What follows belongs to an exercise in optimizing a design on an open flow for a short achievable clock period and few clock cycles; a production flow would make more cautious choices.
At most, simulation tests tie the RTL to the original design; equivalence was not proved.
The series may have gaps, and a smaller design here may also do less where the tests do not look.
Function not checked in run 3: the RTL went through the layout flow alone.
Power and IR drop assume default switching activity.

==> flow/design.v <==
module mux #(parameter N = 32)(
    input  wire [N-1:0] a,
    input  wire [N-1:0] b,
    input  wire sel,
    output reg  [N-1:0] y
);
    always @(*) begin
        y = sel ? b : a;
    end
endmodule
module Extender(
    input  [23:0] Instr,
    input  [1:0]  ImmSrc,
    output reg [31:0] ExtImm
);
    always @(*) begin
        case (ImmSrc)
            2'b00: ExtImm = {24'b0, Instr[7:0]};
            2'b01: ExtImm = {20'b0, Instr[11:0]};
            2'b10: ExtImm = {{6{Instr[23]}}, Instr, 2'b00};
            default: ExtImm = 32'b0;
        endcase
    end
endmodule
module alu (
    input  [31:0] A,   
    input  [31:0] B,    
    input  [1:0]  ALUControl,
    output reg  [31:0] Result,
    output reg         N,     
    output reg         Z,     
    output reg         C,     
    output reg         V      
);
     reg [32:0] temp;
  always @(*) begin
   temp = 33'd0;
   case( ALUControl)
    2'b00: begin
     temp = {1'b0, A} + {1'b0, B};
     Result = A+B;
    end
    2'b01: begin
     temp = {1'b0, A} - {1'b0, B};
     Result = A-B;
    end
    2'b10: begin
     Result = A & B;
    end
    2'b11: begin
     Result = A | B;
    end
   endcase
    C = ~ALUControl[1] & temp[32];
    V =  ~(A[31]^B[31]^ALUControl[0]) & (A[31]^Result[31])&~ALUControl[1];
    N =  Result[31];
    Z = (Result==0);
  end
endmodule
module Register_file(
    input         clk,
    input         WE3,           
    input  [3:0]  A1,            
    input  [3:0]  A2,            
    input  [3:0]  A3,            
    input  [31:0] R15,           
    input  [31:0] WD3,           
    output [31:0] RD1,           
    output [31:0] RD2            
);
    reg [31:0] rf[0:15];
    integer i;
    assign RD1 = (A1 == 4'd15) ? R15 : rf[A1];
    assign RD2 = (A2 == 4'd15) ? R15 : rf[A2];
    always @(posedge clk) begin
        if (WE3 && (A3 != 4'd15)) begin
            rf[A3] <= WD3;
        end
    end
endmodule
module Datapath(
    input         clk,
    input         reset,
    input         PCSrc,
    input         MemtoReg,
    input         MemWrite,
    input         ALUSrc,
    input  [1:0]  ALUControl,
    input  [1:0]  ImmSrc,
    input         RegWrite,
    input  [1:0]  RegSrc,
    input  [31:0] Instr,
    input  [31:0] ReadData,
    output [31:0] PC,
    output [31:0] ALUResult,
    output [31:0] WriteData,
    output [31:0] SrcA,
    output [31:0] SrcB,
    output [31:0] ExtImm,
    output [31:0] RD1,
    output [31:0] RD2,
    output        N,
    output        Z,
    output        C,
    output        V
);
    wire [31:0] PCNext, PCPlus4, PCPlus8;
    wire [31:0] Result;
    wire [31:0] RD;
    wire [3:0] RA1, RA2;
    reg [31:0] PCReg;
    assign PC = PCReg;
    always @(posedge clk or posedge reset) begin
        if(reset) PCReg<=0;
        else PCReg <= PCNext;
    end
    assign PCPlus4 = PC + 32'd4;
    assign PCPlus8 = PC + 32'd8;
    assign RD = Instr;
    mux #(.N(4)) muxA (
        .a(RD[19:16]),
        .b(4'b1111),
        .sel(RegSrc[0]),
        .y(RA1)
    );
    mux #(.N(4)) muxB (
        .a(RD[3:0]),
        .b(RD[15:12]),
        .sel(RegSrc[1]),
        .y(RA2)
    );
    Register_file rf (
        .clk(clk),
        .WE3(RegWrite),
        .A1(RA1),
        .A2(RA2),
        .A3(RD[15:12]),
        .R15(PCPlus8),
        .WD3(Result),
        .RD1(RD1),
        .RD2(RD2)
    );
    assign SrcA = RD1;
    assign WriteData = RD2;
    Extender ext (
        .Instr(RD[23:0]),
        .ImmSrc(ImmSrc),
        .ExtImm(ExtImm)
    );
    mux #(.N(32)) muxSrcB (
        .a(RD2),
        .b(ExtImm),
        .sel(ALUSrc),
        .y(SrcB)
    );
    alu ALU_inst (
        .A(SrcA),
        .B(SrcB),
        .ALUControl(ALUControl),
        .Result(ALUResult),
        .N(N),
        .Z(Z),
        .C(C),
        .V(V)
    );
    mux #(.N(32)) muxResult (
        .a(ALUResult),
        .b(ReadData),
        .sel(MemtoReg),
        .y(Result)
    );
    mux #(.N(32)) muxPC (
        .a(PCPlus4),
        .b(Result),
        .sel(PCSrc),
        .y(PCNext)
    );
endmodule
module Condition_Check(
  input  [3:0] Cond,
  input        N, Z, C, V,
  output reg   CondEx
);
  always @(*) begin
    case(Cond)
      4'b0000: CondEx = Z;                     
      4'b0001: CondEx = ~Z;                    
      4'b0010: CondEx = C;                     
      4'b0011: CondEx = ~C;                    
      4'b0100: CondEx = N;                     
      4'b0101: CondEx = ~N;                    
      4'b0110: CondEx = V;                     
      4'b0111: CondEx = ~V;                    
      4'b1000: CondEx = C & ~Z;                
      4'b1001: CondEx = (~C) | Z;              
      4'b1010: CondEx = ~(N ^ V);              
      4'b1011: CondEx =  (N ^ V);              
      4'b1100: CondEx = (~Z) & ~(N ^ V);       
      4'b1101: CondEx = Z | (N ^ V);           
      4'b1110: CondEx = 1'b1;                  
      default: CondEx = 1'bx;
    endcase
  end
endmodule
module Decoder (
    input  [1:0] Op,
    input  [5:0] Funct,
    input  [3:0] Rd,
    output [1:0] FlagW,
    output       PCS,
    output       RegW,
    output       MemW,
    output       MemtoReg,
    output       ALUSrc,
    output [1:0] ImmSrc,
    output [1:0] RegSrc,
    output [1:0] ALUControl
);
    reg  [9:0] controls;
    reg  [1:0] FlagW_r;
    reg  [1:0] ALUControl_r;
    wire Branch;
    wire ALUOp;
    assign FlagW      = FlagW_r;
    assign ALUControl = ALUControl_r;
    always @(*) begin
        case (Op)
            2'b00: begin
                if (Funct[5])        
                    controls = 10'b0000101001;
                else                 
                    controls = 10'b0000001001;
            end
            2'b01: begin
                if (Funct[0])        
                    controls = 10'b0001111000;
                else                 
                    controls = 10'b1001110100;
            end
            2'b10: begin
                controls = 10'b0110100010;
            end
            default: begin
                controls = 10'b0000000000;
            end
        endcase
    end
    assign { RegSrc,
             ImmSrc,
             ALUSrc,
             MemtoReg,
             RegW,
             MemW,
             Branch,
             ALUOp } = controls;
    always @(*) begin
        if (ALUOp) begin
            case (Funct[4:1])
                4'b0100: ALUControl_r = 2'b00;  
                4'b0010: ALUControl_r = 2'b01;  
                4'b0000: ALUControl_r = 2'b10;  
                4'b1100: ALUControl_r = 2'b11;  
                default: ALUControl_r = 2'b00;
            endcase
            FlagW_r[1] = Funct[0];
            FlagW_r[0] = Funct[0] &
                        ((ALUControl_r == 2'b00) |
                         (ALUControl_r == 2'b01));
        end
        else begin
            ALUControl_r = 2'b00;
            FlagW_r      = 2'b00;
        end
    end
    assign PCS = ((Rd == 4'b1111) & RegW) | Branch;
endmodule
module Control_Unit(
   input clk,
   input reset,
   input [3:0]Rd,
   input  [1:0] Op,
   input  [5:0] Funct,
   input  [3:0] Cond,
   input  N, Z, C, V,
   output         PCSrc,
   output         MemtoReg,
   output         MemWrite,
   output  [1:0]  ALUControl,
   output  [1:0]  ImmSrc,
   output         RegWrite,
   output         ALUSrc,
   output  [1:0]  RegSrc
    );
    wire PCS;
    wire RegW;
    wire MemW;
    wire CondEx;
    wire [1:0] FlagW;
    wire [1:0] FlagWrite;
    reg N_reg, Z_reg, C_reg, V_reg;
    assign FlagWrite = FlagW & {CondEx, CondEx};
   assign PCSrc = PCS & CondEx;
   assign RegWrite = RegW & CondEx;
   assign MemWrite = MemW & CondEx;
    always @(posedge clk or posedge reset) begin
    if (reset) begin
        N_reg <= 1'b0;
        Z_reg <= 1'b0;
        C_reg <= 1'b0;
        V_reg <= 1'b0;
    end else begin
        if (FlagWrite[1]) begin
            N_reg <= N;
            Z_reg <= Z;
        end
        if (FlagWrite[0]) begin
            C_reg <= C;
            V_reg <= V;
        end
    end
end
    Decoder decoder(
        .Rd(Rd),
        .Op(Op),
        .Funct(Funct),
        .PCS(PCS),
        .RegW(RegW),
        .MemW(MemW),
        .MemtoReg(MemtoReg),
        .ALUSrc(ALUSrc),
        .ImmSrc(ImmSrc),
        .RegSrc(RegSrc),
        .ALUControl(ALUControl),
        .FlagW(FlagW)
    );
    Condition_Check cond_check(
        .Cond(Cond),
        .N(N_reg), .Z(Z_reg), .C(C_reg), .V(V_reg),
        .CondEx(CondEx)
    );
endmodule
module top (
    input         clk,
    input         reset,
    output [31:0] PC,
    input  [31:0] Instr,
    output        MemWrite,
    output [31:0] DataAdr,
    output [31:0] WriteData,
    input  [31:0] ReadData
);
    wire        PCSrc;
    wire        MemtoReg;
    wire [1:0]  ALUControl;
    wire [1:0]  ImmSrc;
    wire        RegWrite;
    wire        ALUSrc;
    wire [1:0]  RegSrc;
    wire [31:0] ALUResult;
    wire [31:0] SrcA, SrcB, ExtImm;
    wire [31:0] RD1, RD2;
    wire N, Z, C, V;
    assign DataAdr = ALUResult;
    wire [3:0]  Cond;
    wire [1:0]  Op;
    wire [5:0]  Funct;
    wire [3:0]  Rd;
    Datapath datapath_inst (
        .clk(clk),
        .reset(reset),
        .PCSrc(PCSrc),
        .MemtoReg(MemtoReg),
        .MemWrite(MemWrite),
        .ALUSrc(ALUSrc),
        .ALUControl(ALUControl),
        .ImmSrc(ImmSrc),
        .RegWrite(RegWrite),
        .RegSrc(RegSrc),
        .Instr(Instr),
        .N(N), .Z(Z), .C(C), .V(V),
        .PC(PC),
        .ALUResult(ALUResult),
        .WriteData(WriteData),
        .ReadData(ReadData),
        .SrcA(SrcA),
        .SrcB(SrcB),
        .ExtImm(ExtImm),
        .RD1(RD1),
        .RD2(RD2)
    );
    assign Cond  = Instr[31:28];
    assign Op    = Instr[27:26];
    assign Funct = { Instr[25], Instr[24:21], Instr[20] };  
    assign Rd    = Instr[15:12];
    Control_Unit control_inst (
        .clk(clk),
        .reset(reset),
        .Rd(Rd),
        .Op(Op),
        .Funct(Funct),
        .Cond(Cond),
        .N(N), .Z(Z), .C(C), .V(V),
        .PCSrc(PCSrc),
        .MemtoReg(MemtoReg),
        .MemWrite(MemWrite),
        .ALUControl(ALUControl),
        .ImmSrc(ImmSrc),
        .RegWrite(RegWrite),
        .ALUSrc(ALUSrc),
        .RegSrc(RegSrc)
    );
endmodule
==> flow/run.sh <==
#!/bin/bash
# synth_recipe.tcl (not shown) runs the flow's synth.tcl, then flattens the netlist and writes it again
# the make line also repeats each setting of config.mk as NAME=value (left out here)
make -C /OpenROAD-flow-scripts/flow DESIGN_CONFIG=/design/flow/config.mk WORK_HOME=/design/flow/orfs CLKGATE_MAP_FILE= SYNTH_SCRIPT=/design/flow/synth_recipe.tcl finish
==> flow/config.mk <==
export PLATFORM = sky130hd
export DESIGN_NAME = top
export DESIGN_NICKNAME = top
export VERILOG_FILES = /design/flow/design.v
export SDC_FILE = /design/flow/constraint.sdc
export NUM_CORES = 4
export LEC_CHECK = 0
export CAP_MARGIN = 20
export CORE_MARGIN = 2
export CORE_UTILIZATION = 40
export PLACE_DENSITY = 0.6
export SETUP_SLACK_MARGIN = 5
export SLEW_MARGIN = 20
==> flow/constraint.sdc <==
create_clock -name core_clock -period 11.0 [get_ports {clk}]
set_input_delay 2.2000 -clock core_clock [delete_from_list [all_inputs] [get_ports {clk}]]
set_output_delay 2.2000 -clock core_clock [all_outputs]
set_load 0.01 [all_outputs]
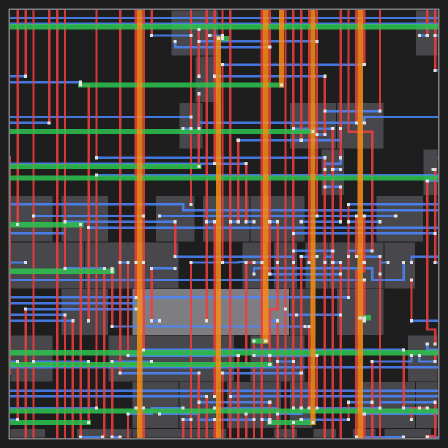
*Layout detail, run 1*
Region (210, 62) to (235, 87) um. Cells in gray, sequential cells in the stronger gray; small squares are vias.
Key: blue = met1; red = met2; green = met3; orange = met4
34 logic cells have their middle in the window. Most frequent: buf_4 (10), nor2_1 (4), nand2_1 (3). Netlist names of flops here include `datapath_inst.PCReg` (1). Sequential cells in the window: 1.

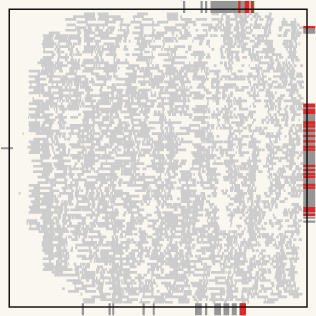
*Pin placement, run 1*
Scale: 1 px per um. Pins as bars across the die edge, other pins in gray.
Key: green = `reset` [pins 1, direction input, edge north]; red = `DataAdr` [pins 32, direction output, edge 24 east, 5 north, 3 south]
All pins by edge: 89 east, 42 north, 31 south, 1 west.

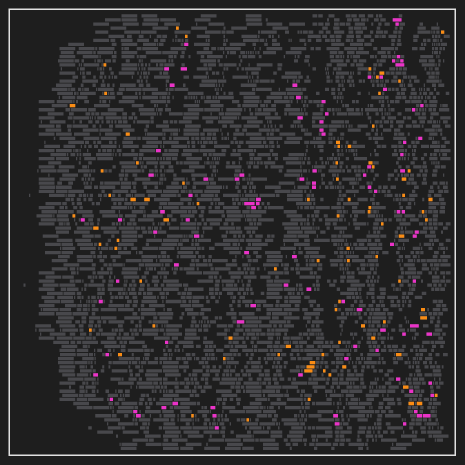
*Selected gate families, run 1*
Scale: 1.5 px per um.
Key: magenta = AND-OR and OR-AND gates [cells 97]; orange = AND and OR gates [cells 83, where spread over the die]

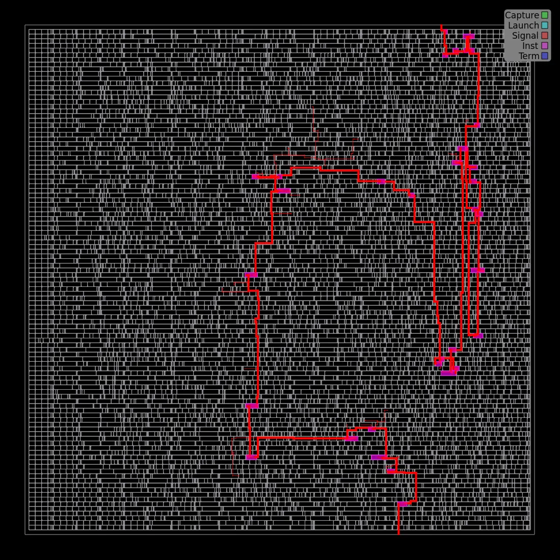
*The worst timing path, run 1*
Final WS setup: 675 ps
Final TNS setup: 0 ps

==> results by group, run 1 <==
Timing
  – Tcrit/Tclk final: approximately 94%
  – Min Tclk post-route: 10330 ps
  – Final Hold Fails: 0
  – Slew @ Worst Pin: ~1100 ps
  – Maximum clock frequency: roughly 97 MHz
  – Endpoints failing setup: 0
  – Slew Viols, Final: 0

Placed design
  – Hpwl dp: roughly 120000 um
  – DP Worst Slack: -610 ps

Clock network
  – CTS root buffer: clkbuf_16
  – Clock Latency Late Sink: 680 ps
  – Maximum clock path buffer count: 3
  – H-Tree Depth: 2
  – TritonCTS clock tree: built

Detailed routing
  – Final ANT Viol Nets: 0
  – DR pass1 iterations: 8
  – Initial DRC Count: 4707
  – Drt drc: 0
  – Routed WL per cell: 35.5 um

Worst hold path
  – Hold path depth: 2
  – Hold Startpoint: control_inst.Z_reg$_DFFE_PP0P_

Critical path
  – CP peak stage delay: ~440 ps
  – Worst R2R Path Depth: 30
  – Worst path arrival time: just over 8000 ps
  – Bufs and invs on worst path: 13
  – Worst setup EP type: output pin
  – Family with the most delay on the worst path: compound AO/OA/AOI/OAI gates
  – R2r startpoint: datapath_inst.PCReg[5]$_DFF_PP0_
  – Startpoint Class: input pin
  – Stages on the worst setup path: 33
  – CP required: slightly below 9000 ps

Die
  – # rows: 107
  – Chip width: 296 um
  – Num ports: roughly 160

Global route
  – GRT Residual Overflow: 0
  – GR Util met1: between 40% and 50%
  – Grt met2 use: roughly three fifths

Synth
  – Synth Flop Type: edfxtp_1
  – Cell Area, Synth: between 30000 and 40000 um^2
  – Async SR Flop Fraction: 6.65%
  – Syn. warnings: 9
  – Mean post-synth cell area: about 11 um^2
  – Post-synthesis sequential area ratio: a little under half
  – Netlist cell types: 98
  – Mapped Cells: roughly 3100

Power and ir drop
  – PD cells: approximately 210 nW/um^2
  – Peak supply drop: roughly 0.18 mV

Layout
  – Fin nets: 3893
  – Synth-to-Final Area Change: 37.7%
  – Most frequent cells in the layout: 505 x edfxtp_1, 494 x buf_4, 314 x nand2_1
  – Share of layout cells above drive strength 1: a little over a third
  – Largest registers: datapath_inst.rf.rf x505, datapath_inst.PCReg x32

Outcome
  – Outcome: no timing/DRC/antenna violations
Testbench counts for the RTL of run 1, summed over its fixed seeds: cycles 38,859.
## run 1: layout make-up
class                      instances  area, um^2  area share, %
multi-input combinational       2307       19600           41.6
sequential                       541       16100           34.1
timing repair buffer             818        7780           16.5
clock buffer                      79        1590           3.38
tap                             1144        1430           3.04
clock inverter                    31         403          0.856
inverter                          53         206          0.439
antenna                            3        7.51         0.0159
## run 1: worst register-to-register path, delay by kind of cell, from the launching register on
kind                       cells  cell delay, ps
and+or+nand+nor               11            3320
AOI/OAI and AO/OA              7            1470
buffers and inverters          7            1010
DFF                            1             710
xor gates and xnor gates       3             590
adders and majority gates      1             320
muxes                          1             260
## run 1: kinds of logic (layout without fill, tap and decap cells)
group / after synthesis / after routing / synth area share (%)
flip-flops: 541 / 541 / 47.0
XOR/XNOR: 119 / 119 / 3.05
AND/OR/NAND/NOR: 830 / 831 / 11.5
buffers and inverters: 310 / 981 / 3.99
multiplexers: 430 / 443 / 15.6
adder cells (fa/ha/maj): 59 / 59 / 2.09
AO/OA/AOI/OAI: 830 / 830 / 16.8
other: 1 / 28 / 0.0110
## run 1: per-stage QoR
stage	utilization [%]	instances	total power, mW	cell area (um^2)	hold slack [ps]
after floorplan	-	3144	4.68	35200	499
after global placement	48.1	4656	6.54	40900	539
after detailed placement	48.1	4656	6.57	40900	550
after CTS	52.6	4866	8.95	44700	564
after global routing	55.5	4974	10.2	47100	611
final	55.5	4976	9.92	47100	582
## run 1: cells in the mapped netlist (all sizes together), types with 49 or more instances
cell type / number / area share (%)
nand3: 86 / 1.3
mux4: 73 / 4.8
a31oi: 81 / 1.5
nor2: 156 / 1.7
edfxtp: 505 / 44
mux2i: 266 / 7.8
o22ai: 55 / 1.0
nand2: 327 / 3.6
mux2: 91 / 3.0
a21oi: 145 / 2.1
o21ai: 142 / 2.1
clkbuf: 139 / 1.5
nor3: 51 / 0.75
xnor2: 72 / 1.8
a211oi: 49 / 1.1
inv: 50 / 0.55
buf: 118 / 1.9
## run 1: where the power goes
part           switching [mW]  internal (mW)  total, mW  leakage (nW)
registers               0.221           2.76       2.98          5.00
clock network           0.900           1.19       2.09         0.964
logic                    2.67           2.17       4.84          11.7
total                    3.79           6.12       9.92          17.7
## run 1: layer usage
metal,routed length [um],vias to the layer above
met2,76300,2682
met3,24400,610
met5,72,-
met4,10900,10
li1,-,13500
met1,65100,16600
## run 1: worst max path at each step
stage | start | end | slack, ps
floorplan | Instr[26] | DataAdr[31] | 1340
global placement | Instr[27] | DataAdr[29] | -590
detailed placement | Instr[26] | DataAdr[29] | -610
CTS | Instr[27] | DataAdr[30] | 840
global route | Instr[0] | DataAdr[29] | 530
finish | Instr[27] | DataAdr[29] | 670
## run 1: repair_timing
item,4_1_cts,5_1_grt
gates resized for setup,359,335
pin swaps,125,129
cloned,3,17
setup buffers,97,90
endpoints found under the setup margin,590,589
### Metal layers overlaid, run 1

Scale: 1.5 px per um. Two of the layers only.
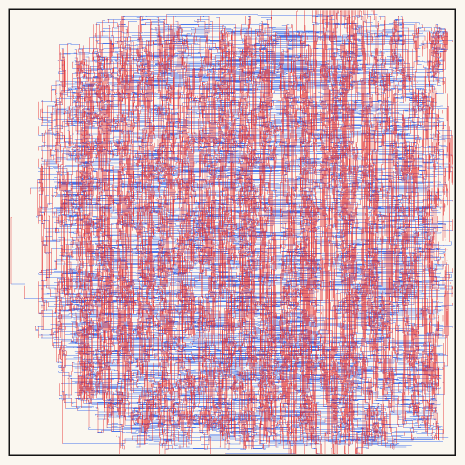

==> run 1 -> run 2 <==
==> flow/design.v (replaced) <==
module top (
    input         clk,
    input         reset,
    output [31:0] PC,
    input  [31:0] Instr,
    output        MemWrite,
    output [31:0] DataAdr,
    output [31:0] WriteData,
    input  [31:0] ReadData
);
    reg  [31:0] pc_f;                
    reg  [31:0] ir;                  
    reg  [31:0] pc8_x;               
    reg         v_x;                 
    reg  [31:0] rf [0:14];
    reg         fN, fZ, fC, fV;
    reg         mw_m;                
    reg  [31:0] adr_m, wd_m;
    reg         ld_m;                
    reg  [3:0]  ldrd_m;
    assign PC        = pc_f;
    assign MemWrite  = mw_m;
    assign DataAdr   = adr_m;
    assign WriteData = wd_m;
    wire [3:0] cond = ir[31:28];
    wire [1:0] op   = ir[27:26];
    wire       ibit = ir[25];
    wire [3:0] cmd  = ir[24:21];
    wire       sbit = ir[20];
    wire [3:0] rn   = ir[19:16];
    wire [3:0] rd   = ir[15:12];
    wire [3:0] rm   = ir[3:0];
    wire is_dp  = (op == 2'b00);
    wire is_mem = (op == 2'b01);
    wire is_br  = (op == 2'b10);
    wire is_ld  = is_mem &  sbit;
    wire is_st  = is_mem & ~sbit;
    reg condex;
    always @(*) begin
        case (cond)
            4'b0000: condex = fZ;
            4'b0001: condex = ~fZ;
            4'b0010: condex = fC;
            4'b0011: condex = ~fC;
            4'b0100: condex = fN;
            4'b0101: condex = ~fN;
            4'b0110: condex = fV;
            4'b0111: condex = ~fV;
            4'b1000: condex = fC & ~fZ;
            4'b1001: condex = ~fC | fZ;
            4'b1010: condex = ~(fN ^ fV);
            4'b1011: condex = fN ^ fV;
            4'b1100: condex = ~fZ & ~(fN ^ fV);
            4'b1101: condex = fZ | (fN ^ fV);
            4'b1110: condex = 1'b1;
            default: condex = 1'bx;
        endcase
    end
    reg [1:0] aluc;
    always @(*) begin
        if (is_dp) begin
            case (cmd)
                4'b0100: aluc = 2'b00;
                4'b0010: aluc = 2'b01;
                4'b0000: aluc = 2'b10;
                4'b1100: aluc = 2'b11;
                default: aluc = 2'b00;
            endcase
        end else
            aluc = 2'b00;
    end
    wire rd_rn  = is_dp | is_mem;
    wire rd_rm  = is_dp & ~ibit;
    wire rd_rdd = is_st;
    wire stall  = v_x & ld_m &
                  ((rd_rn & rn == ldrd_m) | (rd_rm & rm == ldrd_m) | (rd_rdd & rd == ldrd_m));
    wire go     = v_x & ~stall & condex;
    wire [3:0]  ra2  = is_st ? rd : rm;
    wire [31:0] rd1  = (rn  == 4'd15) ? pc8_x : rf[rn];
    wire [31:0] rd2  = (ra2 == 4'd15) ? pc8_x : rf[ra2];
    wire [31:0] srca = is_br ? pc8_x : rd1;
    wire [31:0] srcb = (is_dp & ibit) ? {24'd0, ir[7:0]} :
                       is_mem         ? {20'd0, ir[11:0]} :
                       is_br          ? {{6{ir[23]}}, ir[23:0], 2'b00} : rd2;
    wire        sub  = (aluc == 2'b01);
    wire [32:0] sum  = {1'b0, srca} + {1'b0, sub ? ~srcb : srcb} + {32'd0, sub};
    reg  [31:0] res;
    always @(*) begin
        case (aluc)
            2'b00, 2'b01: res = sum[31:0];
            2'b10:        res = srca & srcb;
            default:      res = srca | srcb;
        endcase
    end
    wire rN = res[31];
    wire rZ = (res == 32'd0);
    wire rC = ~aluc[1] & (sum[32] ^ sub);
    wire rV = ~(srca[31] ^ srcb[31] ^ aluc[0]) & (srca[31] ^ res[31]) & ~aluc[1];
    wire flagw_nz = is_dp & sbit;
    wire flagw_cv = is_dp & sbit & ~aluc[1];
    wire regw_x   = go & (is_dp | is_ld);
    wire dp_we    = go & is_dp & (rd != 4'd15);
    wire redirect = go & (is_br | (is_dp & rd == 4'd15));
    wire [31:0] pc_plus4 = pc_f + 32'd4;
    wire [31:0] pc_next  = redirect ? res : (stall ? pc_f : pc_plus4);
    integer i;
    always @(posedge clk) begin
        for (i = 0; i < 15; i = i + 1) begin
            if (dp_we && rd == i)
                rf[i] <= res;
            else if (ld_m && ldrd_m == i)
                rf[i] <= ReadData;
        end
    end
    always @(posedge clk or posedge reset) begin
        if (reset) begin
            pc_f  <= 32'd0;
            v_x   <= 1'b0;
            fN <= 1'b0; fZ <= 1'b0; fC <= 1'b0; fV <= 1'b0;
            mw_m  <= 1'b0;
            ld_m  <= 1'b0;
        end else begin
            pc_f <= pc_next;
            if (!stall) v_x <= ~redirect;
            if (go & flagw_nz) begin fN <= rN; fZ <= rZ; end
            if (go & flagw_cv) begin fC <= rC; fV <= rV; end
            mw_m <= go & is_st;
            ld_m <= go & is_ld;
        end
    end
    always @(posedge clk) begin
        if (!stall) begin
            ir    <= Instr;
            pc8_x <= pc_f + 32'd8;
        end
        ldrd_m <= rd;
        adr_m  <= res;
        wd_m   <= rd2;
    end
endmodule
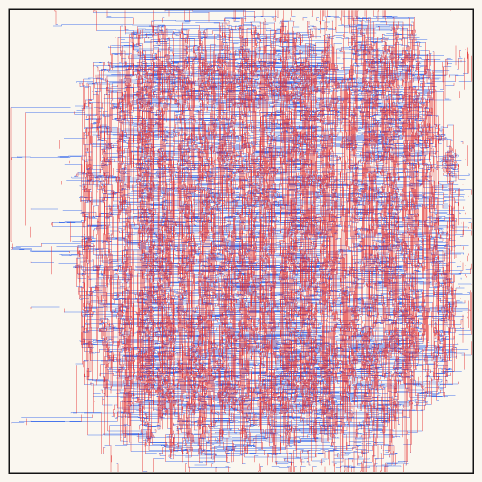
*Metal layers overlaid, run 2*
Scale: 1.5 px per um. Two of the layers only.
Key: red = met2 [wire length 73.5 mm]; blue = met1 [wire length 62.9 mm]

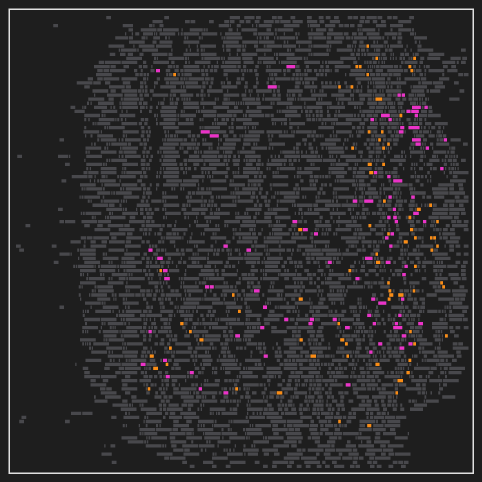
*Selected gate families, run 2*
Scale: 1.5 px per um.
Key: magenta = AND-OR and OR-AND gates [cells 88]; orange = AND and OR gates [cells 79]

==> run 2 against run 1 <==
  * Register-to-register slack better by 1000 ps
  * Global-route usage down 1.6 points
  * Largest cell class is now sequential cells
  * Cell count up 4.5%
==> results by group, run 2 <==
Global route
  – GRT Residual Overflow: 0 (unchanged)
  – Vias in the first global route: 32700 (was 31700)

Detailed routing
  – DR pass1 iterations: 11 (was 8)
  – Drt drc: 0 (unchanged)
  – Routed WL per cell: 34.8 um (was 35.5 um)
  – Final ANT Viol Nets: 0 (unchanged)
  – Initial DRC Count: 7725 (was 4707)

Synth
  – Post-synthesis sequential area ratio: 50.4% (was 47.0%)
  – Cell Area, Synth: 37000 um^2 (was 34200 um^2)
  – Top-count cell post-synth: nand2_1 (was edfxtp_1)
  – Compound-gate portion of the synthesized area: 21.0% (was 16.8%)
  – Top cell type's share of synthesized area: 44.1% (was 44.4%)
  – Post-Synth Simple-Gate Area: 14.6% (was 11.5%)
  – Async SR Flop Fraction: 5.99% (was 6.65%)
  – Synth top area cells: edfxtp_1 44%, o21ai_0 7.1%, nand2_1 6.3% (was edfxtp_1 44%, mux2i_1 7.8%, mux4_2 4.8%)
  – Leading area contributor after synthesis: edfxtp_1 (unchanged)
  – Post-synthesis adder-cell area fraction: 1.84% (was 2.09%)
  – Commonest cells post-synth: 617 x nand2_1, 544 x edfxtp_1, 527 x o21ai_0 (was 505 x edfxtp_1, 327 x nand2_1, 266 x mux2i_1)
  – Syn. warnings: 2 (was 9)
  – Largest family of logic cells by synthesized area: compound AO/OA/AOI/OAI gates (unchanged)
  – Mux cell area share after synthesis: 5.09% (was 15.6%)
  – Netlist cell types: 97 (was 98)
  – Mapped Cells: 3799 (was 3120)
  – Synth Flop Type: edfxtp_1 (unchanged)

Layout
  – Fin area: 45500 um^2 (was 47100 um^2)
  – Register area: 18700 um^2 (was 16100 um^2)
  – Synth-to-Final Area Change: 22.8% (was 37.7%)
  – Fin nets: 4047 (was 3893)
  – Multi-input logic area: 18500 um^2 (was 19600 um^2)
  – Most frequent cells in the layout: 605 x nand2_1, 544 x edfxtp_1, 446 x o21ai_0 (was 505 x edfxtp_1, 494 x buf_4, 314 x nand2_1)
  – Largest reg by FF count: rf (was datapath_inst.rf.rf)

Critical path
  – Worst path arrival time: 7320 ps (was 8130 ps)
  – Family with the most delay on the worst path: compound AO/OA/AOI/OAI gates (unchanged)
  – Bufs and invs on worst path: 6 (was 13)
  – Startpoint Class: flip-flop (was input pin)
  – Worst setup EP type: flip-flop (was output pin)
  – CP required: 11580 ps (was 8800 ps)

Die
  – Chip width: 308 um (was 296 um)
  – # rows: 111 (was 107)
  – Num ports: 163 (unchanged)

Power and ir drop
  – PD cells: 195 nW/um^2 (was 211 nW/um^2)
  – Peak supply drop: 0.0980 mV (was 0.182 mV)

Timing
  – Min Tclk post-route: 6740 ps (was 10330 ps)
  – Final TNS setup: 0 ps (unchanged)
  – Tcrit/Tclk final: 61.3% (was 93.9%)
  – Endpoints failing setup: 0 (unchanged)
  – Final Hold Fails: 0 (unchanged)
  – Maximum clock frequency: 148 MHz (was 96.9 MHz)
  – Slew Viols, Final: 0 (unchanged)
  – Slew margin rel.: 25.9% (was 28.3%)

Outcome
  – Outcome: no timing/DRC/antenna violations (unchanged)

Clock network
  – # hold bufs at CTS: 0 (unchanged)
  – Maximum clock path buffer count: 3 (unchanged)
  – TritonCTS clock tree: built (unchanged)

Placed design
  – Hpwl dp: 103000 um (was 121000 um)
  – Placed Area: 40000 um^2 (was 40900 um^2)
Testbench counts for the RTL of run 2, summed over its fixed seeds: cycles 44,680.
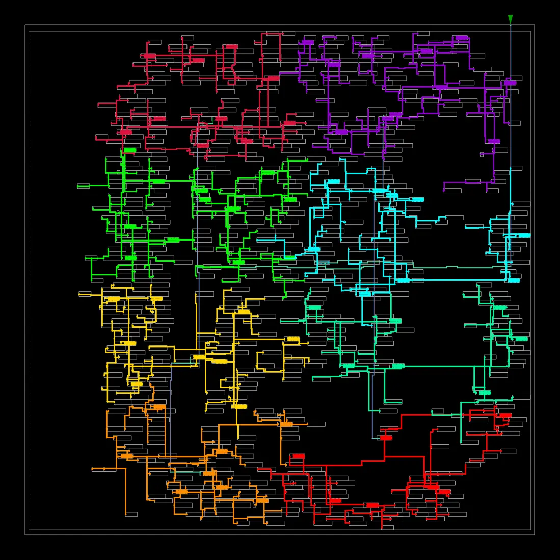
*Clock tree after CTS, run 2*
CTS Buf Count: 74
Clock Sinks: 651
H-Tree Depth: 3
CTS root buffer: clkbuf_16
num sequential: 651

==> run 2: changes by cell type in the layout (fill, tap and decap cells not counted), moves of 68 or more <==
cell             before  now
o21ai_0              94  446
buf_4               494  173
nand2_1             314  605
a22oi_1              23  252
mux2i_1             252   37
clkdlybuf4s50_1      84  162
buf_6               110   35
dfxtp_1               0   68
==> run 2: path summary, 6_finish.rpt <==
check                               startpoint  cells past startpoint                   end
max                           ir[17]$_DFFE_PN_                     25        fZ$_DFFE_PP0P_
min                        pc_f[0]$_DFFE_PP0P_                      0    pc8_x[0]$_DFFE_PN_
max reg2reg                   ir[17]$_DFFE_PN_                     25        fZ$_DFFE_PP0P_
min reg2reg                pc_f[0]$_DFFE_PP0P_                      0    pc8_x[0]$_DFFE_PN_
max in group asynchronous                reset                      2        mw_m$_DFF_PP0_
min in group asynchronous                reset                      2  pc_f[23]$_DFFE_PP0N_
==> run 2: cell type report <==
cell class | count | area share, %
Sequential cell | 651 | 41.0
Inverter | 69 | 0.591
Timing Repair Buffer | 405 | 8.89
Clock buffer | 109 | 4.69
Multi-Input combinational cell | 2744 | 40.6
Clock inverter | 29 | 0.924
Antenna cell | 5 | 0.0275
Tap cell | 1186 | 3.26
==> run 2: repair_timing <==
action / in CTS / in global routing
buffers inserted: 90 / 36
gates resized for setup: 214 / 153
endpoints found under the setup margin: 626 / 340
pin swaps: 59 / 58
gates cloned: 13 / 6
==> run 2: per-layer routing <==
metal / up-vias / global-route usage (%) / part of all wire [%]
li1: 14600 / - / -
met1: 16900 / 46.2 / 35
met2: 3416 / 52.5 / 41
met3: 851 / 13.7 / 16
met4: 14 / 23.9 / 8.0
met5: - / 0.155 / 0.052
==> run 2: cell families (layout without fill, tap and decap cells) <==
| group | after synthesis | count (layout) |
|---|---|---|
| other | 0 | 5 |
| muxes | 164 | 170 |
| xor gates and xnor gates | 114 | 114 |
| DFF | 651 | 651 |
| adders and majority gates | 58 | 58 |
| buffers and inverters | 414 | 612 |
| AOI/OAI and AO/OA | 1231 | 1235 |
| and+or+nand+nor | 1167 | 1167 |
==> run 2: through the flow <==
step / hold WS, ps / power (mW) / std cells / utilization (%) / setup slack (ps)
5_1_grt: 503 / 9.08 / 5194 / 49.6 / 4240
3_3_place_gp: 467 / 5.50 / 4910 / 43.7 / 2370
2_1_floorplan: 346 / 4.36 / 3799 / - / 5000
6_report: 486 / 8.89 / 5198 / 49.6 / 4260
4_1_cts: 488 / 8.47 / 5151 / 48.6 / 4560
3_5_place_dp: 478 / 5.50 / 4910 / 43.7 / 2300
==> run 2: report_power, final <==
part | switching [mW] | internal, mW
clock | 1.12 | 1.53
combinational | 1.85 | 1.20
sequential | 0.266 | 2.93
### The worst timing path, run 2

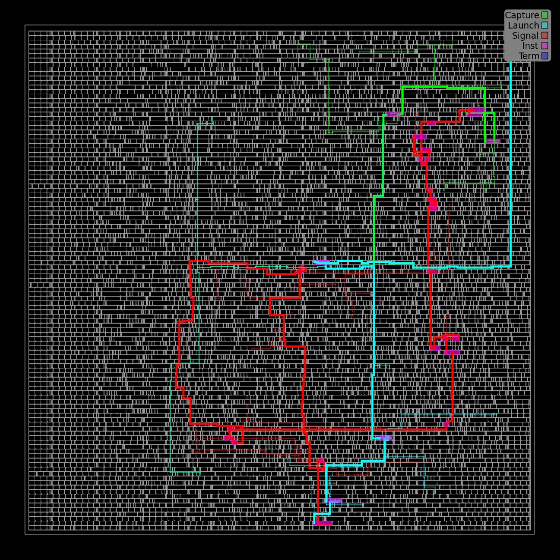

--- run 3 (changed files replaced; the others as in run 2) ---
removed: flow/run.sh
==> flow/design.v <==
module ks_add #(parameter W = 32) (
    input  [W-1:0] a,
    input  [W-1:0] b,
    input          ci,
    output [W-1:0] s,
    output         co
);
    localparam L = $clog2(W);
    wire [W-1:0] g [0:L];
    wire [W-1:0] p [0:L];
    wire [W-1:0] p0 = a ^ b;
    assign g[0] = (a & b) | {{(W-1){1'b0}}, p0[0] & ci};
    assign p[0] = p0;
    genvar k, i;
    generate
        for (k = 0; k < L; k = k + 1) begin : lvl
            for (i = 0; i < W; i = i + 1) begin : bit_
                if (i >= (1 << k)) begin : comb
                    assign g[k+1][i] = g[k][i] | (p[k][i] & g[k][i-(1<<k)]);
                    assign p[k+1][i] = p[k][i] & p[k][i-(1<<k)];
                end else begin : pass
                    assign g[k+1][i] = g[k][i];
                    assign p[k+1][i] = p[k][i];
                end
            end
        end
    endgenerate
    wire [W-1:0] c = {g[L][W-2:0], ci};    
    assign s  = p0 ^ c;
    assign co = g[L][W-1];
endmodule
module top (
    input         clk,
    input         reset,
    output [31:0] PC,
    input  [31:0] Instr,
    output        MemWrite,
    output [31:0] DataAdr,
    output [31:0] WriteData,
    input  [31:0] ReadData
);
    reg  [31:0] pc_f;
    reg         v_d;
    reg  [31:0] ir_d;
    reg  [31:0] pc8_d, pc4_d;
    reg         pred_d;
    reg         v_e;
    reg  [31:0] a_e, b_e, sd_e;
    reg  [31:0] pc4_e;
    reg  [3:0]  cond_e;
    reg  [3:0]  rd_e;
    reg         dp_e, ld_e, st_e, br_e, s_e, pred_e;
    reg  [1:0]  aluc_e;
    reg         fN, fZ, fC, fV;
    reg         mw_m, ld_m, wr_m;
    reg  [3:0]  rd_m;
    reg  [31:0] adr_m, wd_m;
    reg  [31:0] rf [0:14];
    assign PC        = pc_f;
    assign MemWrite  = mw_m;
    assign DataAdr   = adr_m;
    assign WriteData = wd_m;
    reg condex;
    always @(*) begin
        case (cond_e)
            4'b0000: condex = fZ;
            4'b0001: condex = ~fZ;
            4'b0010: condex = fC;
            4'b0011: condex = ~fC;
            4'b0100: condex = fN;
            4'b0101: condex = ~fN;
            4'b0110: condex = fV;
            4'b0111: condex = ~fV;
            4'b1000: condex = fC & ~fZ;
            4'b1001: condex = ~fC | fZ;
            4'b1010: condex = ~(fN ^ fV);
            4'b1011: condex = fN ^ fV;
            4'b1100: condex = ~fZ & ~(fN ^ fV);
            4'b1101: condex = fZ | (fN ^ fV);
            default: condex = 1'b1;
        endcase
    end
    wire go_e = v_e & condex;
    wire        sub_e = (aluc_e == 2'b01);
    wire [31:0] sum_e, dif_e;
    wire        co_s, co_d;
    ks_add #(32) add_e (.a(a_e), .b(b_e),  .ci(1'b0), .s(sum_e), .co(co_s));
    ks_add #(32) sub_u (.a(a_e), .b(~b_e), .ci(1'b1), .s(dif_e), .co(co_d));
    wire [31:0] res_e = aluc_e[1] ? (aluc_e[0] ? (a_e | b_e) : (a_e & b_e)) :
                        (aluc_e[0] ? dif_e : sum_e);
    wire co_e = aluc_e[0] ? co_d : co_s;
    wire rN = res_e[31];
    wire [31:0] bz   = b_e ^ {32{sub_e}};
    wire [31:0] kz   = {a_e[30:0] | bz[30:0], sub_e};
    wire        z_as = &((a_e ^ bz) ~^ kz);
    wire rZ = aluc_e[1] ? (aluc_e[0] ? ~|(a_e | b_e) : ~|(a_e & b_e)) : z_as;
    wire rC = ~aluc_e[1] & (co_e ^ sub_e);
    wire rV = ~(a_e[31] ^ b_e[31] ^ aluc_e[0]) & (a_e[31] ^ res_e[31]) & ~aluc_e[1];
    wire pcw_e    = dp_e & (rd_e == 4'd15);
    wire taken_e  = go_e & (br_e | pcw_e);
    wire redirect = v_e & (taken_e ^ pred_e);
    wire wf_e     = go_e & dp_e & s_e;                  
    wire wr_e     = go_e & ((dp_e & ~pcw_e) | ld_e);    
    wire [3:0] cond_d = ir_d[31:28];
    wire [1:0] op_d   = ir_d[27:26];
    wire       i_d    = ir_d[25];
    wire [3:0] cmd_d  = ir_d[24:21];
    wire       s_d    = ir_d[20];
    wire [3:0] rn_d   = ir_d[19:16];
    wire [3:0] rd_d   = ir_d[15:12];
    wire [3:0] rm_d   = ir_d[3:0];
    wire dp_d = (op_d == 2'b00);
    wire mem_d = (op_d == 2'b01);
    wire br_d = (op_d == 2'b10);
    wire ld_d = mem_d & s_d;
    wire st_d = mem_d & ~s_d;
    reg [1:0] aluc_d;
    always @(*) begin
        if (dp_d) begin
            case (cmd_d)
                4'b0100: aluc_d = 2'b00;
                4'b0010: aluc_d = 2'b01;
                4'b0000: aluc_d = 2'b10;
                4'b1100: aluc_d = 2'b11;
                default: aluc_d = 2'b00;
            endcase
        end else
            aluc_d = 2'b00;
    end
    wire [3:0] ra2_d = st_d ? rd_d : rm_d;
    wire use_a = dp_d | mem_d;
    wire use_b = (dp_d & ~i_d) | st_d;
    wire stall = v_d & v_e & ld_e &
                 ((use_a & rn_d == rd_e) | (use_b & ra2_d == rd_e));
    wire [31:0] m_val = ld_m ? ReadData : adr_m;
    wire fa_e = wr_e & (rn_d == rd_e);
    wire fb_e = wr_e & (ra2_d == rd_e);
    wire fa_m = wr_m & (rn_d == rd_m);
    wire fb_m = wr_m & (ra2_d == rd_m);
    wire [31:0] rfa = (rn_d  == 4'd15) ? pc8_d : rf[rn_d];
    wire [31:0] rfb = (ra2_d == 4'd15) ? pc8_d : rf[ra2_d];
    wire [31:0] rfa_m = fa_m ? m_val : rfa;
    wire [31:0] rfb_m = fb_m ? m_val : rfb;
    wire addpc_d = dp_d & i_d & (cmd_d == 4'b0100) & (rn_d == 4'd15) & (rd_d == 4'd15);
    wire ctl_d   = br_d | addpc_d;
    wire zd      = wf_e ? rZ : fZ;
    reg  condex_d;
    always @(*) begin
        case (cond_d)
            4'b0000: condex_d = zd;
            4'b0001: condex_d = ~zd;
            4'b0010: condex_d = fC;
            4'b0011: condex_d = ~fC;
            4'b0100: condex_d = fN;
            4'b0101: condex_d = ~fN;
            4'b0110: condex_d = fV;
            4'b0111: condex_d = ~fV;
            4'b1000: condex_d = fC & ~fZ;
            4'b1001: condex_d = ~fC | fZ;
            4'b1010: condex_d = ~(fN ^ fV);
            4'b1011: condex_d = fN ^ fV;
            4'b1100: condex_d = ~fZ & ~(fN ^ fV);
            4'b1101: condex_d = fZ | (fN ^ fV);
            default: condex_d = 1'b1;
        endcase
    end
    wire known_d  = ~wf_e | (cond_d[3:1] == 3'b000) | (cond_d == 4'b1110);
    wire redir_d  = v_d & ctl_d & known_d & (condex_d ^ pred_d) & ~redirect;
    wire [31:0] off_d  = br_d ? {{6{ir_d[23]}}, ir_d[23:0], 2'b00} : {24'd0, ir_d[7:0]};
    wire [31:0] btgt_d;
    wire        btgt_co;
    ks_add #(32) add_d (.a(pc8_d), .b(off_d), .ci(1'b0), .s(btgt_d), .co(btgt_co));
    wire [31:0] d_target = condex_d ? btgt_d : pc4_d;
    wire [31:0] imm_d = br_d ? {{6{ir_d[23]}}, ir_d[23:0], 2'b00} :
                        mem_d ? {20'd0, ir_d[11:0]} : {24'd0, ir_d[7:0]};
    wire a_is_pc = br_d;
    wire b_is_imm = br_d | mem_d | i_d;
    wire [31:0] a_next  = a_is_pc ? pc8_d : (fa_e ? res_e : rfa_m);
    wire [31:0] b_next  = b_is_imm ? imm_d : (fb_e ? res_e : rfb_m);
    wire [31:0] sd_next = fb_e ? res_e : rfb_m;
    wire [31:0] pcp4 = pc_f + 32'd4;
    wire [31:0] pcp8 = pc_f + 32'd8;
    wire [21:0] hi0  = pcp8[31:10];
    wire [21:0] hi_p = hi0 + 22'd1;
    wire [21:0] hi_m = hi0 - 22'd1;
    wire [3:0] f_cond  = Instr[31:28];
    wire       f_br    = (Instr[27:26] == 2'b10);
    wire       f_addpc = (Instr[27:21] == 7'b0010100) &&
                         (Instr[19:16] == 4'd15) && (Instr[15:12] == 4'd15);
    wire       f_short = (Instr[23:8] == 16'h0000) || (Instr[23:8] == 16'hFFFF);
    wire [7:0] lo_b;
    wire       c_b;
    ks_add #(8) add_fb (.a(pcp8[9:2]), .b(Instr[7:0]), .ci(1'b0), .s(lo_b), .co(c_b));
    wire [21:0] hb1 = Instr[23] ? hi0  : hi_p;      
    wire [21:0] hb0 = Instr[23] ? hi_m : hi0;       
    wire [21:0] hi_b = c_b ? hb1 : hb0;
    wire [31:0] tgt_b = {hi_b, lo_b, pcp8[1:0]};
    wire [7:0]  lo_a;
    wire        c_a;
    ks_add #(8) add_fa (.a(pcp8[7:0]), .b(Instr[7:0]), .ci(1'b0), .s(lo_a), .co(c_a));
    wire [23:0] hi8_0 = pcp8[31:8];
    wire [23:0] hi8_p = pcp8[31:8] + 24'd1;
    wire [31:0] tgt_a = {c_a ? hi8_p : hi8_0, lo_a};
    reg f_condok;
    always @(*) begin
        case (f_cond)
            4'b0000: f_condok = fZ;
            4'b0001: f_condok = ~fZ;
            4'b0010: f_condok = fC;
            4'b0011: f_condok = ~fC;
            4'b0100: f_condok = fN;
            4'b0101: f_condok = ~fN;
            4'b0110: f_condok = fV;
            4'b0111: f_condok = ~fV;
            4'b1000: f_condok = fC & ~fZ;
            4'b1001: f_condok = ~fC | fZ;
            4'b1010: f_condok = ~(fN ^ fV);
            4'b1011: f_condok = fN ^ fV;
            4'b1100: f_condok = ~fZ & ~(fN ^ fV);
            4'b1101: f_condok = fZ | (fN ^ fV);
            default: f_condok = 1'b1;
        endcase
    end
    wire f_take = f_condok;
    wire pred_b = f_br & f_short & f_take;
    wire pred_a = f_addpc & f_take;
    wire f_pred = pred_b | pred_a;
    wire [31:0] e_target = taken_e ? res_e : pc4_e;
    wire [31:0] pc_seq   = redirect ? e_target : (redir_d ? d_target : (stall ? pc_f : pcp4));
    wire        hold     = redirect | redir_d | stall;
    wire        take_b   = pred_b & ~hold;
    wire        take_a   = pred_a & ~hold;
    wire [31:0] pc_next  = take_b ? tgt_b : (take_a ? tgt_a : pc_seq);
    always @(posedge clk or posedge reset) begin
        if (reset) begin
            pc_f <= 32'd0;
            v_d  <= 1'b0;
            v_e  <= 1'b0;
            fN <= 1'b0; fZ <= 1'b0; fC <= 1'b0; fV <= 1'b0;
            mw_m <= 1'b0;
            ld_m <= 1'b0;
            wr_m <= 1'b0;
        end else begin
            pc_f <= pc_next;
            if (redirect | redir_d) v_d <= 1'b0;
            else if (!stall) v_d <= 1'b1;
            v_e  <= v_d & ~stall & ~redirect;
            if (go_e & dp_e & s_e) begin fN <= rN; fZ <= rZ; end
            if (go_e & dp_e & s_e & ~aluc_e[1]) begin fC <= rC; fV <= rV; end
            mw_m <= go_e & st_e;
            ld_m <= go_e & ld_e;
            wr_m <= wr_e;
        end
    end
    always @(posedge clk) begin
        if (!stall) begin
            ir_d   <= Instr;
            pc8_d  <= pcp8;
            pc4_d  <= pcp4;
            pred_d <= f_pred;
        end
        a_e    <= a_next;
        b_e    <= b_next;
        sd_e   <= sd_next;
        pc4_e  <= pc4_d;
        cond_e <= cond_d;
        rd_e   <= rd_d;
        dp_e   <= dp_d;
        ld_e   <= ld_d;
        st_e   <= st_d;
        br_e   <= br_d;
        s_e    <= s_d;
        pred_e <= pred_d ^ redir_d;
        aluc_e <= aluc_d;
        rd_m   <= rd_e;
        adr_m  <= res_e;
        wd_m   <= sd_e;
        if (wr_m) rf[rd_m] <= m_val;
    end
endmodule
==> flow/flow/run.sh <==
#!/bin/bash
# Own flow: the standard layout, with timing repair aimed at a slack
# well beyond the 11 ns period (the design runs near 3.5 ns).
set -uo pipefail
MARGIN=${MARGIN:-7.6}
bash standard.sh SETUP_SLACK_MARGIN=$MARGIN finish > run_make.log 2>&1
st=$?
tail -20 run_make.log
exit $st
==> flow/standard.sh <==
#!/bin/bash
# synth_recipe.tcl (not shown) runs the flow's synth.tcl, then flattens the netlist and writes it again
# the make line also repeats each setting of config.mk as NAME=value (left out here)
make -C /OpenROAD-flow-scripts/flow DESIGN_CONFIG=/design/flow/config.mk WORK_HOME=/design/flow/orfs CLKGATE_MAP_FILE= SYNTH_SCRIPT=/design/flow/synth_recipe.tcl "${@:-finish}"
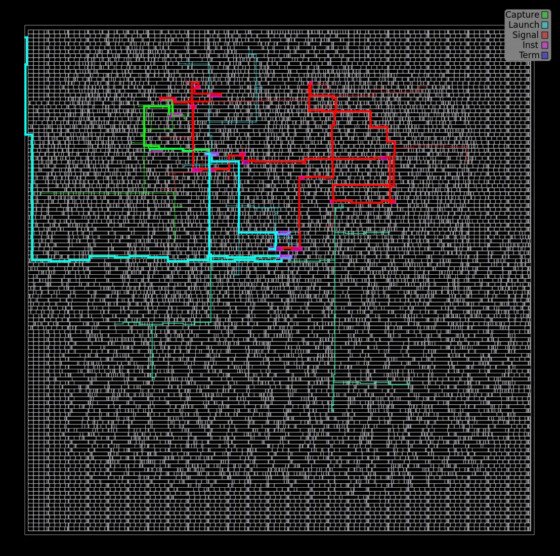
*The worst timing path, run 3*
min Tclk post-route: 4410 ps
Non-Filler Instances: 6781

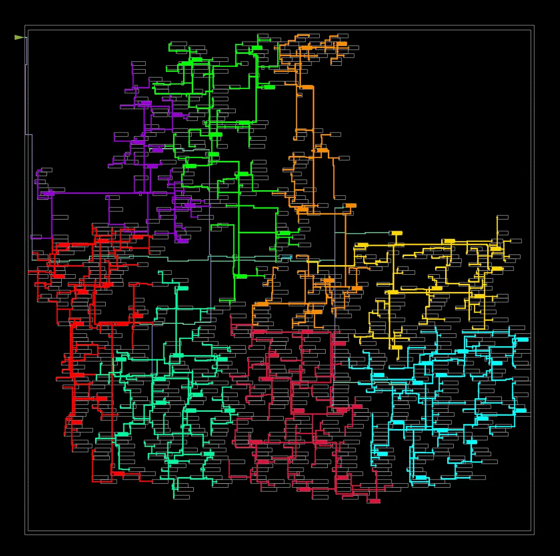
*Clock tree after CTS, run 3*
CTS Buf Count: 92
num sequential: 832
Clock Sinks: 832

==> run 3 against run 2 <==
  * Final area increased by 39%
  * Clock power increased by 23%
  * Flip-flop and latch count increased by 181
  * Worst setup slack improved by 2300 ps
  * Die area increased by 30%
  * Largest power group is now combinational cells
  * Highest routed layer unchanged
==> results by group, run 3 <==
Synth
  – Netlist cell types: 102 (was 97)
  – Post-synthesis adder-cell area fraction: 4.94% (was 1.84%)
  – Top cell type's share of synthesized area: 35.8% (was 44.1%)
  – Largest family of logic cells by synthesized area: compound AO/OA/AOI/OAI gates (unchanged)
  – Leading area contributor after synthesis: edfxtp_1 (unchanged)
  – Compound-gate portion of the synthesized area: 14.3% (was 21.0%)
  – Top-count cell post-synth: nand2_1 (unchanged)
  – Post-Synth Simple-Gate Area: 14.0% (was 14.6%)
  – Synth Flop Type: edfxtp_1 (unchanged)
  – Mean post-synth cell area: 10.5 um^2 (was 9.75 um^2)
  – Syn. warnings: 3 (was 2)
  – Synth top area cells: edfxtp_1 36%, dfxtp_1 9.0%, mux4_2 6.4% (was edfxtp_1 44%, o21ai_0 7.1%, nand2_1 6.3%)
  – Mapped Cells: 4599 (was 3799)
  – Async SR Flop Fraction: 4.93% (was 5.99%)

Critical path
  – Worst r2r dst: pc_f[31]$_DFFE_PP0P_ (was fZ$_DFFE_PP0P_)
  – CP peak stage delay: 580 ps (was 870 ps)
  – Worst path arrival time: 4960 ps (was 7320 ps)
  – Worst setup EP type: flip-flop (unchanged)
  – Worst R2R Path Depth: 14 (was 25)

Detailed routing
  – Initial DRC Count: 6386 (was 7725)
  – Met2 wire length: 87600 um (was 73500 um)
  – Routed WL per cell: 31.2 um (was 34.8 um)
  – Max layer used: met5 (unchanged)
  – DR pass1 iterations: 8 (was 11)
  – Drt drc: 0 (unchanged)

Layout
  – Largest reg by FF count: rf (unchanged)
  – Synth-to-Final Area Change: 30.7% (was 22.8%)
  – Most frequent cells in the layout: 575 x nand2_1, 575 x edfxtp_1, 321 x buf_4 (was 605 x nand2_1, 544 x edfxtp_1, 446 x o21ai_0)
  – Fin nets: 5345 (was 4047)

Global route
  – GRT Residual Overflow: 0 (unchanged)

Worst hold path
  – Hold Crit Endpoint: wd_m[28]$_DFF_P_ (was pc8_x[0]$_DFFE_PN_)
  – Hold path depth: 0 (unchanged)
  – Hold Startpoint: sd_e[28]$_DFF_P_ (was pc_f[0]$_DFFE_PP0P_)

Clock network
  – CTS root buffer: clkbuf_16 (unchanged)
  – H-Tree Depth: 3 (unchanged)
  – Clock Latency Late Sink: 700 ps (was 680 ps)
  – # hold bufs at CTS: 0 (unchanged)
  – Maximum clock path buffer count: 3 (unchanged)

Timing
  – Endpoints failing setup: 0 (unchanged)
  – Tcrit/Tclk final: 40.1% (was 61.3%)
  – Slew Viols, Final: 0 (unchanged)
  – Final Hold Fails: 0 (unchanged)
  – Final TNS setup: 0 ps (unchanged)

Power and ir drop
  – Total power: 14.0 mW (was 8.89 mW)
  – Peak supply drop: 0.211 mV (was 0.0980 mV)

Placed design
  – Hpwl dp: 131000 um (was 103000 um)

Die
  – Chip width: 351 um (was 308 um)
  – # rows: 127 (was 111)

Outcome
  – Outcome: no timing/DRC/antenna violations (unchanged)
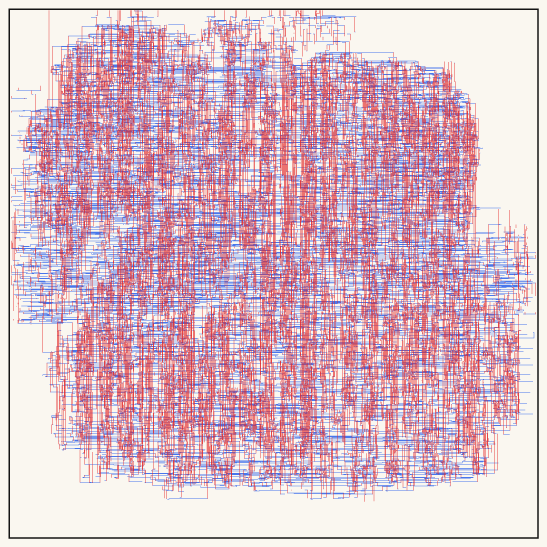
*Metal layers overlaid, run 3*
Scale: 1.5 px per um. Two of the layers only.
Key: red = met2 [wire length 87.6 mm]; blue = met1 [wire length 83.9 mm]

## run 3: what timing repair did
| action | CTS | global route |
|---|---|---|
| endpoints found under the hold margin | 0 | 0 |
| setup endpoints to repair | 330 | 175 |
| pin swaps | 135 | 196 |
| resized for setup | 1112 | 348 |
| buffers inserted | 277 | 129 |
| gates cloned | 34 | 18 |
## run 3: per-stage QoR
| step | hold WS, ps | utilization (%) | worst slack (ps) | cells | cell area [um^2] |
|---|---|---|---|---|---|
| after global routing | 336 | 52.7 | 6480 | 6781 | 63100 |
| final | 315 | 52.7 | 6590 | 6781 | 63100 |
| after CTS | 321 | 50.3 | 6610 | 6632 | 60300 |
| after detailed placement | 313 | 43.2 | 4730 | 6152 | 51800 |
| after global placement | 311 | 43.2 | 4830 | 6152 | 51800 |
| after floorplan | 310 | - | 6420 | 4599 | 48600 |
## run 3: area by class of cell
type	count	area [um^2]
fillers	10300	56700
multi-input cells	3307	27100
repair buffers	688	7310
clock inverters	54	602
clock buffers	115	2530
diodes	1	2.50
flip-flops and latches	832	22800
repair inverters	2	17.5
well taps	1612	2020
inverters	170	691
## run 3: how the worst max path moves through the flow
stage | start | to | slack [ps] | cells past startpoint
final | aluc_e[1]$_SDFF_PN0_ | pc_f[31]$_DFFE_PP0P_ | 6590 | 14
after global routing | Instr[28] | pc_f[23]$_DFFE_PP0P_ | 6480 | 15
after CTS | Instr[29] | pc_f[23]$_DFFE_PP0P_ | 6610 | 14
after detailed placement | Instr[29] | pc_f[21]$_DFFE_PP0P_ | 4730 | 12
after global placement | Instr[29] | pc_f[21]$_DFFE_PP0P_ | 4830 | 12
after floorplan | Instr[0] | pc_f[31]$_DFFE_PP0P_ | 6420 | 14
## run 3: cells by family after synthesis
logic type,after synthesis
compound gates,1051
buf+inv,471
fa+ha+maj,188
simple gates,1436
flops,832
mux,381
xor+xnor,240
## run 3: power by group
| group | total [mW] | leakage (nW) | switching, mW | internal, mW |
|---|---|---|---|---|
| clock | 3.25 | 1.52 | 1.39 | 1.86 |
| combinational | 6.10 | 14.7 | 3.69 | 2.41 |
| sequential | 4.63 | 7.68 | 0.519 | 4.11 |
## run 3: critical path, delay by kind of cell, from the launching register on
family	cells	cell delay, ps
buffers and inverters	4	630
AND/OR/NAND/NOR	5	1550
AO/OA/AOI/OAI	5	1690
flip-flops	1	360
## run 3: metal layers
| metal | track usage (%) | vias to the layer above |
|---|---|---|
| li1 | - | 18200 |
| met4 | 13.3 | 12 |
| met2 | 47.0 | 3367 |
| met5 | 0 | - |
| met1 | 46.1 | 21600 |
| met3 | 9.01 | 548 |
### Selected gate families, run 3

Scale: 1.5 px per um.
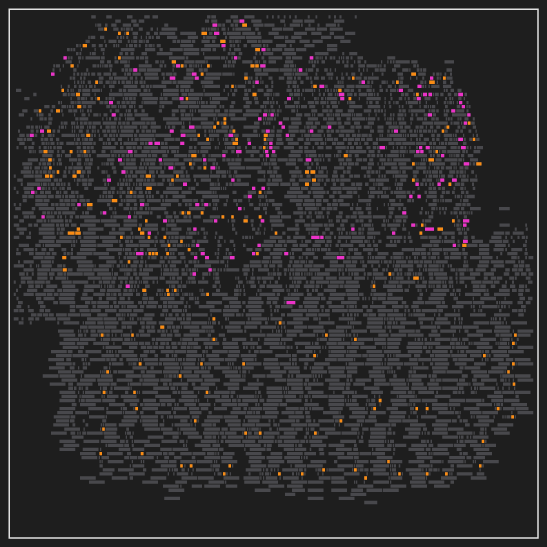

## Run 4: files that changed since run 3, shown whole
==> flow/design.v <==
module top (
    input         clk,
    input         reset,
    output [31:0] PC,
    input  [31:0] Instr,
    output        MemWrite,
    output [31:0] DataAdr,
    output [31:0] WriteData,
    input  [31:0] ReadData
);
    reg  [31:0] pc_f;
    reg         v_d;
    reg  [31:0] ir_d;
    reg  [31:0] pc8_d, pc4_d;
    reg         pred_d;
    reg         v_e;
    reg  [31:0] a_e, b_e, sd_e;
    reg  [31:0] pc4_e;
    reg  [3:0]  cond_e;
    reg  [3:0]  rd_e;
    reg         dp_e, ld_e, st_e, br_e, s_e, pred_e;
    reg  [1:0]  aluc_e;
    reg         fN, fZ, fC, fV;
    reg         mw_m, ld_m, wr_m;
    reg  [3:0]  rd_m;
    reg  [31:0] adr_m, wd_m;
    reg  [32*15-1:0] rf;              
    assign PC        = pc_f;
    assign MemWrite  = mw_m;
    assign DataAdr   = adr_m;
    assign WriteData = wd_m;
    function [64:0] ks32;
        input [31:0] a, b;
        input        ci;
        reg   [31:0] g, p, gn, pn, c;
        integer k, i;
        begin
            p = a ^ b;
            g = a & b;
            g[0] = g[0] | (p[0] & ci);
            for (k = 1; k < 32; k = k * 2) begin
                for (i = 0; i < 32; i = i + 1) begin
                    if (i >= k) begin
                        gn[i] = g[i] | (p[i] & g[i-k]);
                        pn[i] = p[i] & p[i-k];
                    end else begin
                        gn[i] = g[i];
                        pn[i] = p[i];
                    end
                end
                g = gn;
                p = pn;
            end
            c = {g[30:0], ci};
            ks32 = {g[31], c, a ^ b ^ c};
        end
    endfunction
    function [16:0] ks8;
        input [7:0] a, b;
        input       ci;
        reg   [7:0] g, p, gn, pn, c;
        integer k, i;
        begin
            p = a ^ b;
            g = a & b;
            g[0] = g[0] | (p[0] & ci);
            for (k = 1; k < 8; k = k * 2) begin
                for (i = 0; i < 8; i = i + 1) begin
                    if (i >= k) begin
                        gn[i] = g[i] | (p[i] & g[i-k]);
                        pn[i] = p[i] & p[i-k];
                    end else begin
                        gn[i] = g[i];
                        pn[i] = p[i];
                    end
                end
                g = gn;
                p = pn;
            end
            c = {g[6:0], ci};
            ks8 = {g[7], c, a ^ b ^ c};
        end
    endfunction
    reg condex;
    always @(*) begin
        case (cond_e)
            4'b0000: condex = fZ;
            4'b0001: condex = ~fZ;
            4'b0010: condex = fC;
            4'b0011: condex = ~fC;
            4'b0100: condex = fN;
            4'b0101: condex = ~fN;
            4'b0110: condex = fV;
            4'b0111: condex = ~fV;
            4'b1000: condex = fC & ~fZ;
            4'b1001: condex = ~fC | fZ;
            4'b1010: condex = ~(fN ^ fV);
            4'b1011: condex = fN ^ fV;
            4'b1100: condex = ~fZ & ~(fN ^ fV);
            4'b1101: condex = fZ | (fN ^ fV);
            default: condex = 1'b1;
        endcase
    end
    wire go_e = v_e & condex;
    wire        sub_e = (aluc_e == 2'b01);
    wire [31:0] sum_e, dif_e;
    wire        co_s, co_d;
    wire [31:0] cs_unused, cd_unused;
    assign {co_s, cs_unused, sum_e} = ks32(a_e, b_e, 1'b0);
    assign {co_d, cd_unused, dif_e} = ks32(a_e, ~b_e, 1'b1);
    wire [31:0] res_e = aluc_e[1] ? (aluc_e[0] ? (a_e | b_e) : (a_e & b_e)) :
                        (aluc_e[0] ? dif_e : sum_e);
    wire co_e = aluc_e[0] ? co_d : co_s;
    wire rN = res_e[31];
    wire [31:0] bz   = b_e ^ {32{sub_e}};
    wire [31:0] kz   = {a_e[30:0] | bz[30:0], sub_e};
    wire        z_as = &((a_e ^ bz) ~^ kz);
    wire rZ = aluc_e[1] ? (aluc_e[0] ? ~|(a_e | b_e) : ~|(a_e & b_e)) : z_as;
    wire rC = ~aluc_e[1] & (co_e ^ sub_e);
    wire rV = ~(a_e[31] ^ b_e[31] ^ aluc_e[0]) & (a_e[31] ^ res_e[31]) & ~aluc_e[1];
    wire pcw_e    = dp_e & (rd_e == 4'd15);
    wire taken_e  = go_e & (br_e | pcw_e);
    wire redirect = v_e & (taken_e ^ pred_e);
    wire wf_e     = go_e & dp_e & s_e;                  
    wire wr_e     = go_e & ((dp_e & ~pcw_e) | ld_e);    
    wire [3:0] cond_d = ir_d[31:28];
    wire [1:0] op_d   = ir_d[27:26];
    wire       i_d    = ir_d[25];
    wire [3:0] cmd_d  = ir_d[24:21];
    wire       s_d    = ir_d[20];
    wire [3:0] rn_d   = ir_d[19:16];
    wire [3:0] rd_d   = ir_d[15:12];
    wire [3:0] rm_d   = ir_d[3:0];
    wire dp_d = (op_d == 2'b00);
    wire mem_d = (op_d == 2'b01);
    wire br_d = (op_d == 2'b10);
    wire ld_d = mem_d & s_d;
    wire st_d = mem_d & ~s_d;
    reg [1:0] aluc_d;
    always @(*) begin
        if (dp_d) begin
            case (cmd_d)
                4'b0100: aluc_d = 2'b00;
                4'b0010: aluc_d = 2'b01;
                4'b0000: aluc_d = 2'b10;
                4'b1100: aluc_d = 2'b11;
                default: aluc_d = 2'b00;
            endcase
        end else
            aluc_d = 2'b00;
    end
    wire [3:0] ra2_d = st_d ? rd_d : rm_d;
    wire use_a = dp_d | mem_d;
    wire use_b = (dp_d & ~i_d) | st_d;
    wire stall = v_d & v_e & ld_e &
                 ((use_a & rn_d == rd_e) | (use_b & ra2_d == rd_e));
    wire [31:0] m_val = ld_m ? ReadData : adr_m;
    wire fa_e = wr_e & (rn_d == rd_e);
    wire fb_e = wr_e & (ra2_d == rd_e);
    wire fa_m = wr_m & (rn_d == rd_m);
    wire fb_m = wr_m & (ra2_d == rd_m);
    wire [31:0] rfa = (rn_d  == 4'd15) ? pc8_d : rf[32*rn_d +: 32];
    wire [31:0] rfb = (ra2_d == 4'd15) ? pc8_d : rf[32*ra2_d +: 32];
    wire [31:0] rfa_m = fa_m ? m_val : rfa;
    wire [31:0] rfb_m = fb_m ? m_val : rfb;
    wire addpc_d = dp_d & i_d & (cmd_d == 4'b0100) & (rn_d == 4'd15) & (rd_d == 4'd15);
    wire ctl_d   = br_d | addpc_d;
    wire zd      = wf_e ? rZ : fZ;
    reg  condex_d;
    always @(*) begin
        case (cond_d)
            4'b0000: condex_d = zd;
            4'b0001: condex_d = ~zd;
            4'b0010: condex_d = fC;
            4'b0011: condex_d = ~fC;
            4'b0100: condex_d = fN;
            4'b0101: condex_d = ~fN;
            4'b0110: condex_d = fV;
            4'b0111: condex_d = ~fV;
            4'b1000: condex_d = fC & ~fZ;
            4'b1001: condex_d = ~fC | fZ;
            4'b1010: condex_d = ~(fN ^ fV);
            4'b1011: condex_d = fN ^ fV;
            4'b1100: condex_d = ~fZ & ~(fN ^ fV);
            4'b1101: condex_d = fZ | (fN ^ fV);
            default: condex_d = 1'b1;
        endcase
    end
    wire known_d  = ~wf_e | (cond_d[3:1] == 3'b000) | (cond_d == 4'b1110);
    wire redir_d  = v_d & ctl_d & known_d & (condex_d ^ pred_d) & ~redirect;
    wire [31:0] off_d  = br_d ? {{6{ir_d[23]}}, ir_d[23:0], 2'b00} : {24'd0, ir_d[7:0]};
    wire [31:0] btgt_d;
    wire        btgt_co;
    wire [31:0] cbt_unused;
    assign {btgt_co, cbt_unused, btgt_d} = ks32(pc8_d, off_d, 1'b0);
    wire [31:0] d_target = condex_d ? btgt_d : pc4_d;
    wire [31:0] imm_d = br_d ? {{6{ir_d[23]}}, ir_d[23:0], 2'b00} :
                        mem_d ? {20'd0, ir_d[11:0]} : {24'd0, ir_d[7:0]};
    wire a_is_pc = br_d;
    wire b_is_imm = br_d | mem_d | i_d;
    wire [31:0] a_next  = a_is_pc ? pc8_d : (fa_e ? res_e : rfa_m);
    wire [31:0] b_next  = b_is_imm ? imm_d : (fb_e ? res_e : rfb_m);
    wire [31:0] sd_next = fb_e ? res_e : rfb_m;
    wire [31:2] pcp4_u = pc_f[31:2] + 30'd1;
    wire [31:3] pcp8_u = pc_f[31:3] + 29'd1;
    wire [21:0] hi0  = pcp8_u[31:10];
    wire [21:0] hi_p = hi0 + 22'd1;
    wire [21:0] hi_m = hi0 - 22'd1;
    wire [3:0] f_cond  = Instr[31:28];
    wire       f_br    = (Instr[27:26] == 2'b10);
    wire       f_addpc = (Instr[27:21] == 7'b0010100) &&
                         (Instr[19:16] == 4'd15) && (Instr[15:12] == 4'd15);
    wire       f_short = (Instr[23:8] == 16'h0000) || (Instr[23:8] == 16'hFFFF);
    wire [7:0] lo_b;
    wire       c_b;
    wire [7:0] cb_unused;
    assign {c_b, cb_unused, lo_b} = ks8({pcp8_u[9:3], pc_f[2]}, Instr[7:0], 1'b0);
    wire [21:0] hb1 = Instr[23] ? hi0  : hi_p;      
    wire [21:0] hb0 = Instr[23] ? hi_m : hi0;       
    wire [21:0] hi_b = c_b ? hb1 : hb0;
    wire [31:0] tgt_b = {hi_b, lo_b, pc_f[1:0]};
    wire [7:0]  lo_a;
    wire        c_a;
    wire [7:0] ca_unused;
    assign {c_a, ca_unused, lo_a} = ks8({pcp8_u[7:3], pc_f[2:0]}, Instr[7:0], 1'b0);
    wire [23:0] hi8_0 = pcp8_u[31:8];
    wire [23:0] hi8_p = pcp8_u[31:8] + 24'd1;
    wire [31:0] tgt_a = {c_a ? hi8_p : hi8_0, lo_a};
    wire fNV = fN ^ fV;
    wire [15:0] cv = {1'b1, 1'b1, fZ | fNV, ~fZ & ~fNV, fNV, ~fNV, ~fC | fZ, fC & ~fZ,
                      ~fV, fV, ~fN, fN, ~fC, fC, ~fZ, fZ};
    wire f_condok = cv[f_cond];
    wire pred_b = f_br & f_short & f_condok;
    wire pred_a = f_addpc & f_condok;
    wire f_pred = (f_br & f_short | f_addpc) & f_condok;
    wire [31:0] tgt_f = f_br ? tgt_b : tgt_a;
    wire [31:0] e_target = taken_e ? res_e : pc4_e;
    wire [31:0] pc_hold  = redirect ? e_target : (redir_d ? d_target : pc_f);
    wire        hold     = redirect | redir_d | stall;
    wire [31:0] pc_fnext = f_pred ? tgt_f : {pcp4_u, pc_f[1:0]};
    wire [31:0] pc_next  = hold ? pc_hold : pc_fnext;
    integer j;
    always @(posedge clk or posedge reset) begin
        if (reset) begin
            pc_f <= 32'd0;
            v_d  <= 1'b0;
            v_e  <= 1'b0;
            fN <= 1'b0; fZ <= 1'b0; fC <= 1'b0; fV <= 1'b0;
            mw_m <= 1'b0;
            ld_m <= 1'b0;
            wr_m <= 1'b0;
        end else begin
            pc_f <= pc_next;
            if (redirect | redir_d) v_d <= 1'b0;
            else if (!stall) v_d <= 1'b1;
            v_e  <= v_d & ~stall & ~redirect;
            if (go_e & dp_e & s_e) begin fN <= rN; fZ <= rZ; end
            if (go_e & dp_e & s_e & ~aluc_e[1]) begin fC <= rC; fV <= rV; end
            mw_m <= go_e & st_e;
            ld_m <= go_e & ld_e;
            wr_m <= wr_e;
        end
    end
    always @(posedge clk) begin
        if (!stall) begin
            ir_d   <= Instr;
            pc8_d  <= {pcp8_u, pc_f[2:0]};
            pc4_d  <= {pcp4_u, pc_f[1:0]};
            pred_d <= f_pred;
        end
        a_e    <= a_next;
        b_e    <= b_next;
        sd_e   <= sd_next;
        pc4_e  <= pc4_d;
        cond_e <= cond_d;
        rd_e   <= rd_d;
        dp_e   <= dp_d;
        ld_e   <= ld_d;
        st_e   <= st_d;
        br_e   <= br_d;
        s_e    <= s_d;
        pred_e <= pred_d ^ redir_d;
        aluc_e <= aluc_d;
        rd_m   <= rd_e;
        adr_m  <= res_e;
        wd_m   <= sd_e;
        for (j = 0; j < 15; j = j + 1)
            if (wr_m && rd_m == j) rf[32*j +: 32] <= m_val;
    end
endmodule
==> flow/flow/run.sh <==
#!/bin/bash
# Own flow: the standard layout (standard.sh) with these changes.
#  - Synthesis maps with a mapping-only ABC script (flow/abc_map.script) and
#    without the full/half adder cells, so the RTL's parallel-prefix adders
#    keep their depth. Registers are untouched by both changes.
#  - The standard synthesis runs first; its netlist gives the names of the
#    few registers that synthesis leaves unnamed (see flow/fast_synth.tcl).
set -uo pipefail
HERE=$(pwd)
MARGIN=${MARGIN:-7.6}
RES=orfs/results/${FLOW_PLATFORM:-sky130hd}/top/base
bash standard.sh synth > std_synth.log 2>&1 || { tail -20 std_synth.log; exit 1; }
cp $RES/1_2_yosys.v std_netlist.v
rm -rf orfs
export FAST_ABC_SCRIPT=$HERE/flow/abc_map.script
export STD_NETLIST=$HERE/std_netlist.v
bash standard.sh SYNTH_SCRIPT=$HERE/flow/fast_synth.tcl ADDER_MAP_FILE= \
    SETUP_SLACK_MARGIN=$MARGIN finish > run_make.log 2>&1
st=$?
tail -20 run_make.log
exit $st
==> flow/flow/abc_map.script <==
strash
dch
map -D 1000
topo
buffer -p
upsize -D 1000
dnsize -D 1000
==> flow/flow/fast_synth.tcl <==
# The standard flow's synthesis script (synth_recipe.tcl), with two changes:
#  - ABC runs a mapping-only script (abc_map.script) that keeps the depth of
#    the RTL's parallel-prefix adders;
#  - a register that synthesis leaves without a name of its own (named
#    _NNN_) is given the name the standard synthesis gave the register that
#    drives the same net, read from $STD_NETLIST, so that the two pair.
proc synth {args} { yosys synth -nofsm -noshare {*}$args }
proc abc {args} {
  set i [lsearch -exact $args -script]
  if {$i >= 0} { lset args [expr {$i + 1}] $::env(FAST_ABC_SCRIPT) }
  yosys abc {*}$args
}
source $::env(SCRIPTS_DIR)/synth.tcl
# left out here: clear keep_hierarchy, flatten, clean up, hide names made inside functions, write 1_2_yosys.v

proc flop_q_map {txt} {
  # auto-named flip-flops: Q net -> instance name
  set m [dict create]
  foreach {all cell inst body} [regexp -all -inline {(sky130_fd_sc_hd__e?df\w*)\s+(\S+)\s*\(([^;]*)\);} $txt] {
    if {[regexp {^_[0-9]+_$} $inst] && [regexp {\.Q\(\s*([^)]*?)\s*\)} $body -> q]} {
      dict set m $q $inst
    }
  }
  return $m
}
if {[info exists ::env(STD_NETLIST)] && [file exists $::env(STD_NETLIST)]} {
  set f [open $::env(STD_NETLIST) r]; set std [read $f]; close $f
  set out $::env(RESULTS_DIR)/1_2_yosys.v
  set f [open $out r]; set txt [read $f]; close $f
  set stdm [flop_q_map $std]
  set mine [flop_q_map $txt]
  dict for {q inst} $mine {
    if {![dict exists $stdm $q]} { puts "fast_synth: no standard name for $inst (Q $q)"; continue }
    set want [dict get $stdm $q]
    if {$want eq $inst} continue
    # move any cell already holding that name out of the way
    if {[regexp "\\s${want}\\s*\\(" $txt]} {
      set n 0
      while {[regexp "\\s${want}x${n}\\s*\\(" $txt]} { incr n }
      regsub -all "(\\s)${want}(\\s*\\()" $txt "\\1${want}x${n}\\2" txt
    }
    regsub -all "(\\s)${inst}(\\s*\\()" $txt "\\1${want}\\2" txt
    puts "fast_synth: renamed $inst to $want (Q $q)"
  }
  set f [open $out w]; puts -nonewline $f $txt; close $f
}
==> flow/config.mk <==
export PLATFORM = sky130hd
export DESIGN_NAME = top
export DESIGN_NICKNAME = top
export VERILOG_FILES = /design/flow/design.v
export SDC_FILE = /design/flow/constraint.sdc
export NUM_CORES = 4
export LEC_CHECK = 0
export ABC_CLOCK_PERIOD_IN_PS = 1000
export CAP_MARGIN = 20
export CORE_MARGIN = 2
export CORE_UTILIZATION = 40
export PLACE_DENSITY = 0.6
export SETUP_SLACK_MARGIN = 5
export SLEW_MARGIN = 20
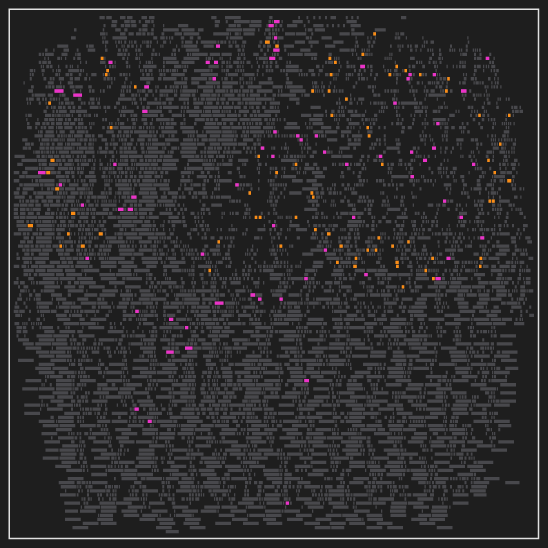
*Selected gate families, run 4*
Scale: 1.5 px per um.
Key: magenta = AND-OR and OR-AND gates [cells 69]; orange = AND and OR gates [cells 74]

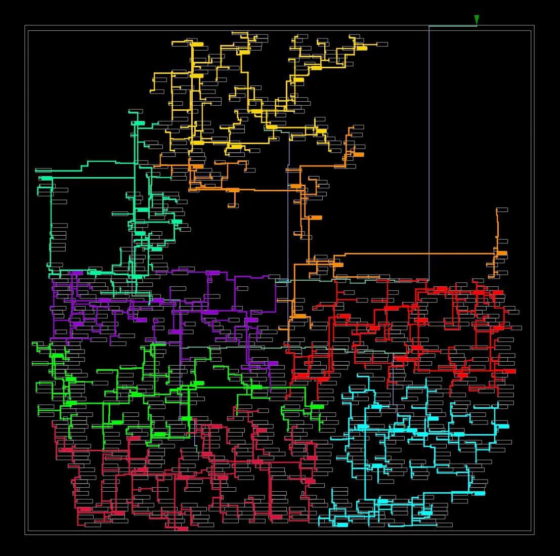
*Clock tree after CTS, run 4*
CTS Buf Count: 91
Clock Sinks: 828

==> run 4 against run 3 <==
  * Sequential share of layout area increased by 0.25 points
  * Combinational power increased by 6.2%
  * Register-to-register slack improved by 750 ps
  * Clock-buffer cell count increased by 12
  * Critical path type is now input pin to flip-flop
  * Critical endpoint is now pc_f[11]$_DFFE_PP0P_
==> results by group, run 4 <==
Layout
  – Most frequent cells in the layout: 945 x nand2_1, 575 x edfxtp_1, 562 x o21ai_0 (was 575 x nand2_1, 575 x edfxtp_1, 321 x buf_4)

Detailed routing
  – DR pass1 iterations: 7 (was 8)
  – Final ANT Viol Nets: 0 (unchanged)
  – Initial DRC Count: 9630 (was 6386)
  – Drt drc: 0 (unchanged)
  – Routed WL per cell: 32.7 um (was 31.2 um)

Clock network
  – Maximum clock path buffer count: 3 (unchanged)
  – # hold bufs at CTS: 0 (unchanged)
  – H-Tree Depth: 3 (unchanged)
  – TritonCTS clock tree: built (unchanged)
  – Clock Latency Late Sink: 720 ps (was 700 ps)

Synth
  – Post-synthesis adder-cell area fraction: 0.0207% (was 4.94%)
  – Compound-gate portion of the synthesized area: 23.2% (was 14.3%)
  – Largest family of logic cells by synthesized area: compound AO/OA/AOI/OAI gates (unchanged)
  – Commonest cells post-synth: 1042 x nand2_1, 667 x nor2_1, 660 x o21ai_0 (was 594 x nand2_1, 575 x edfxtp_1, 294 x nor2_1)
  – Post-synthesis sequential area ratio: 46.6% (was 46.8%)
  – Mapped Cells: 5999 (was 4599)
  – Synth top area cells: edfxtp_1 36%, dfxtp_1 8.8%, nand2_1 8.1% (was edfxtp_1 36%, dfxtp_1 9.0%, mux4_2 6.4%)
  – Synth Flop Type: edfxtp_1 (unchanged)
  – Cell Area, Synth: 48400 um^2 (was 48300 um^2)
  – Mux cell area share after synthesis: 0.209% (was 11.6%)
  – Syn. warnings: 1 (was 3)
  – Netlist cell types: 89 (was 102)
  – Mean post-synth cell area: 8.07 um^2 (was 10.5 um^2)
  – Post-Synth XOR/XNOR Area: 0.895% (was 4.38%)
  – Post-Synth Simple-Gate Area: 22.5% (was 14.0%)

Critical path
  – Bufs and invs on worst path: 3 (was 4)
  – Worst setup EP type: flip-flop (unchanged)
  – Startpoint Class: input pin (was flip-flop)
  – Worst path arrival time: 4260 ps (was 4960 ps)
  – Family with the most delay on the worst path: simple AND/OR/NAND/NOR gates (was compound AO/OA/AOI/OAI gates)
  – CP peak stage delay: 560 ps (was 580 ps)

Timing
  – Final Hold Fails: 0 (unchanged)
  – Slew Viols, Final: 0 (unchanged)
  – Tcrit/Tclk final: 33.2% (was 40.1%)
  – Slew margin rel.: 20.3% (was 23.2%)
  – Final TNS setup: 0 ps (unchanged)
  – Hold Slack: 334 ps (was 315 ps)

Outcome
  – Outcome: no timing/DRC/antenna violations (unchanged)

Placed design
  – Placed cells: 7557 (was 6152)

Power and ir drop
  – PD cells: 230 nW/um^2 (was 221 nW/um^2)
  – Peak supply drop: 0.158 mV (was 0.211 mV)

Die
  – Chip width: 352 um (was 351 um)
  – # rows: 127 (unchanged)
Testbench counts for the RTL of run 4, summed over its fixed seeds: cycles 40,664.
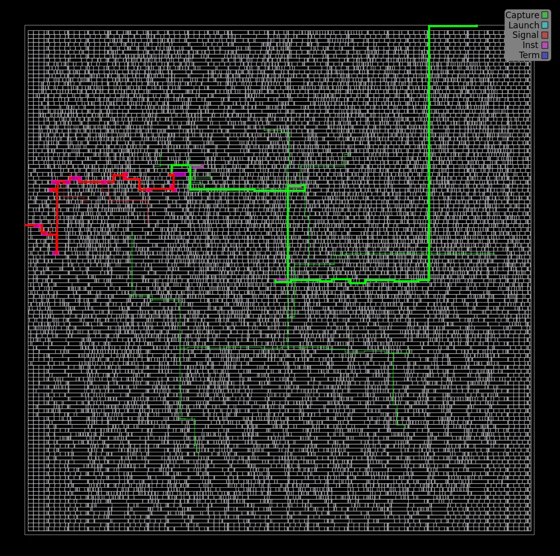
*The worst timing path, run 4*
min Tclk post-route: 3650 ps
final core utilization: 51.9%
Final WS setup: 7350 ps
Non-Filler Instances: 8105

-- run 4: changes by cell type after synthesis, sizes merged, moves of 163 or more --
cell | previous run | this run
inv | 169 | 477
o21ai | 281 | 700
nand2 | 594 | 1046
a21oi | 230 | 422
xnor2 | 180 | 10
nor2 | 294 | 678
ha | 181 | 0
mux2i | 172 | 9
nand3 | 100 | 388
-- run 4: path summary, 6_finish.rpt --
kind / start / cells after the start / end / slack [ps]
hold / removal: sd_e[19]$_DFF_P_ / 0 / wd_m[19]$_DFF_P_ / 330
hold reg to reg: sd_e[19]$_DFF_P_ / 0 / wd_m[19]$_DFF_P_ / 330
max in group asynchronous: reset / 3 / pc_f[1]$_DFFE_PP0P_ / 8450
min in group asynchronous: reset / 3 / fC$_DFFE_PP0P_ / 1980
setup reg to reg: pc_f[4]$_DFFE_PP0P_ / 16 / pc_f[26]$_DFFE_PP0P_ / 7350
setup / recovery: Instr[21] / 13 / pc_f[11]$_DFFE_PP0P_ / 7350
-- run 4: through the flow --
stage	instance area (um^2)	total power, mW	util (%)
3_5_place_dp	52000	9.64	43.3
4_1_cts	59400	13.5	49.5
5_1_grt	62300	14.6	51.9
3_3_place_gp	52000	9.66	43.3
2_1_floorplan	48700	7.23	-
6_report	62300	14.3	51.9
-- run 4: layer usage --
metal / part of all wire [%] / global-route usage, % / up-vias
met1: 37 / 54.0 / 25900
met4: 7.4 / 23.3 / 20
li1: - / - / 22600
met3: 15 / 12.1 / 1048
met5: 0.058 / 0 / -
met2: 40 / 57.8 / 4679
-- run 4: final cells by class --
| cell class | count | area, um^2 | area share [%] |
|---|---|---|---|
| well taps | 1612 | 2020 | 3.24 |
| multi-input cells | 4390 | 25900 | 41.7 |
| repair buffers | 612 | 6650 | 10.7 |
| inverters | 480 | 1930 | 3.10 |
| flip-flops and latches | 828 | 22700 | 36.4 |
| clock buffers | 127 | 2580 | 4.14 |
| clock inverters | 45 | 460 | 0.739 |
| diodes | 11 | 27.5 | 0.0442 |
-- run 4: cell families after synthesis --
logic type,after synthesis
flops,828
xor+xnor,47
buf+inv,803
simple gates,2488
compound gates,1822
mux,10
fa+ha+maj,1
-- run 4: timing repair --
item / 4_1_cts / 5_1_grt
pin swaps: 131 / 151
buffers inserted: 201 / 105
setup endpoints to repair: 345 / 265
cloned: 36 / 23
resized for setup: 1198 / 454
-- run 4: power by group --
| part | internal, mW | total, mW | switching, mW |
|---|---|---|---|
| sequential | 4.09 | 4.70 | 0.606 |
| clock | 1.75 | 3.15 | 1.40 |
| combinational | 1.99 | 6.48 | 4.49 |
| total | 7.83 | 14.3 | 6.49 |
### Metal layers overlaid, run 4

Scale: 1.5 px per um. Two of the layers only.
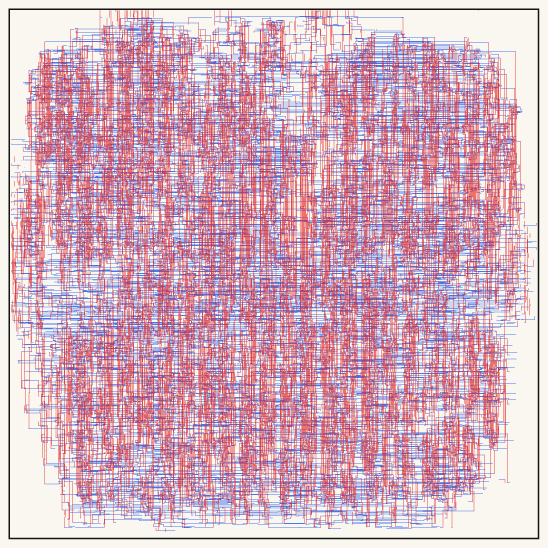

==> run 4 -> run 5 <==
--- a/flow/design.v
+++ b/flow/design.v
@@ -205,5 +205,10 @@
     wire [31:3] pcp8_u = pc_f[31:3] + 29'd1;
-    wire [21:0] hi0  = pcp8_u[31:10];
-    wire [21:0] hi_p = hi0 + 22'd1;
-    wire [21:0] hi_m = hi0 - 22'd1;
+    wire        c8   = &pc_f[9:3];
+    wire [21:0] pa0  = pc_f[31:10];
+    wire [21:0] pa1  = pc_f[31:10] + 22'd1;
+    wire [21:0] pa2  = pc_f[31:10] + 22'd2;
+    wire [21:0] pam  = pc_f[31:10] - 22'd1;
+    wire [21:0] hi0  = c8 ? pa1 : pa0;
+    wire [21:0] hi_p = c8 ? pa2 : pa1;
+    wire [21:0] hi_m = c8 ? pa0 : pam;
     wire [3:0] f_cond  = Instr[31:28];
@@ -225,4 +230,7 @@
     assign {c_a, ca_unused, lo_a} = ks8({pcp8_u[7:3], pc_f[2:0]}, Instr[7:0], 1'b0);
-    wire [23:0] hi8_0 = pcp8_u[31:8];
-    wire [23:0] hi8_p = pcp8_u[31:8] + 24'd1;
+    wire        c6    = &pc_f[7:3];
+    wire [23:0] pb1   = pc_f[31:8] + 24'd1;
+    wire [23:0] pb2   = pc_f[31:8] + 24'd2;
+    wire [23:0] hi8_0 = c6 ? pb1 : pc_f[31:8];
+    wire [23:0] hi8_p = c6 ? pb2 : pb1;
     wire [31:0] tgt_a = {c_a ? hi8_p : hi8_0, lo_a};
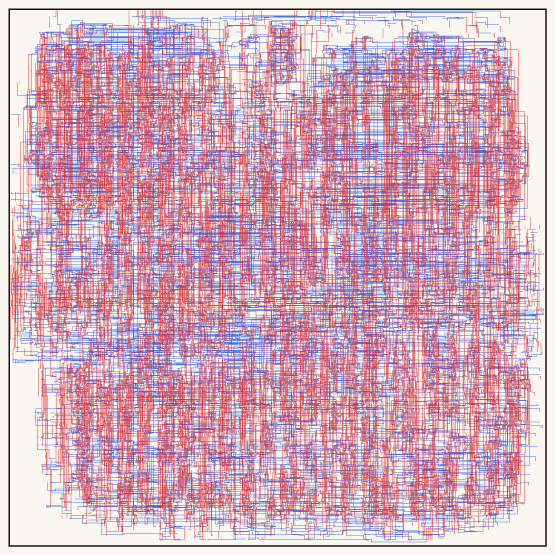
*Metal layers overlaid, run 5*
Scale: 1.5 px per um. Two of the layers only.
Key: blue = met1 [wire length 105 mm]; red = met2 [wire length 114 mm]

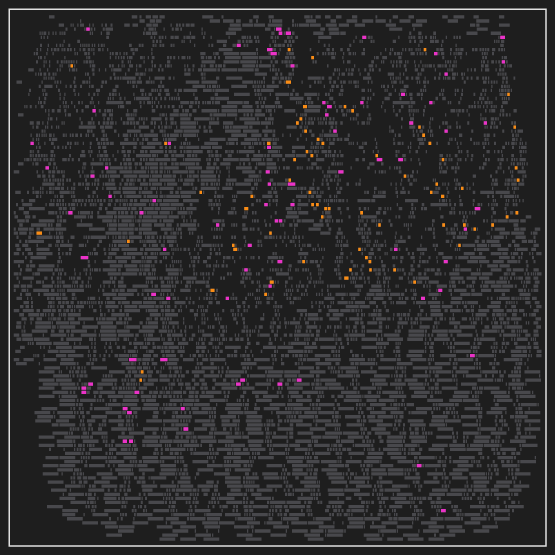
*Selected gate families, run 5*
Scale: 1.5 px per um.
Key: orange = AND and OR gates [cells 70]; magenta = AND-OR and OR-AND gates [cells 79, where spread over the die]

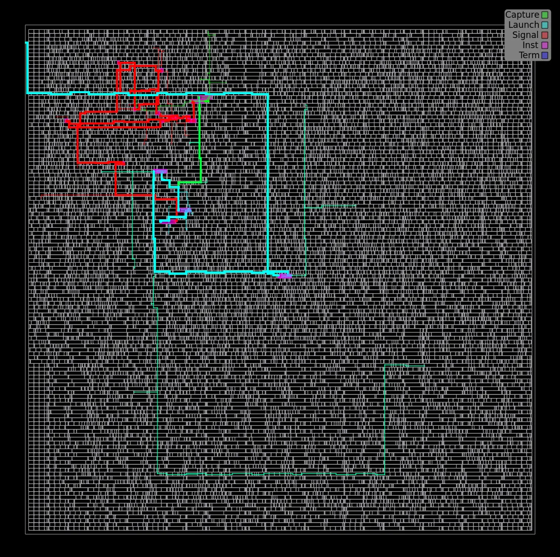
*The worst timing path, run 5*
min Tclk post-route: 3960 ps
final core utilization: 49.8%
Final WS setup: 7040 ps

==> run 5 against run 4 <==
  * Highest routed layer unchanged
  * Critical endpoint is now pc_f[16]$_DFFE_PP0P_
  * Sequential share of layout area increased by 0.43 points
  * Sequential power decreased by 3%
  * Clock-buffer cell count decreased by 3
  * Still clean on timing, DRC and antenna
  * Worst setup slack got worse by 310 ps
  * Global-route usage increased by 0.81 points
  * Critical path depth unchanged
  * Hold slack got worse by 9.3 ps
  * Combinational power decreased by 0.6%
==> results by group, run 5 <==
Detailed routing
  – Vias: 55000 (was 54200)
  – DR pass1 iterations: 7 (unchanged)
  – Final ANT Viol Nets: 0 (unchanged)
  – Routed WL per cell: 33.2 um (was 32.7 um)
  – Routed WL: 276000 um (was 265000 um)
  – Drt drc: 0 (unchanged)
  – Initial DRC Count: 9206 (was 9630)
  – Via density: 6.63 (was 6.68)

Synth
  – Post-synth EDFFs: 575 (unchanged)
  – Cell Area, Synth: 49800 um^2 (was 48400 um^2)
  – Yosys reg bits: 828 (unchanged)
  – Leading area contributor after synthesis: edfxtp_1 (unchanged)
  – Top-count cell post-synth: nand2_1 (unchanged)
  – Syn. warnings: 1 (unchanged)
  – Async SR Flop Fraction: 4.95% (unchanged)
  – Synth Flop Type: edfxtp_1 (unchanged)
  – Mapped Cells: 6296 (was 5999)
  – Post-synthesis sequential area ratio: 45.3% (was 46.6%)
  – Netlist cell types: 91 (was 89)
  – Synth top area cells: edfxtp_1 35%, dfxtp_1 8.5%, nand2_1 8.4% (was edfxtp_1 36%, dfxtp_1 8.8%, nand2_1 8.1%)
  – Mean post-synth cell area: 7.91 um^2 (was 8.07 um^2)
  – Commonest cells post-synth: 1120 x nand2_1, 767 x o21ai_0, 630 x nor2_1 (was 1042 x nand2_1, 667 x nor2_1, 660 x o21ai_0)
  – Top cell type's share of synthesized area: 34.7% (was 35.7%)

Die
  – Starting density of the core: 40.3% (about the same)
  – Core area: 124000 um^2 (was 120000 um^2)
  – Num ports: 163 (unchanged)
  – Chip width: 357 um (was 352 um)
  – Die area: 127000 um^2 (was 124000 um^2)
  – # rows: 129 (was 127)
  – Chip height: 357 um (was 352 um)

Timing
  – Final TNS setup: 0 ps (unchanged)
  – Slew margin rel.: 21.5% (was 20.3%)
  – Slew @ Worst Pin: 1160 ps (was 1200 ps)
  – Slew Viols, Final: 0 (unchanged)
  – Final Hold Fails: 0 (unchanged)
  – Tcrit/Tclk final: 36.0% (was 33.2%)
  – Clock Skew: 75.0 ps (was 52.8 ps)
  – Maximum clock frequency: 252 MHz (was 274 MHz)
  – RSZ-0062 raised after global routing: yes (unchanged)
  – Endpoints failing setup: 0 (unchanged)

Power and ir drop
  – Leakage Power: 24.0 nW (was 23.6 nW)
  – PD cells: 229 nW/um^2 (was 230 nW/um^2)
  – Peak supply drop: 0.147 mV (was 0.158 mV)

Clock network
  – CTS root buffer: clkbuf_16 (unchanged)
  – TritonCTS clock tree: built (unchanged)
  – Clock Sinks: 828 (unchanged)
  – Clock Latency Late Sink: 780 ps (was 720 ps)
  – CTS Buf Count: 92 (was 91)
  – H-Tree Depth: 3 (unchanged)
  – Maximum clock path buffer count: 3 (unchanged)
  – # hold bufs at CTS: 0 (unchanged)
  – Clk slew on worst S/H paths: 70 ps (was 60 ps)

Outcome
  – Outcome: no timing/DRC/antenna violations (unchanged)

Global route
  – First-pass GRT wire length: 376000 um (was 360000 um)
  – GRT Residual Overflow: 0 (unchanged)
  – Initial antenna violation count: 27 (was 24)
  – Largest net degree at the start of global routing: 90 (was 75)
  – Gr usage total: 41.2% (was 40.4%)
  – Vias in the first global route: 49700 (was 48500)

Placed design
  – Count of buffers from port buffering: 162 (unchanged)
  – Hpwl dp: 183000 um (was 172000 um)
  – Gpl congestion: 1.09 (was 1.05)

Critical path
  – Crit path kind: flip-flop to flip-flop (was input pin to flip-flop)
  – Worst-path fanout max: 11 (was 4)
  – Worst path arrival time: 4560 ps (was 4260 ps)
  – Crit-path cells: nand2_1 -> nor2_2 -> nand2_1 -> nor2_1 -> xor2_1 -> nand2_1 -> o21ai_0 -> o22ai_1 -> o211ai_1 -> o21ai_1 -> a21oi_1 -> a21oi_1 -> o21ai_2 (was buf_6 -> or4_4 -> nor2_4 -> nand2_2 -> a21o_4 -> nor2_4 -> buf_12 -> buf_6 -> o21a_1 -> o21ai_1 -> o211ai_1 -> o21ai_1 -> a22oi_1)
  – CP required: 11600 ps (was 11610 ps)
  – Crit-path most repeated cell: nand2_1
  – Worst setup EP type: flip-flop (unchanged)
  – CP peak stage delay: 480 ps (was 560 ps)
  – Worst path slowest cell: dfrtp_4 (was or4_4)
  – Startpoint Class: flip-flop (was input pin)

Layout
  – Most frequent cells in the layout: 1050 x nand2_1, 673 x o21ai_0, 575 x edfxtp_1 (was 945 x nand2_1, 575 x edfxtp_1, 562 x o21ai_0)
  – Share of layout cells above drive strength 1: 18.7% (was 22.5%)
  – Synth-to-Final Area Change: 23.7% (was 28.7%)
  – Largest reg by FF count: rf (unchanged)
  – Flip-flop count of the largest register after layout: 480 (unchanged)
  – Fin nets: 6653 (was 6469)
  – Most common cell after layout, fill and taps aside: nand2_1 (unchanged)

Worst hold path
  – Class of the worst hold path: flip-flop to flip-flop (unchanged)

Flow run
  – Max_cap viols: 0 (unchanged)
Testbench counts for the RTL of run 5, summed over its fixed seeds: cycles 40,664.
==> run 5: what timing repair did <==
item                       in CTS  in global routing
gates cloned                   37                 13
buffers inserted              151                 73
pin swaps                      83                 75
setup endpoints to repair     363                214
resized for setup            1099                295
==> run 5: layout make-up <==
class / instances / area (um^2)
flip-flops and latches: 828 / 22700
well taps: 1637 / 2050
repair buffers: 536 / 5800
repair inverters: 1 / 8.76
clock buffers: 124 / 2490
multi-input cells: 4525 / 25600
inverters: 603 / 2410
fillers: 11900 / 62000
clock inverters: 45 / 510
diodes: 6 / 15.0
==> run 5: cell families after synthesis <==
logic type                share of synthesized area [%]
xor gates and xnor gates                           1.29
buffers and inverters                              7.64
and+or+nand+nor                                    21.0
DFF                                                45.3
muxes                                            0.0653
AOI/OAI and AO/OA                                  24.8
==> run 5: worst max-delay path: cells and delay by family (launching register included) <==
family | cells | cell delay [ps]
xor gates and xnor gates | 1 | 170
AOI/OAI and AO/OA | 7 | 1470
and+or+nand+nor | 5 | 1720
DFF | 1 | 480
==> run 5: power by group <==
| group | switching (mW) | internal, mW |
|---|---|---|
| Combinational | 4.52 | 1.92 |
| Clock | 1.39 | 1.75 |
| Sequential | 0.500 | 4.05 |
==> run 5: through the flow <==
step / total power [mW] / setup WS, ps / cell area, um^2 / cells / hold WS [ps]
2_1_floorplan: 7.13 / 6720 / 49900 / 6296 / 310
3_3_place_gp: 9.75 / 4980 / 53100 / 7854 / 313
3_5_place_dp: 9.71 / 4890 / 53100 / 7855 / 313
4_1_cts: 13.5 / 7060 / 59900 / 8212 / 325
5_1_grt: 14.5 / 6960 / 61600 / 8300 / 327
6_report: 14.1 / 7040 / 61600 / 8305 / 325
==> run 5: per-layer routing <==
layer,GRT usage (%),wire length [um]
met4,23.3,19800
met2,60.8,114000
met5,0,298
met1,55.1,105000
met3,10.3,36400
==> run 5: final timing paths <==
| check | from | to | slack (ps) | cells past startpoint |
|---|---|---|---|---|
| hold / removal | sd_e[25]$_DFF_P_ | wd_m[25]$_DFF_P_ | 330 | 0 |
| setup / recovery | pc_f[10]$_DFFE_PP0P_ | pc_f[16]$_DFFE_PP0P_ | 7040 | 13 |
| hold reg to reg | sd_e[25]$_DFF_P_ | wd_m[25]$_DFF_P_ | 330 | 0 |
| min in group asynchronous | reset | fC$_DFFE_PP0P_ | 1960 | 2 |
| max in group asynchronous | reset | pc_f[25]$_DFFE_PP0P_ | 8330 | 2 |
| setup reg to reg | pc_f[10]$_DFFE_PP0P_ | pc_f[16]$_DFFE_PP0P_ | 7040 | 13 |
### Clock tree after CTS, run 5

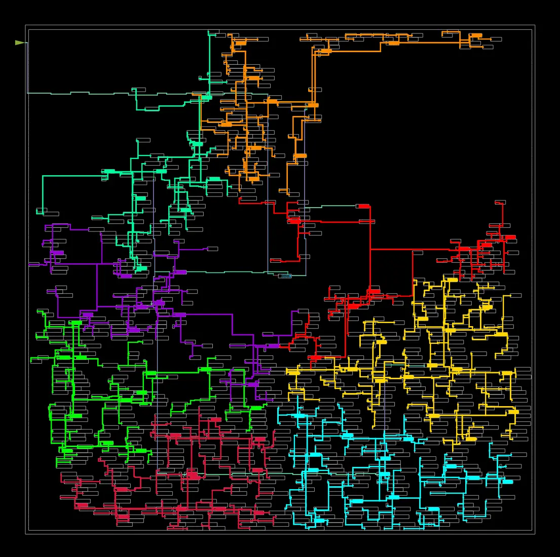

==> run 5 -> run 6 <==
--- a/flow/design.v
+++ b/flow/design.v
@@ -27,3 +27,4 @@
     reg  [32*15-1:0] rf;              
-    assign PC        = pc_f;
+    reg  [31:0] pc_on;
+    assign PC        = ~pc_on;
     assign MemWrite  = mw_m;
@@ -253,2 +254,3 @@
             pc_f <= 32'd0;
+            pc_on <= 32'hFFFFFFFF;
             v_d  <= 1'b0;
@@ -261,2 +263,3 @@
             pc_f <= pc_next;
+            pc_on <= ~pc_next;
             if (redirect | redir_d) v_d <= 1'b0;
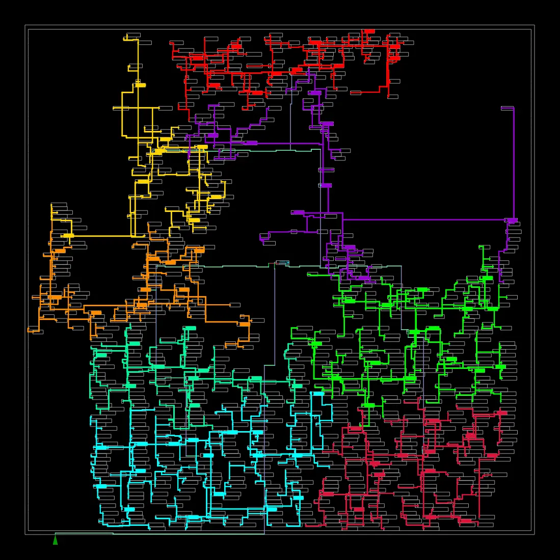
*Clock tree after CTS, run 6*
CTS Buf Count: 96
num sequential: 860
Clock Sinks: 860

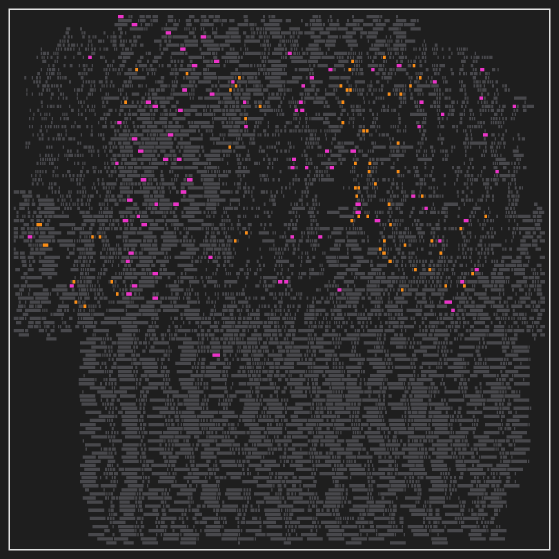
*Selected gate families, run 6*
Scale: 1.5 px per um.
Key: magenta = AND-OR and OR-AND gates [cells 82]; orange = AND and OR gates [cells 65]

==> run 6 against run 5 <==
  * Still clean on timing, DRC and antenna
  * Largest power group unchanged
  * Clock power grew 13%
  * Sequential share of layout area is 0.57 points lower
  * Register-to-register slack better by 90 ps
  * First-iteration DRC count shrank 0.20%
  * Cell count grew 0.71%
  * Via count is 1.3% higher
  * Area after synthesis increased by 1.4%
  * Critical path type is now input pin to flip-flop
==> results by group, run 6 <==
Detailed routing
  – Routed WL per cell: 32.8 um (was 33.2 um)
  – Vias: 55700 (was 55000)
  – Via density: 6.66 (was 6.63)
  – Drt drc: 0 (unchanged)

Timing
  – Slew @ Worst Pin: 1250 ps (was 1160 ps)
  – Slew Viols, Final: 0 (unchanged)
  – Final TNS setup: 0 ps (unchanged)
  – Slew margin rel.: 15.9% (was 21.5%)
  – Tcrit/Tclk final: 35.9% (was 36.0%)
  – Endpoints failing setup: 0 (unchanged)
  – Final Hold Fails: 0 (unchanged)

Power and ir drop
  – Peak supply drop: 0.131 mV (was 0.147 mV)
  – PD cells: 225 nW/um^2 (was 229 nW/um^2)

Critical path
  – Worst path arrival time: 4610 ps (was 4560 ps)
  – Crit-path most repeated cell: buf_4 (was nand2_1)
  – CP peak stage delay: 420 ps (was 480 ps)
  – Worst path slowest cell: or3b_4 (was dfrtp_4)
  – CP required: 11660 ps (was 11600 ps)
  – Setup crit start: Instr[24] (was pc_f[10]$_DFFE_PP0P_)
  – Startpoint Class: input pin (was flip-flop)
  – Crit-path cells: buf_6 -> nand3b_1 -> or3b_4 -> buf_4 -> buf_4 -> o31ai_2 -> nand3_2 -> clkinvlp_4 -> buf_4 -> o21ai_1 -> a21oi_1 -> nand4_1 -> o2111a_1 (was nand2_1 -> nor2_2 -> nand2_1 -> nor2_1 -> xor2_1 -> nand2_1 -> o21ai_0 -> o22ai_1 -> o211ai_1 -> o21ai_1 -> a21oi_1 -> a21oi_1 -> o21ai_2)
  – Family with the most delay on the worst path: simple AND/OR/NAND/NOR gates (unchanged)
  – Bufs and invs on worst path: 5 (was 0)

Synth
  – Post-synth EDFFs: 575 (unchanged)
  – Yosys reg bits: 860 (was 828)
  – Netlist cell types: 81 (was 91)
  – Mean post-synth cell area: 8.04 um^2 (was 7.91 um^2)
  – Commonest cells post-synth: 1014 x nand2_1, 740 x o21ai_0, 648 x nor2_1 (was 1120 x nand2_1, 767 x o21ai_0, 630 x nor2_1)
  – Syn. warnings: 1 (unchanged)
  – Top cell type's share of synthesized area: 34.2% (was 34.7%)
  – Synth Flop Type: edfxtp_1 (unchanged)
  – Leading area contributor after synthesis: edfxtp_1 (unchanged)
  – Mapped Cells: 6283 (was 6296)
  – Post-synthesis sequential area ratio: 46.3% (was 45.3%)

Clock network
  – Clk slew on worst S/H paths: 60 ps (was 70 ps)
  – # hold bufs at CTS: 0 (unchanged)
  – Maximum clock path buffer count: 3 (unchanged)
  – TritonCTS clock tree: built (unchanged)

Outcome
  – Outcome: no timing/DRC/antenna violations (unchanged)

Die
  – # rows: 130 (was 129)
  – Starting density of the core: 40.3% (about the same)
  – Chip height: 359 um (was 357 um)
  – Die area: 129000 um^2 (was 127000 um^2)
  – Chip width: 359 um (was 357 um)
  – Core area: 125000 um^2 (was 124000 um^2)

Placed design
  – Gpl congestion: 1.05 (was 1.09)
  – Count of buffers from port buffering: 162 (unchanged)
  – Hpwl dp: 175000 um (was 183000 um)

Layout
  – Synth-to-Final Area Change: 28.1% (was 23.7%)
  – Final core utilization: 51.6% (was 49.8%)
  – Most frequent cells in the layout: 960 x nand2_1, 610 x o21ai_0, 576 x nor2_1 (was 1050 x nand2_1, 673 x o21ai_0, 575 x edfxtp_1)
  – Largest reg by FF count: rf (unchanged)
  – Share of layout cells above drive strength 1: 20.0% (was 18.7%)

Global route
  – GRT Residual Overflow: 0 (unchanged)
  – Vias in the first global route: 50400 (was 49700)

Worst hold path
  – Hold Startpoint: sd_e[27]$_DFF_P_ (was sd_e[25]$_DFF_P_)
  – Class of the worst hold path: flip-flop to flip-flop (unchanged)
Testbench counts for the RTL of run 6, summed over its fixed seeds: cycles 40,664.
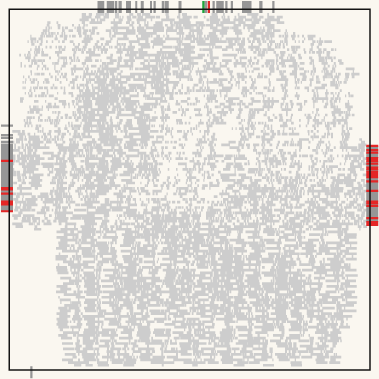
*Pin placement, run 6*
Scale: 1 px per um. Pins as bars across the die edge, other pins in gray.
Key: red = `DataAdr` [pins 32, direction output, edge 23 east, 8 west, 1 north]; green = `reset` [pins 1, direction input, edge north]
All pins by edge: 59 east, 54 west, 49 north, 1 south.

-- run 6: worst paths after layout --
path | slack, ps | depth (start not counted) | end
min in group asynchronous | 1870 | 2 | mw_m$_DFF_PP0_
hold / removal | 320 | 0 | wd_m[27]$_DFF_P_
max in group asynchronous | 7910 | 3 | wr_m$_DFF_PP0_
hold reg to reg | 320 | 0 | wd_m[27]$_DFF_P_
setup reg to reg | 7130 | 13 | pc_on[25]$_DFF_PP1_
setup / recovery | 7050 | 13 | pc_on[30]$_DFF_PP1_
-- run 6: stage by stage --
step / hold slack (ps) / setup WS [ps] / cells / area, um^2 / power [mW]
final: 322 / 7050 / 8364 / 64700 / 14.5
after detailed placement: 313 / 5270 / 7851 / 54000 / 9.62
after global placement: 311 / 5290 / 7850 / 53900 / 9.63
after CTS: 324 / 7170 / 8204 / 61300 / 13.7
after global routing: 330 / 7000 / 8353 / 64700 / 14.9
after floorplan: 310 / 6730 / 6283 / 50700 / 7.25
-- run 6: cells by family after synthesis --
logic type             Yosys count  synth area share, %
AO/OA/AOI/OAI                 2008                 24.6
XOR/XNOR                        52                0.971
multiplexers                     2               0.0396
buffers and inverters          993                 7.71
flip-flops                     860                 46.3
AND/OR/NAND/NOR               2368                 20.4
-- run 6: power by group --
part | internal (mW) | switching, mW
sequential | 4.23 | 0.598
combinational | 1.88 | 4.29
clock | 2.06 | 1.48
-- run 6: area by class of cell --
| class | instances | area, um^2 | area share, % |
|---|---|---|---|
| antenna | 11 | 27.5 | 0.0425 |
| clock buffer | 120 | 2680 | 4.14 |
| clock inverter | 62 | 818 | 1.26 |
| inverter | 640 | 2540 | 3.93 |
| multi-input combinational | 4438 | 25800 | 39.8 |
| sequential | 860 | 23500 | 36.3 |
| tap | 1650 | 2060 | 3.19 |
| timing repair buffer | 582 | 7310 | 11.3 |
| timing repair inverter | 1 | 11.3 | 0.0174 |
-- run 6: layer usage --
layer | wire length [um] | vias to the layer above | track usage, %
li1 | - | 23400 | -
met1 | 101000 | 26700 | 52.0
met2 | 112000 | 4718 | 56.8
met3 | 41200 | 952 | 12.7
met4 | 20200 | 16 | 24.0
met5 | 312 | - | 0
-- run 6: what timing repair did --
| item | in CTS | in global routing |
|---|---|---|
| hold endpoints to repair | 0 | 0 |
| pin swaps | 91 | 139 |
| setup buffers | 129 | 126 |
| setup endpoints to repair | 374 | 303 |
| gates cloned | 42 | 23 |
| resized for setup | 1046 | 492 |
### Layout detail, run 6

Region (257, 77) to (282, 102) um. Cells in gray, sequential cells in the stronger gray; small squares are vias.
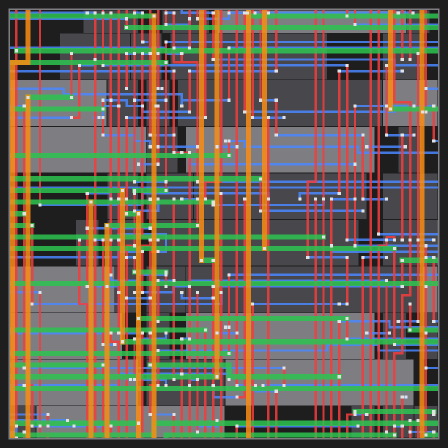

==> run 6 -> run 7 <==
--- a/flow/design.v
+++ b/flow/design.v
@@ -14,2 +14,6 @@
     reg  [31:0] pc8_d, pc4_d;
+    reg  [3:0]  ra2_d;               
+    reg         aimm_d;              
+    reg         bimm_d;              
+    reg  [31:0] imm_d;               
     reg         pred_d;
@@ -152,3 +156,2 @@
     end
-    wire [3:0] ra2_d = st_d ? rd_d : rm_d;
     wire use_a = dp_d | mem_d;
@@ -197,8 +200,10 @@
     wire [31:0] d_target = condex_d ? btgt_d : pc4_d;
-    wire [31:0] imm_d = br_d ? {{6{ir_d[23]}}, ir_d[23:0], 2'b00} :
-                        mem_d ? {20'd0, ir_d[11:0]} : {24'd0, ir_d[7:0]};
-    wire a_is_pc = br_d;
-    wire b_is_imm = br_d | mem_d | i_d;
-    wire [31:0] a_next  = a_is_pc ? pc8_d : (fa_e ? res_e : rfa_m);
-    wire [31:0] b_next  = b_is_imm ? imm_d : (fb_e ? res_e : rfb_m);
+    wire a_is_pc = aimm_d;
+    wire b_is_imm = bimm_d;
+    wire        fa_x = fa_e & ~a_is_pc;
+    wire        fb_x = fb_e & ~b_is_imm;
+    wire [31:0] a_pre   = a_is_pc ? pc8_d : rfa_m;
+    wire [31:0] b_pre   = b_is_imm ? imm_d : rfb_m;
+    wire [31:0] a_next  = fa_x ? res_e : a_pre;
+    wire [31:0] b_next  = fb_x ? res_e : b_pre;
     wire [31:0] sd_next = fb_e ? res_e : rfb_m;
@@ -206,10 +211,5 @@
     wire [31:3] pcp8_u = pc_f[31:3] + 29'd1;
-    wire        c8   = &pc_f[9:3];
-    wire [21:0] pa0  = pc_f[31:10];
-    wire [21:0] pa1  = pc_f[31:10] + 22'd1;
-    wire [21:0] pa2  = pc_f[31:10] + 22'd2;
-    wire [21:0] pam  = pc_f[31:10] - 22'd1;
-    wire [21:0] hi0  = c8 ? pa1 : pa0;
-    wire [21:0] hi_p = c8 ? pa2 : pa1;
-    wire [21:0] hi_m = c8 ? pa0 : pam;
+    wire [21:0] hi0  = pcp8_u[31:10];
+    wire [21:0] hi_p = hi0 + 22'd1;
+    wire [21:0] hi_m = hi0 - 22'd1;
     wire [3:0] f_cond  = Instr[31:28];
@@ -231,7 +231,4 @@
     assign {c_a, ca_unused, lo_a} = ks8({pcp8_u[7:3], pc_f[2:0]}, Instr[7:0], 1'b0);
-    wire        c6    = &pc_f[7:3];
-    wire [23:0] pb1   = pc_f[31:8] + 24'd1;
-    wire [23:0] pb2   = pc_f[31:8] + 24'd2;
-    wire [23:0] hi8_0 = c6 ? pb1 : pc_f[31:8];
-    wire [23:0] hi8_p = c6 ? pb2 : pb1;
+    wire [23:0] hi8_0 = pcp8_u[31:8];
+    wire [23:0] hi8_p = pcp8_u[31:8] + 24'd1;
     wire [31:0] tgt_a = {c_a ? hi8_p : hi8_0, lo_a};
@@ -277,2 +274,7 @@
             ir_d   <= Instr;
+            ra2_d  <= (Instr[27:26] == 2'b01 && !Instr[20]) ? Instr[15:12] : Instr[3:0];
+            aimm_d <= (Instr[27:26] == 2'b10);
+            bimm_d <= Instr[27] ^ Instr[26] | Instr[25];
+            imm_d  <= (Instr[27:26] == 2'b10) ? {{6{Instr[23]}}, Instr[23:0], 2'b00} :
+                      (Instr[27:26] == 2'b01) ? {20'd0, Instr[11:0]} : {24'd0, Instr[7:0]};
             pc8_d  <= {pcp8_u, pc_f[2:0]};
--- a/flow/flow/run.sh
+++ b/flow/flow/run.sh
@@ -7,2 +7,7 @@
 #    few registers that synthesis leaves unnamed (see flow/fast_synth.tcl).
+#  - Ports are buffered with buf_4 rather than the smallest buffer (a delay
+#    cell that resizing could not swap out), and resizing may swap a cell
+#    for one of another footprint.
+# Each step's full output: std_synth.log, run_make.log, and ORFS's own logs
+# under orfs/logs.
 set -uo pipefail
@@ -17,3 +22,4 @@
 bash standard.sh SYNTH_SCRIPT=$HERE/flow/fast_synth.tcl ADDER_MAP_FILE= \
-    SETUP_SLACK_MARGIN=$MARGIN finish > run_make.log 2>&1
+    SETUP_SLACK_MARGIN=$MARGIN MATCH_CELL_FOOTPRINT=0 \
+    "BUFFER_PORTS_ARGS=-buffer_cell sky130_fd_sc_hd__buf_4" finish > run_make.log 2>&1
 st=$?
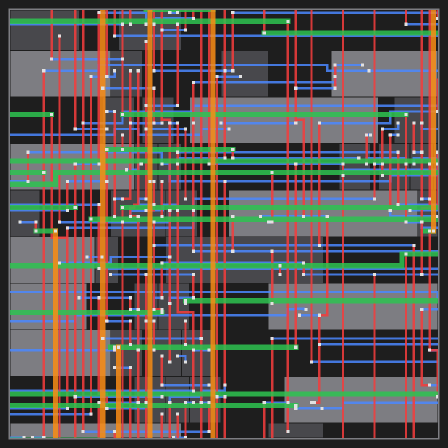
*Layout detail, run 7*
Region (260, 78) to (285, 103) um. Cells in gray, sequential cells in the stronger gray; small squares are vias.
Key: red = met2; blue = met1; orange = met4; green = met3
Sequential cells in the window: 8. Netlist names of flops here include `rf` (8). 35 logic cells have their middle in the window. Most frequent: edfxtp_1 (8), o21ai_0 (7), a21oi_1 (6).

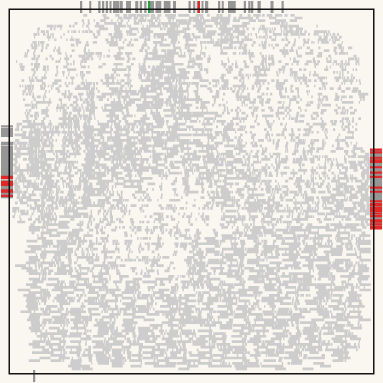
*Pin placement, run 7*
Scale: 1 px per um. Pins as bars across the die edge, other pins in gray.
Key: green = `reset` [pins 1, direction input, edge north]; red = `DataAdr` [pins 32, direction output, edge 23 east, 8 west, 1 north]

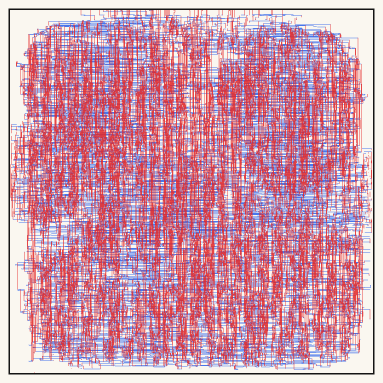
*Metal layers overlaid, run 7*
Scale: 1 px per um. Two of the layers only.
Key: red = met2 [wire length 114 mm]; blue = met1 [wire length 108 mm]

==> run 7 against run 6 <==
  * Utilization fell by 1.7 points
  * Worst setup slack improved by 210 ps
  * Sequential power grew 5.6%
  * Register-to-register slack improved by 190 ps
  * Non-clock buffer count shrank 87
  * Final area decreased by 1.5%
  * Synthesized cell count increased by 0.68%
  * Highest routed layer unchanged
  * Wire length rose by 0.14%
  * Clock-buffer cell count up 6
==> results by group, run 7 <==
Outcome
  – Outcome: no timing/DRC/antenna violations (unchanged)

Clock network
  – Clock Sinks: 892 (was 860)
  – Clk slew on worst S/H paths: 80 ps (was 60 ps)
  – TritonCTS clock tree: built (unchanged)
  – CTS Buf Count: 99 (was 96)
  – # hold bufs at CTS: 0 (unchanged)
  – Maximum clock path buffer count: 3 (unchanged)
  – Clock Latency Late Sink: 770 ps (about the same)

Power and ir drop
  – Peak supply drop: 0.142 mV (was 0.131 mV)
  – Psw: 6.35 mW (was 6.37 mW)
  – PD cells: 226 nW/um^2 (was 225 nW/um^2)
  – Clk pwr share: 23.8% (was 24.4%)
  – Combinational Power Share: 40.9% (was 42.5%)
  – Internal power: 8.03 mW (was 8.17 mW)

Critical path
  – R2R Setup Slk: 7320 ps (was 7130 ps)
  – Worst path slowest cell: dfstp_2 (was or3b_4)
  – R2r startpoint: ir_d[19]$_DFFE_PN_
  – Bufs and invs on worst path: 2 (was 5)
  – Startpoint Class: flip-flop (was input pin)
  – Worst-path fanout max: 1 (was 8)
  – Stages on the worst setup path: 2 (was 13)

Global route
  – Largest net degree at the start of global routing: 93 (was 89)
  – Initial antenna violation count: 16 (was 13)
  – Gr usage total: 40.3% (was 39.7%)
  – GRT Residual Overflow: 0 (unchanged)

Synth
  – Mean post-synth cell area: 8.15 um^2 (was 8.04 um^2)
  – Syn. warnings: 1 (unchanged)
  – Top-count cell post-synth: nand2_1 (unchanged)
  – Synth top area cells: edfxtp_1 35%, dfxtp_1 8.2%, nand2_1 7.6% (was edfxtp_1 34%, dfxtp_1 8.4%, nand2_1 7.5%)
  – Post-synthesis sequential area ratio: 47.2% (was 46.3%)
  – Synth Flop Type: edfxtp_1 (unchanged)

Placed design
  – Hpwl dp: 191000 um (was 175000 um)
  – DP Worst Slack: 5660 ps (was 5270 ps)

Die
  – Chip height: 363 um (was 359 um)
  – Chip width: 363 um (was 359 um)
  – Core area: 128000 um^2 (was 125000 um^2)

Detailed routing
  – DR pass1 iterations: 9 (was 7)

Timing
  – Tcrit/Tclk final: 34.0% (was 35.9%)
  – Maximum clock frequency: 267 MHz (was 253 MHz)
  – Min Tclk post-route: 3740 ps (was 3950 ps)

Layout
  – FILL cells: 12000 (was 11600)
  – Share of layout cells above drive strength 1: 19.9% (was 20.0%)
  – Flip-flop count of the largest register after layout: 480 (unchanged)
  – Final core utilization: 49.9% (was 51.6%)
Testbench counts for the RTL of run 7, summed over its fixed seeds: cycles 40,664.
run 7: worst min path at each step:
stage	start	end	slack (ps)	depth (start not counted)
2_1_floorplan	sd_e[0]$_DFF_P_	wd_m[0]$_DFF_P_	310	0
3_3_place_gp	sd_e[30]$_DFF_P_	wd_m[30]$_DFF_P_	310	0
3_5_place_dp	sd_e[9]$_DFF_P_	wd_m[9]$_DFF_P_	310	0
4_1_cts	sd_e[28]$_DFF_P_	wd_m[28]$_DFF_P_	270	0
5_1_grt	sd_e[28]$_DFF_P_	wd_m[28]$_DFF_P_	280	0
6_report	sd_e[28]$_DFF_P_	wd_m[28]$_DFF_P_	250	0
run 7: repair_timing:
| item | CTS | global route |
|---|---|---|
| cloned | 26 | 3 |
| gates resized for setup | 714 | 258 |
| setup endpoints to repair | 378 | 190 |
| pin swaps | 120 | 88 |
| buffers inserted | 121 | 60 |
run 7: cell families after synthesis:
logic type | after synthesis | synth area share [%]
buf+inv | 961 | 7.23
mux | 20 | 0.410
flops | 892 | 47.2
xor+xnor | 38 | 0.699
simple gates | 2448 | 21.0
compound gates | 1967 | 23.4
run 7: final cells by class:
type	count	area, um^2	share of cell area (%)
inverters	615	2480	3.90
multi-input cells	4475	26000	40.8
flip-flops and latches	892	24400	38.4
clock inverters	59	559	0.877
well taps	1662	2080	3.26
repair inverters	3	48.8	0.0766
repair buffers	495	5290	8.30
clock buffers	126	2790	4.38
diodes	6	15.0	0.0236
run 7: metal layers:
layer	share of wire, %	routed length [um]
met1	39	108000
met3	13	35000
met5	0.026	72
met4	6.6	18100
met2	41	114000
run 7: stage by stage:
| step | hold WS [ps] | instances | cell area (um^2) |
|---|---|---|---|
| finish | 254 | 8333 | 63700 |
| global placement | 310 | 7930 | 54800 |
| global route | 282 | 8328 | 63700 |
| CTS | 268 | 8262 | 62100 |
| detailed placement | 312 | 7930 | 54800 |
| floorplan | 310 | 6326 | 51900 |
run 7: power groups by stage:
stage	combinational, mW	clock [mW]	sequential (mW)
floorplan	2.73	0	4.65
global placement	4.83	0	5.04
detailed placement	4.81	0	5.03
CTS	5.40	3.43	5.02
global route	6.09	3.56	5.08
finish	5.88	3.42	5.09

==> gallery <==
Pin placement.
Scale: 1 px per um. Pins as bars across the die edge, other pins in gray.
panel A
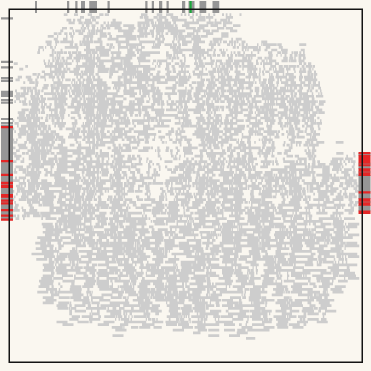
panel B
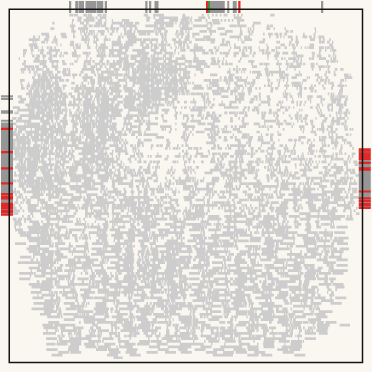
panel C
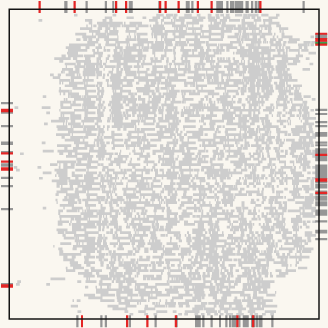
Of these, smallest die: panel C
panel B: run 4
panel A: run 3
panel C: run 2

-- port drivers added, routing unchanged --
How much do the figures lean on ideal ports? The routed layouts below were timed once more, with nothing changed but the port constraints. Step 1, drivers: a clkbuf_16 drives clk and a buf_2 each remaining input, both assumed. Step 2, shift: input delay + t, output delay - t, t = (earliest + latest rising clock arrival at the registers) / 2. This alone moves slack from input paths to output paths. Three values: no drivers, after step 1, after step 2; two values: the first two.
run	t (ns)	slack for setup (ns)	worst hold slack (ns)	worst setup path at the end	slew at the worst register clock pin (ns)
run 1	0.721	0.675 / 0.630 / 0.630	0.582 / 0.582 / 0.582	input to output	0.07 / 0.07
run 2	0.734	4.258 / 4.258 / 4.258	0.486 / 0.486 / 0.486	register to register	0.08 / 0.08
run 3	0.765	6.594 / 6.594 / 5.869	0.315 / 0.315 / 0.315	input to register	0.07 / 0.07
run 4	0.783	7.345 / 7.347 / 6.595	0.334 / 0.334 / 0.334	input to register	0.07 / 0.07
run 5	0.826	7.038 / 7.038 / 6.290	0.325 / 0.325 / 0.325	input to register	0.07 / 0.07
run 6	0.816	7.049 / 7.077 / 6.261	0.322 / 0.322 / 0.322	input to register	0.07 / 0.07
run 7	0.799	7.257 / 7.183 / 6.496	0.254 / 0.254 / 0.254	input to register	0.08 / 0.08
After both steps every run listed still meets setup and hold. The setup slack of run 6, which loses most, moves by +0.028 ns with the drivers and by -0.788 ns with both steps.
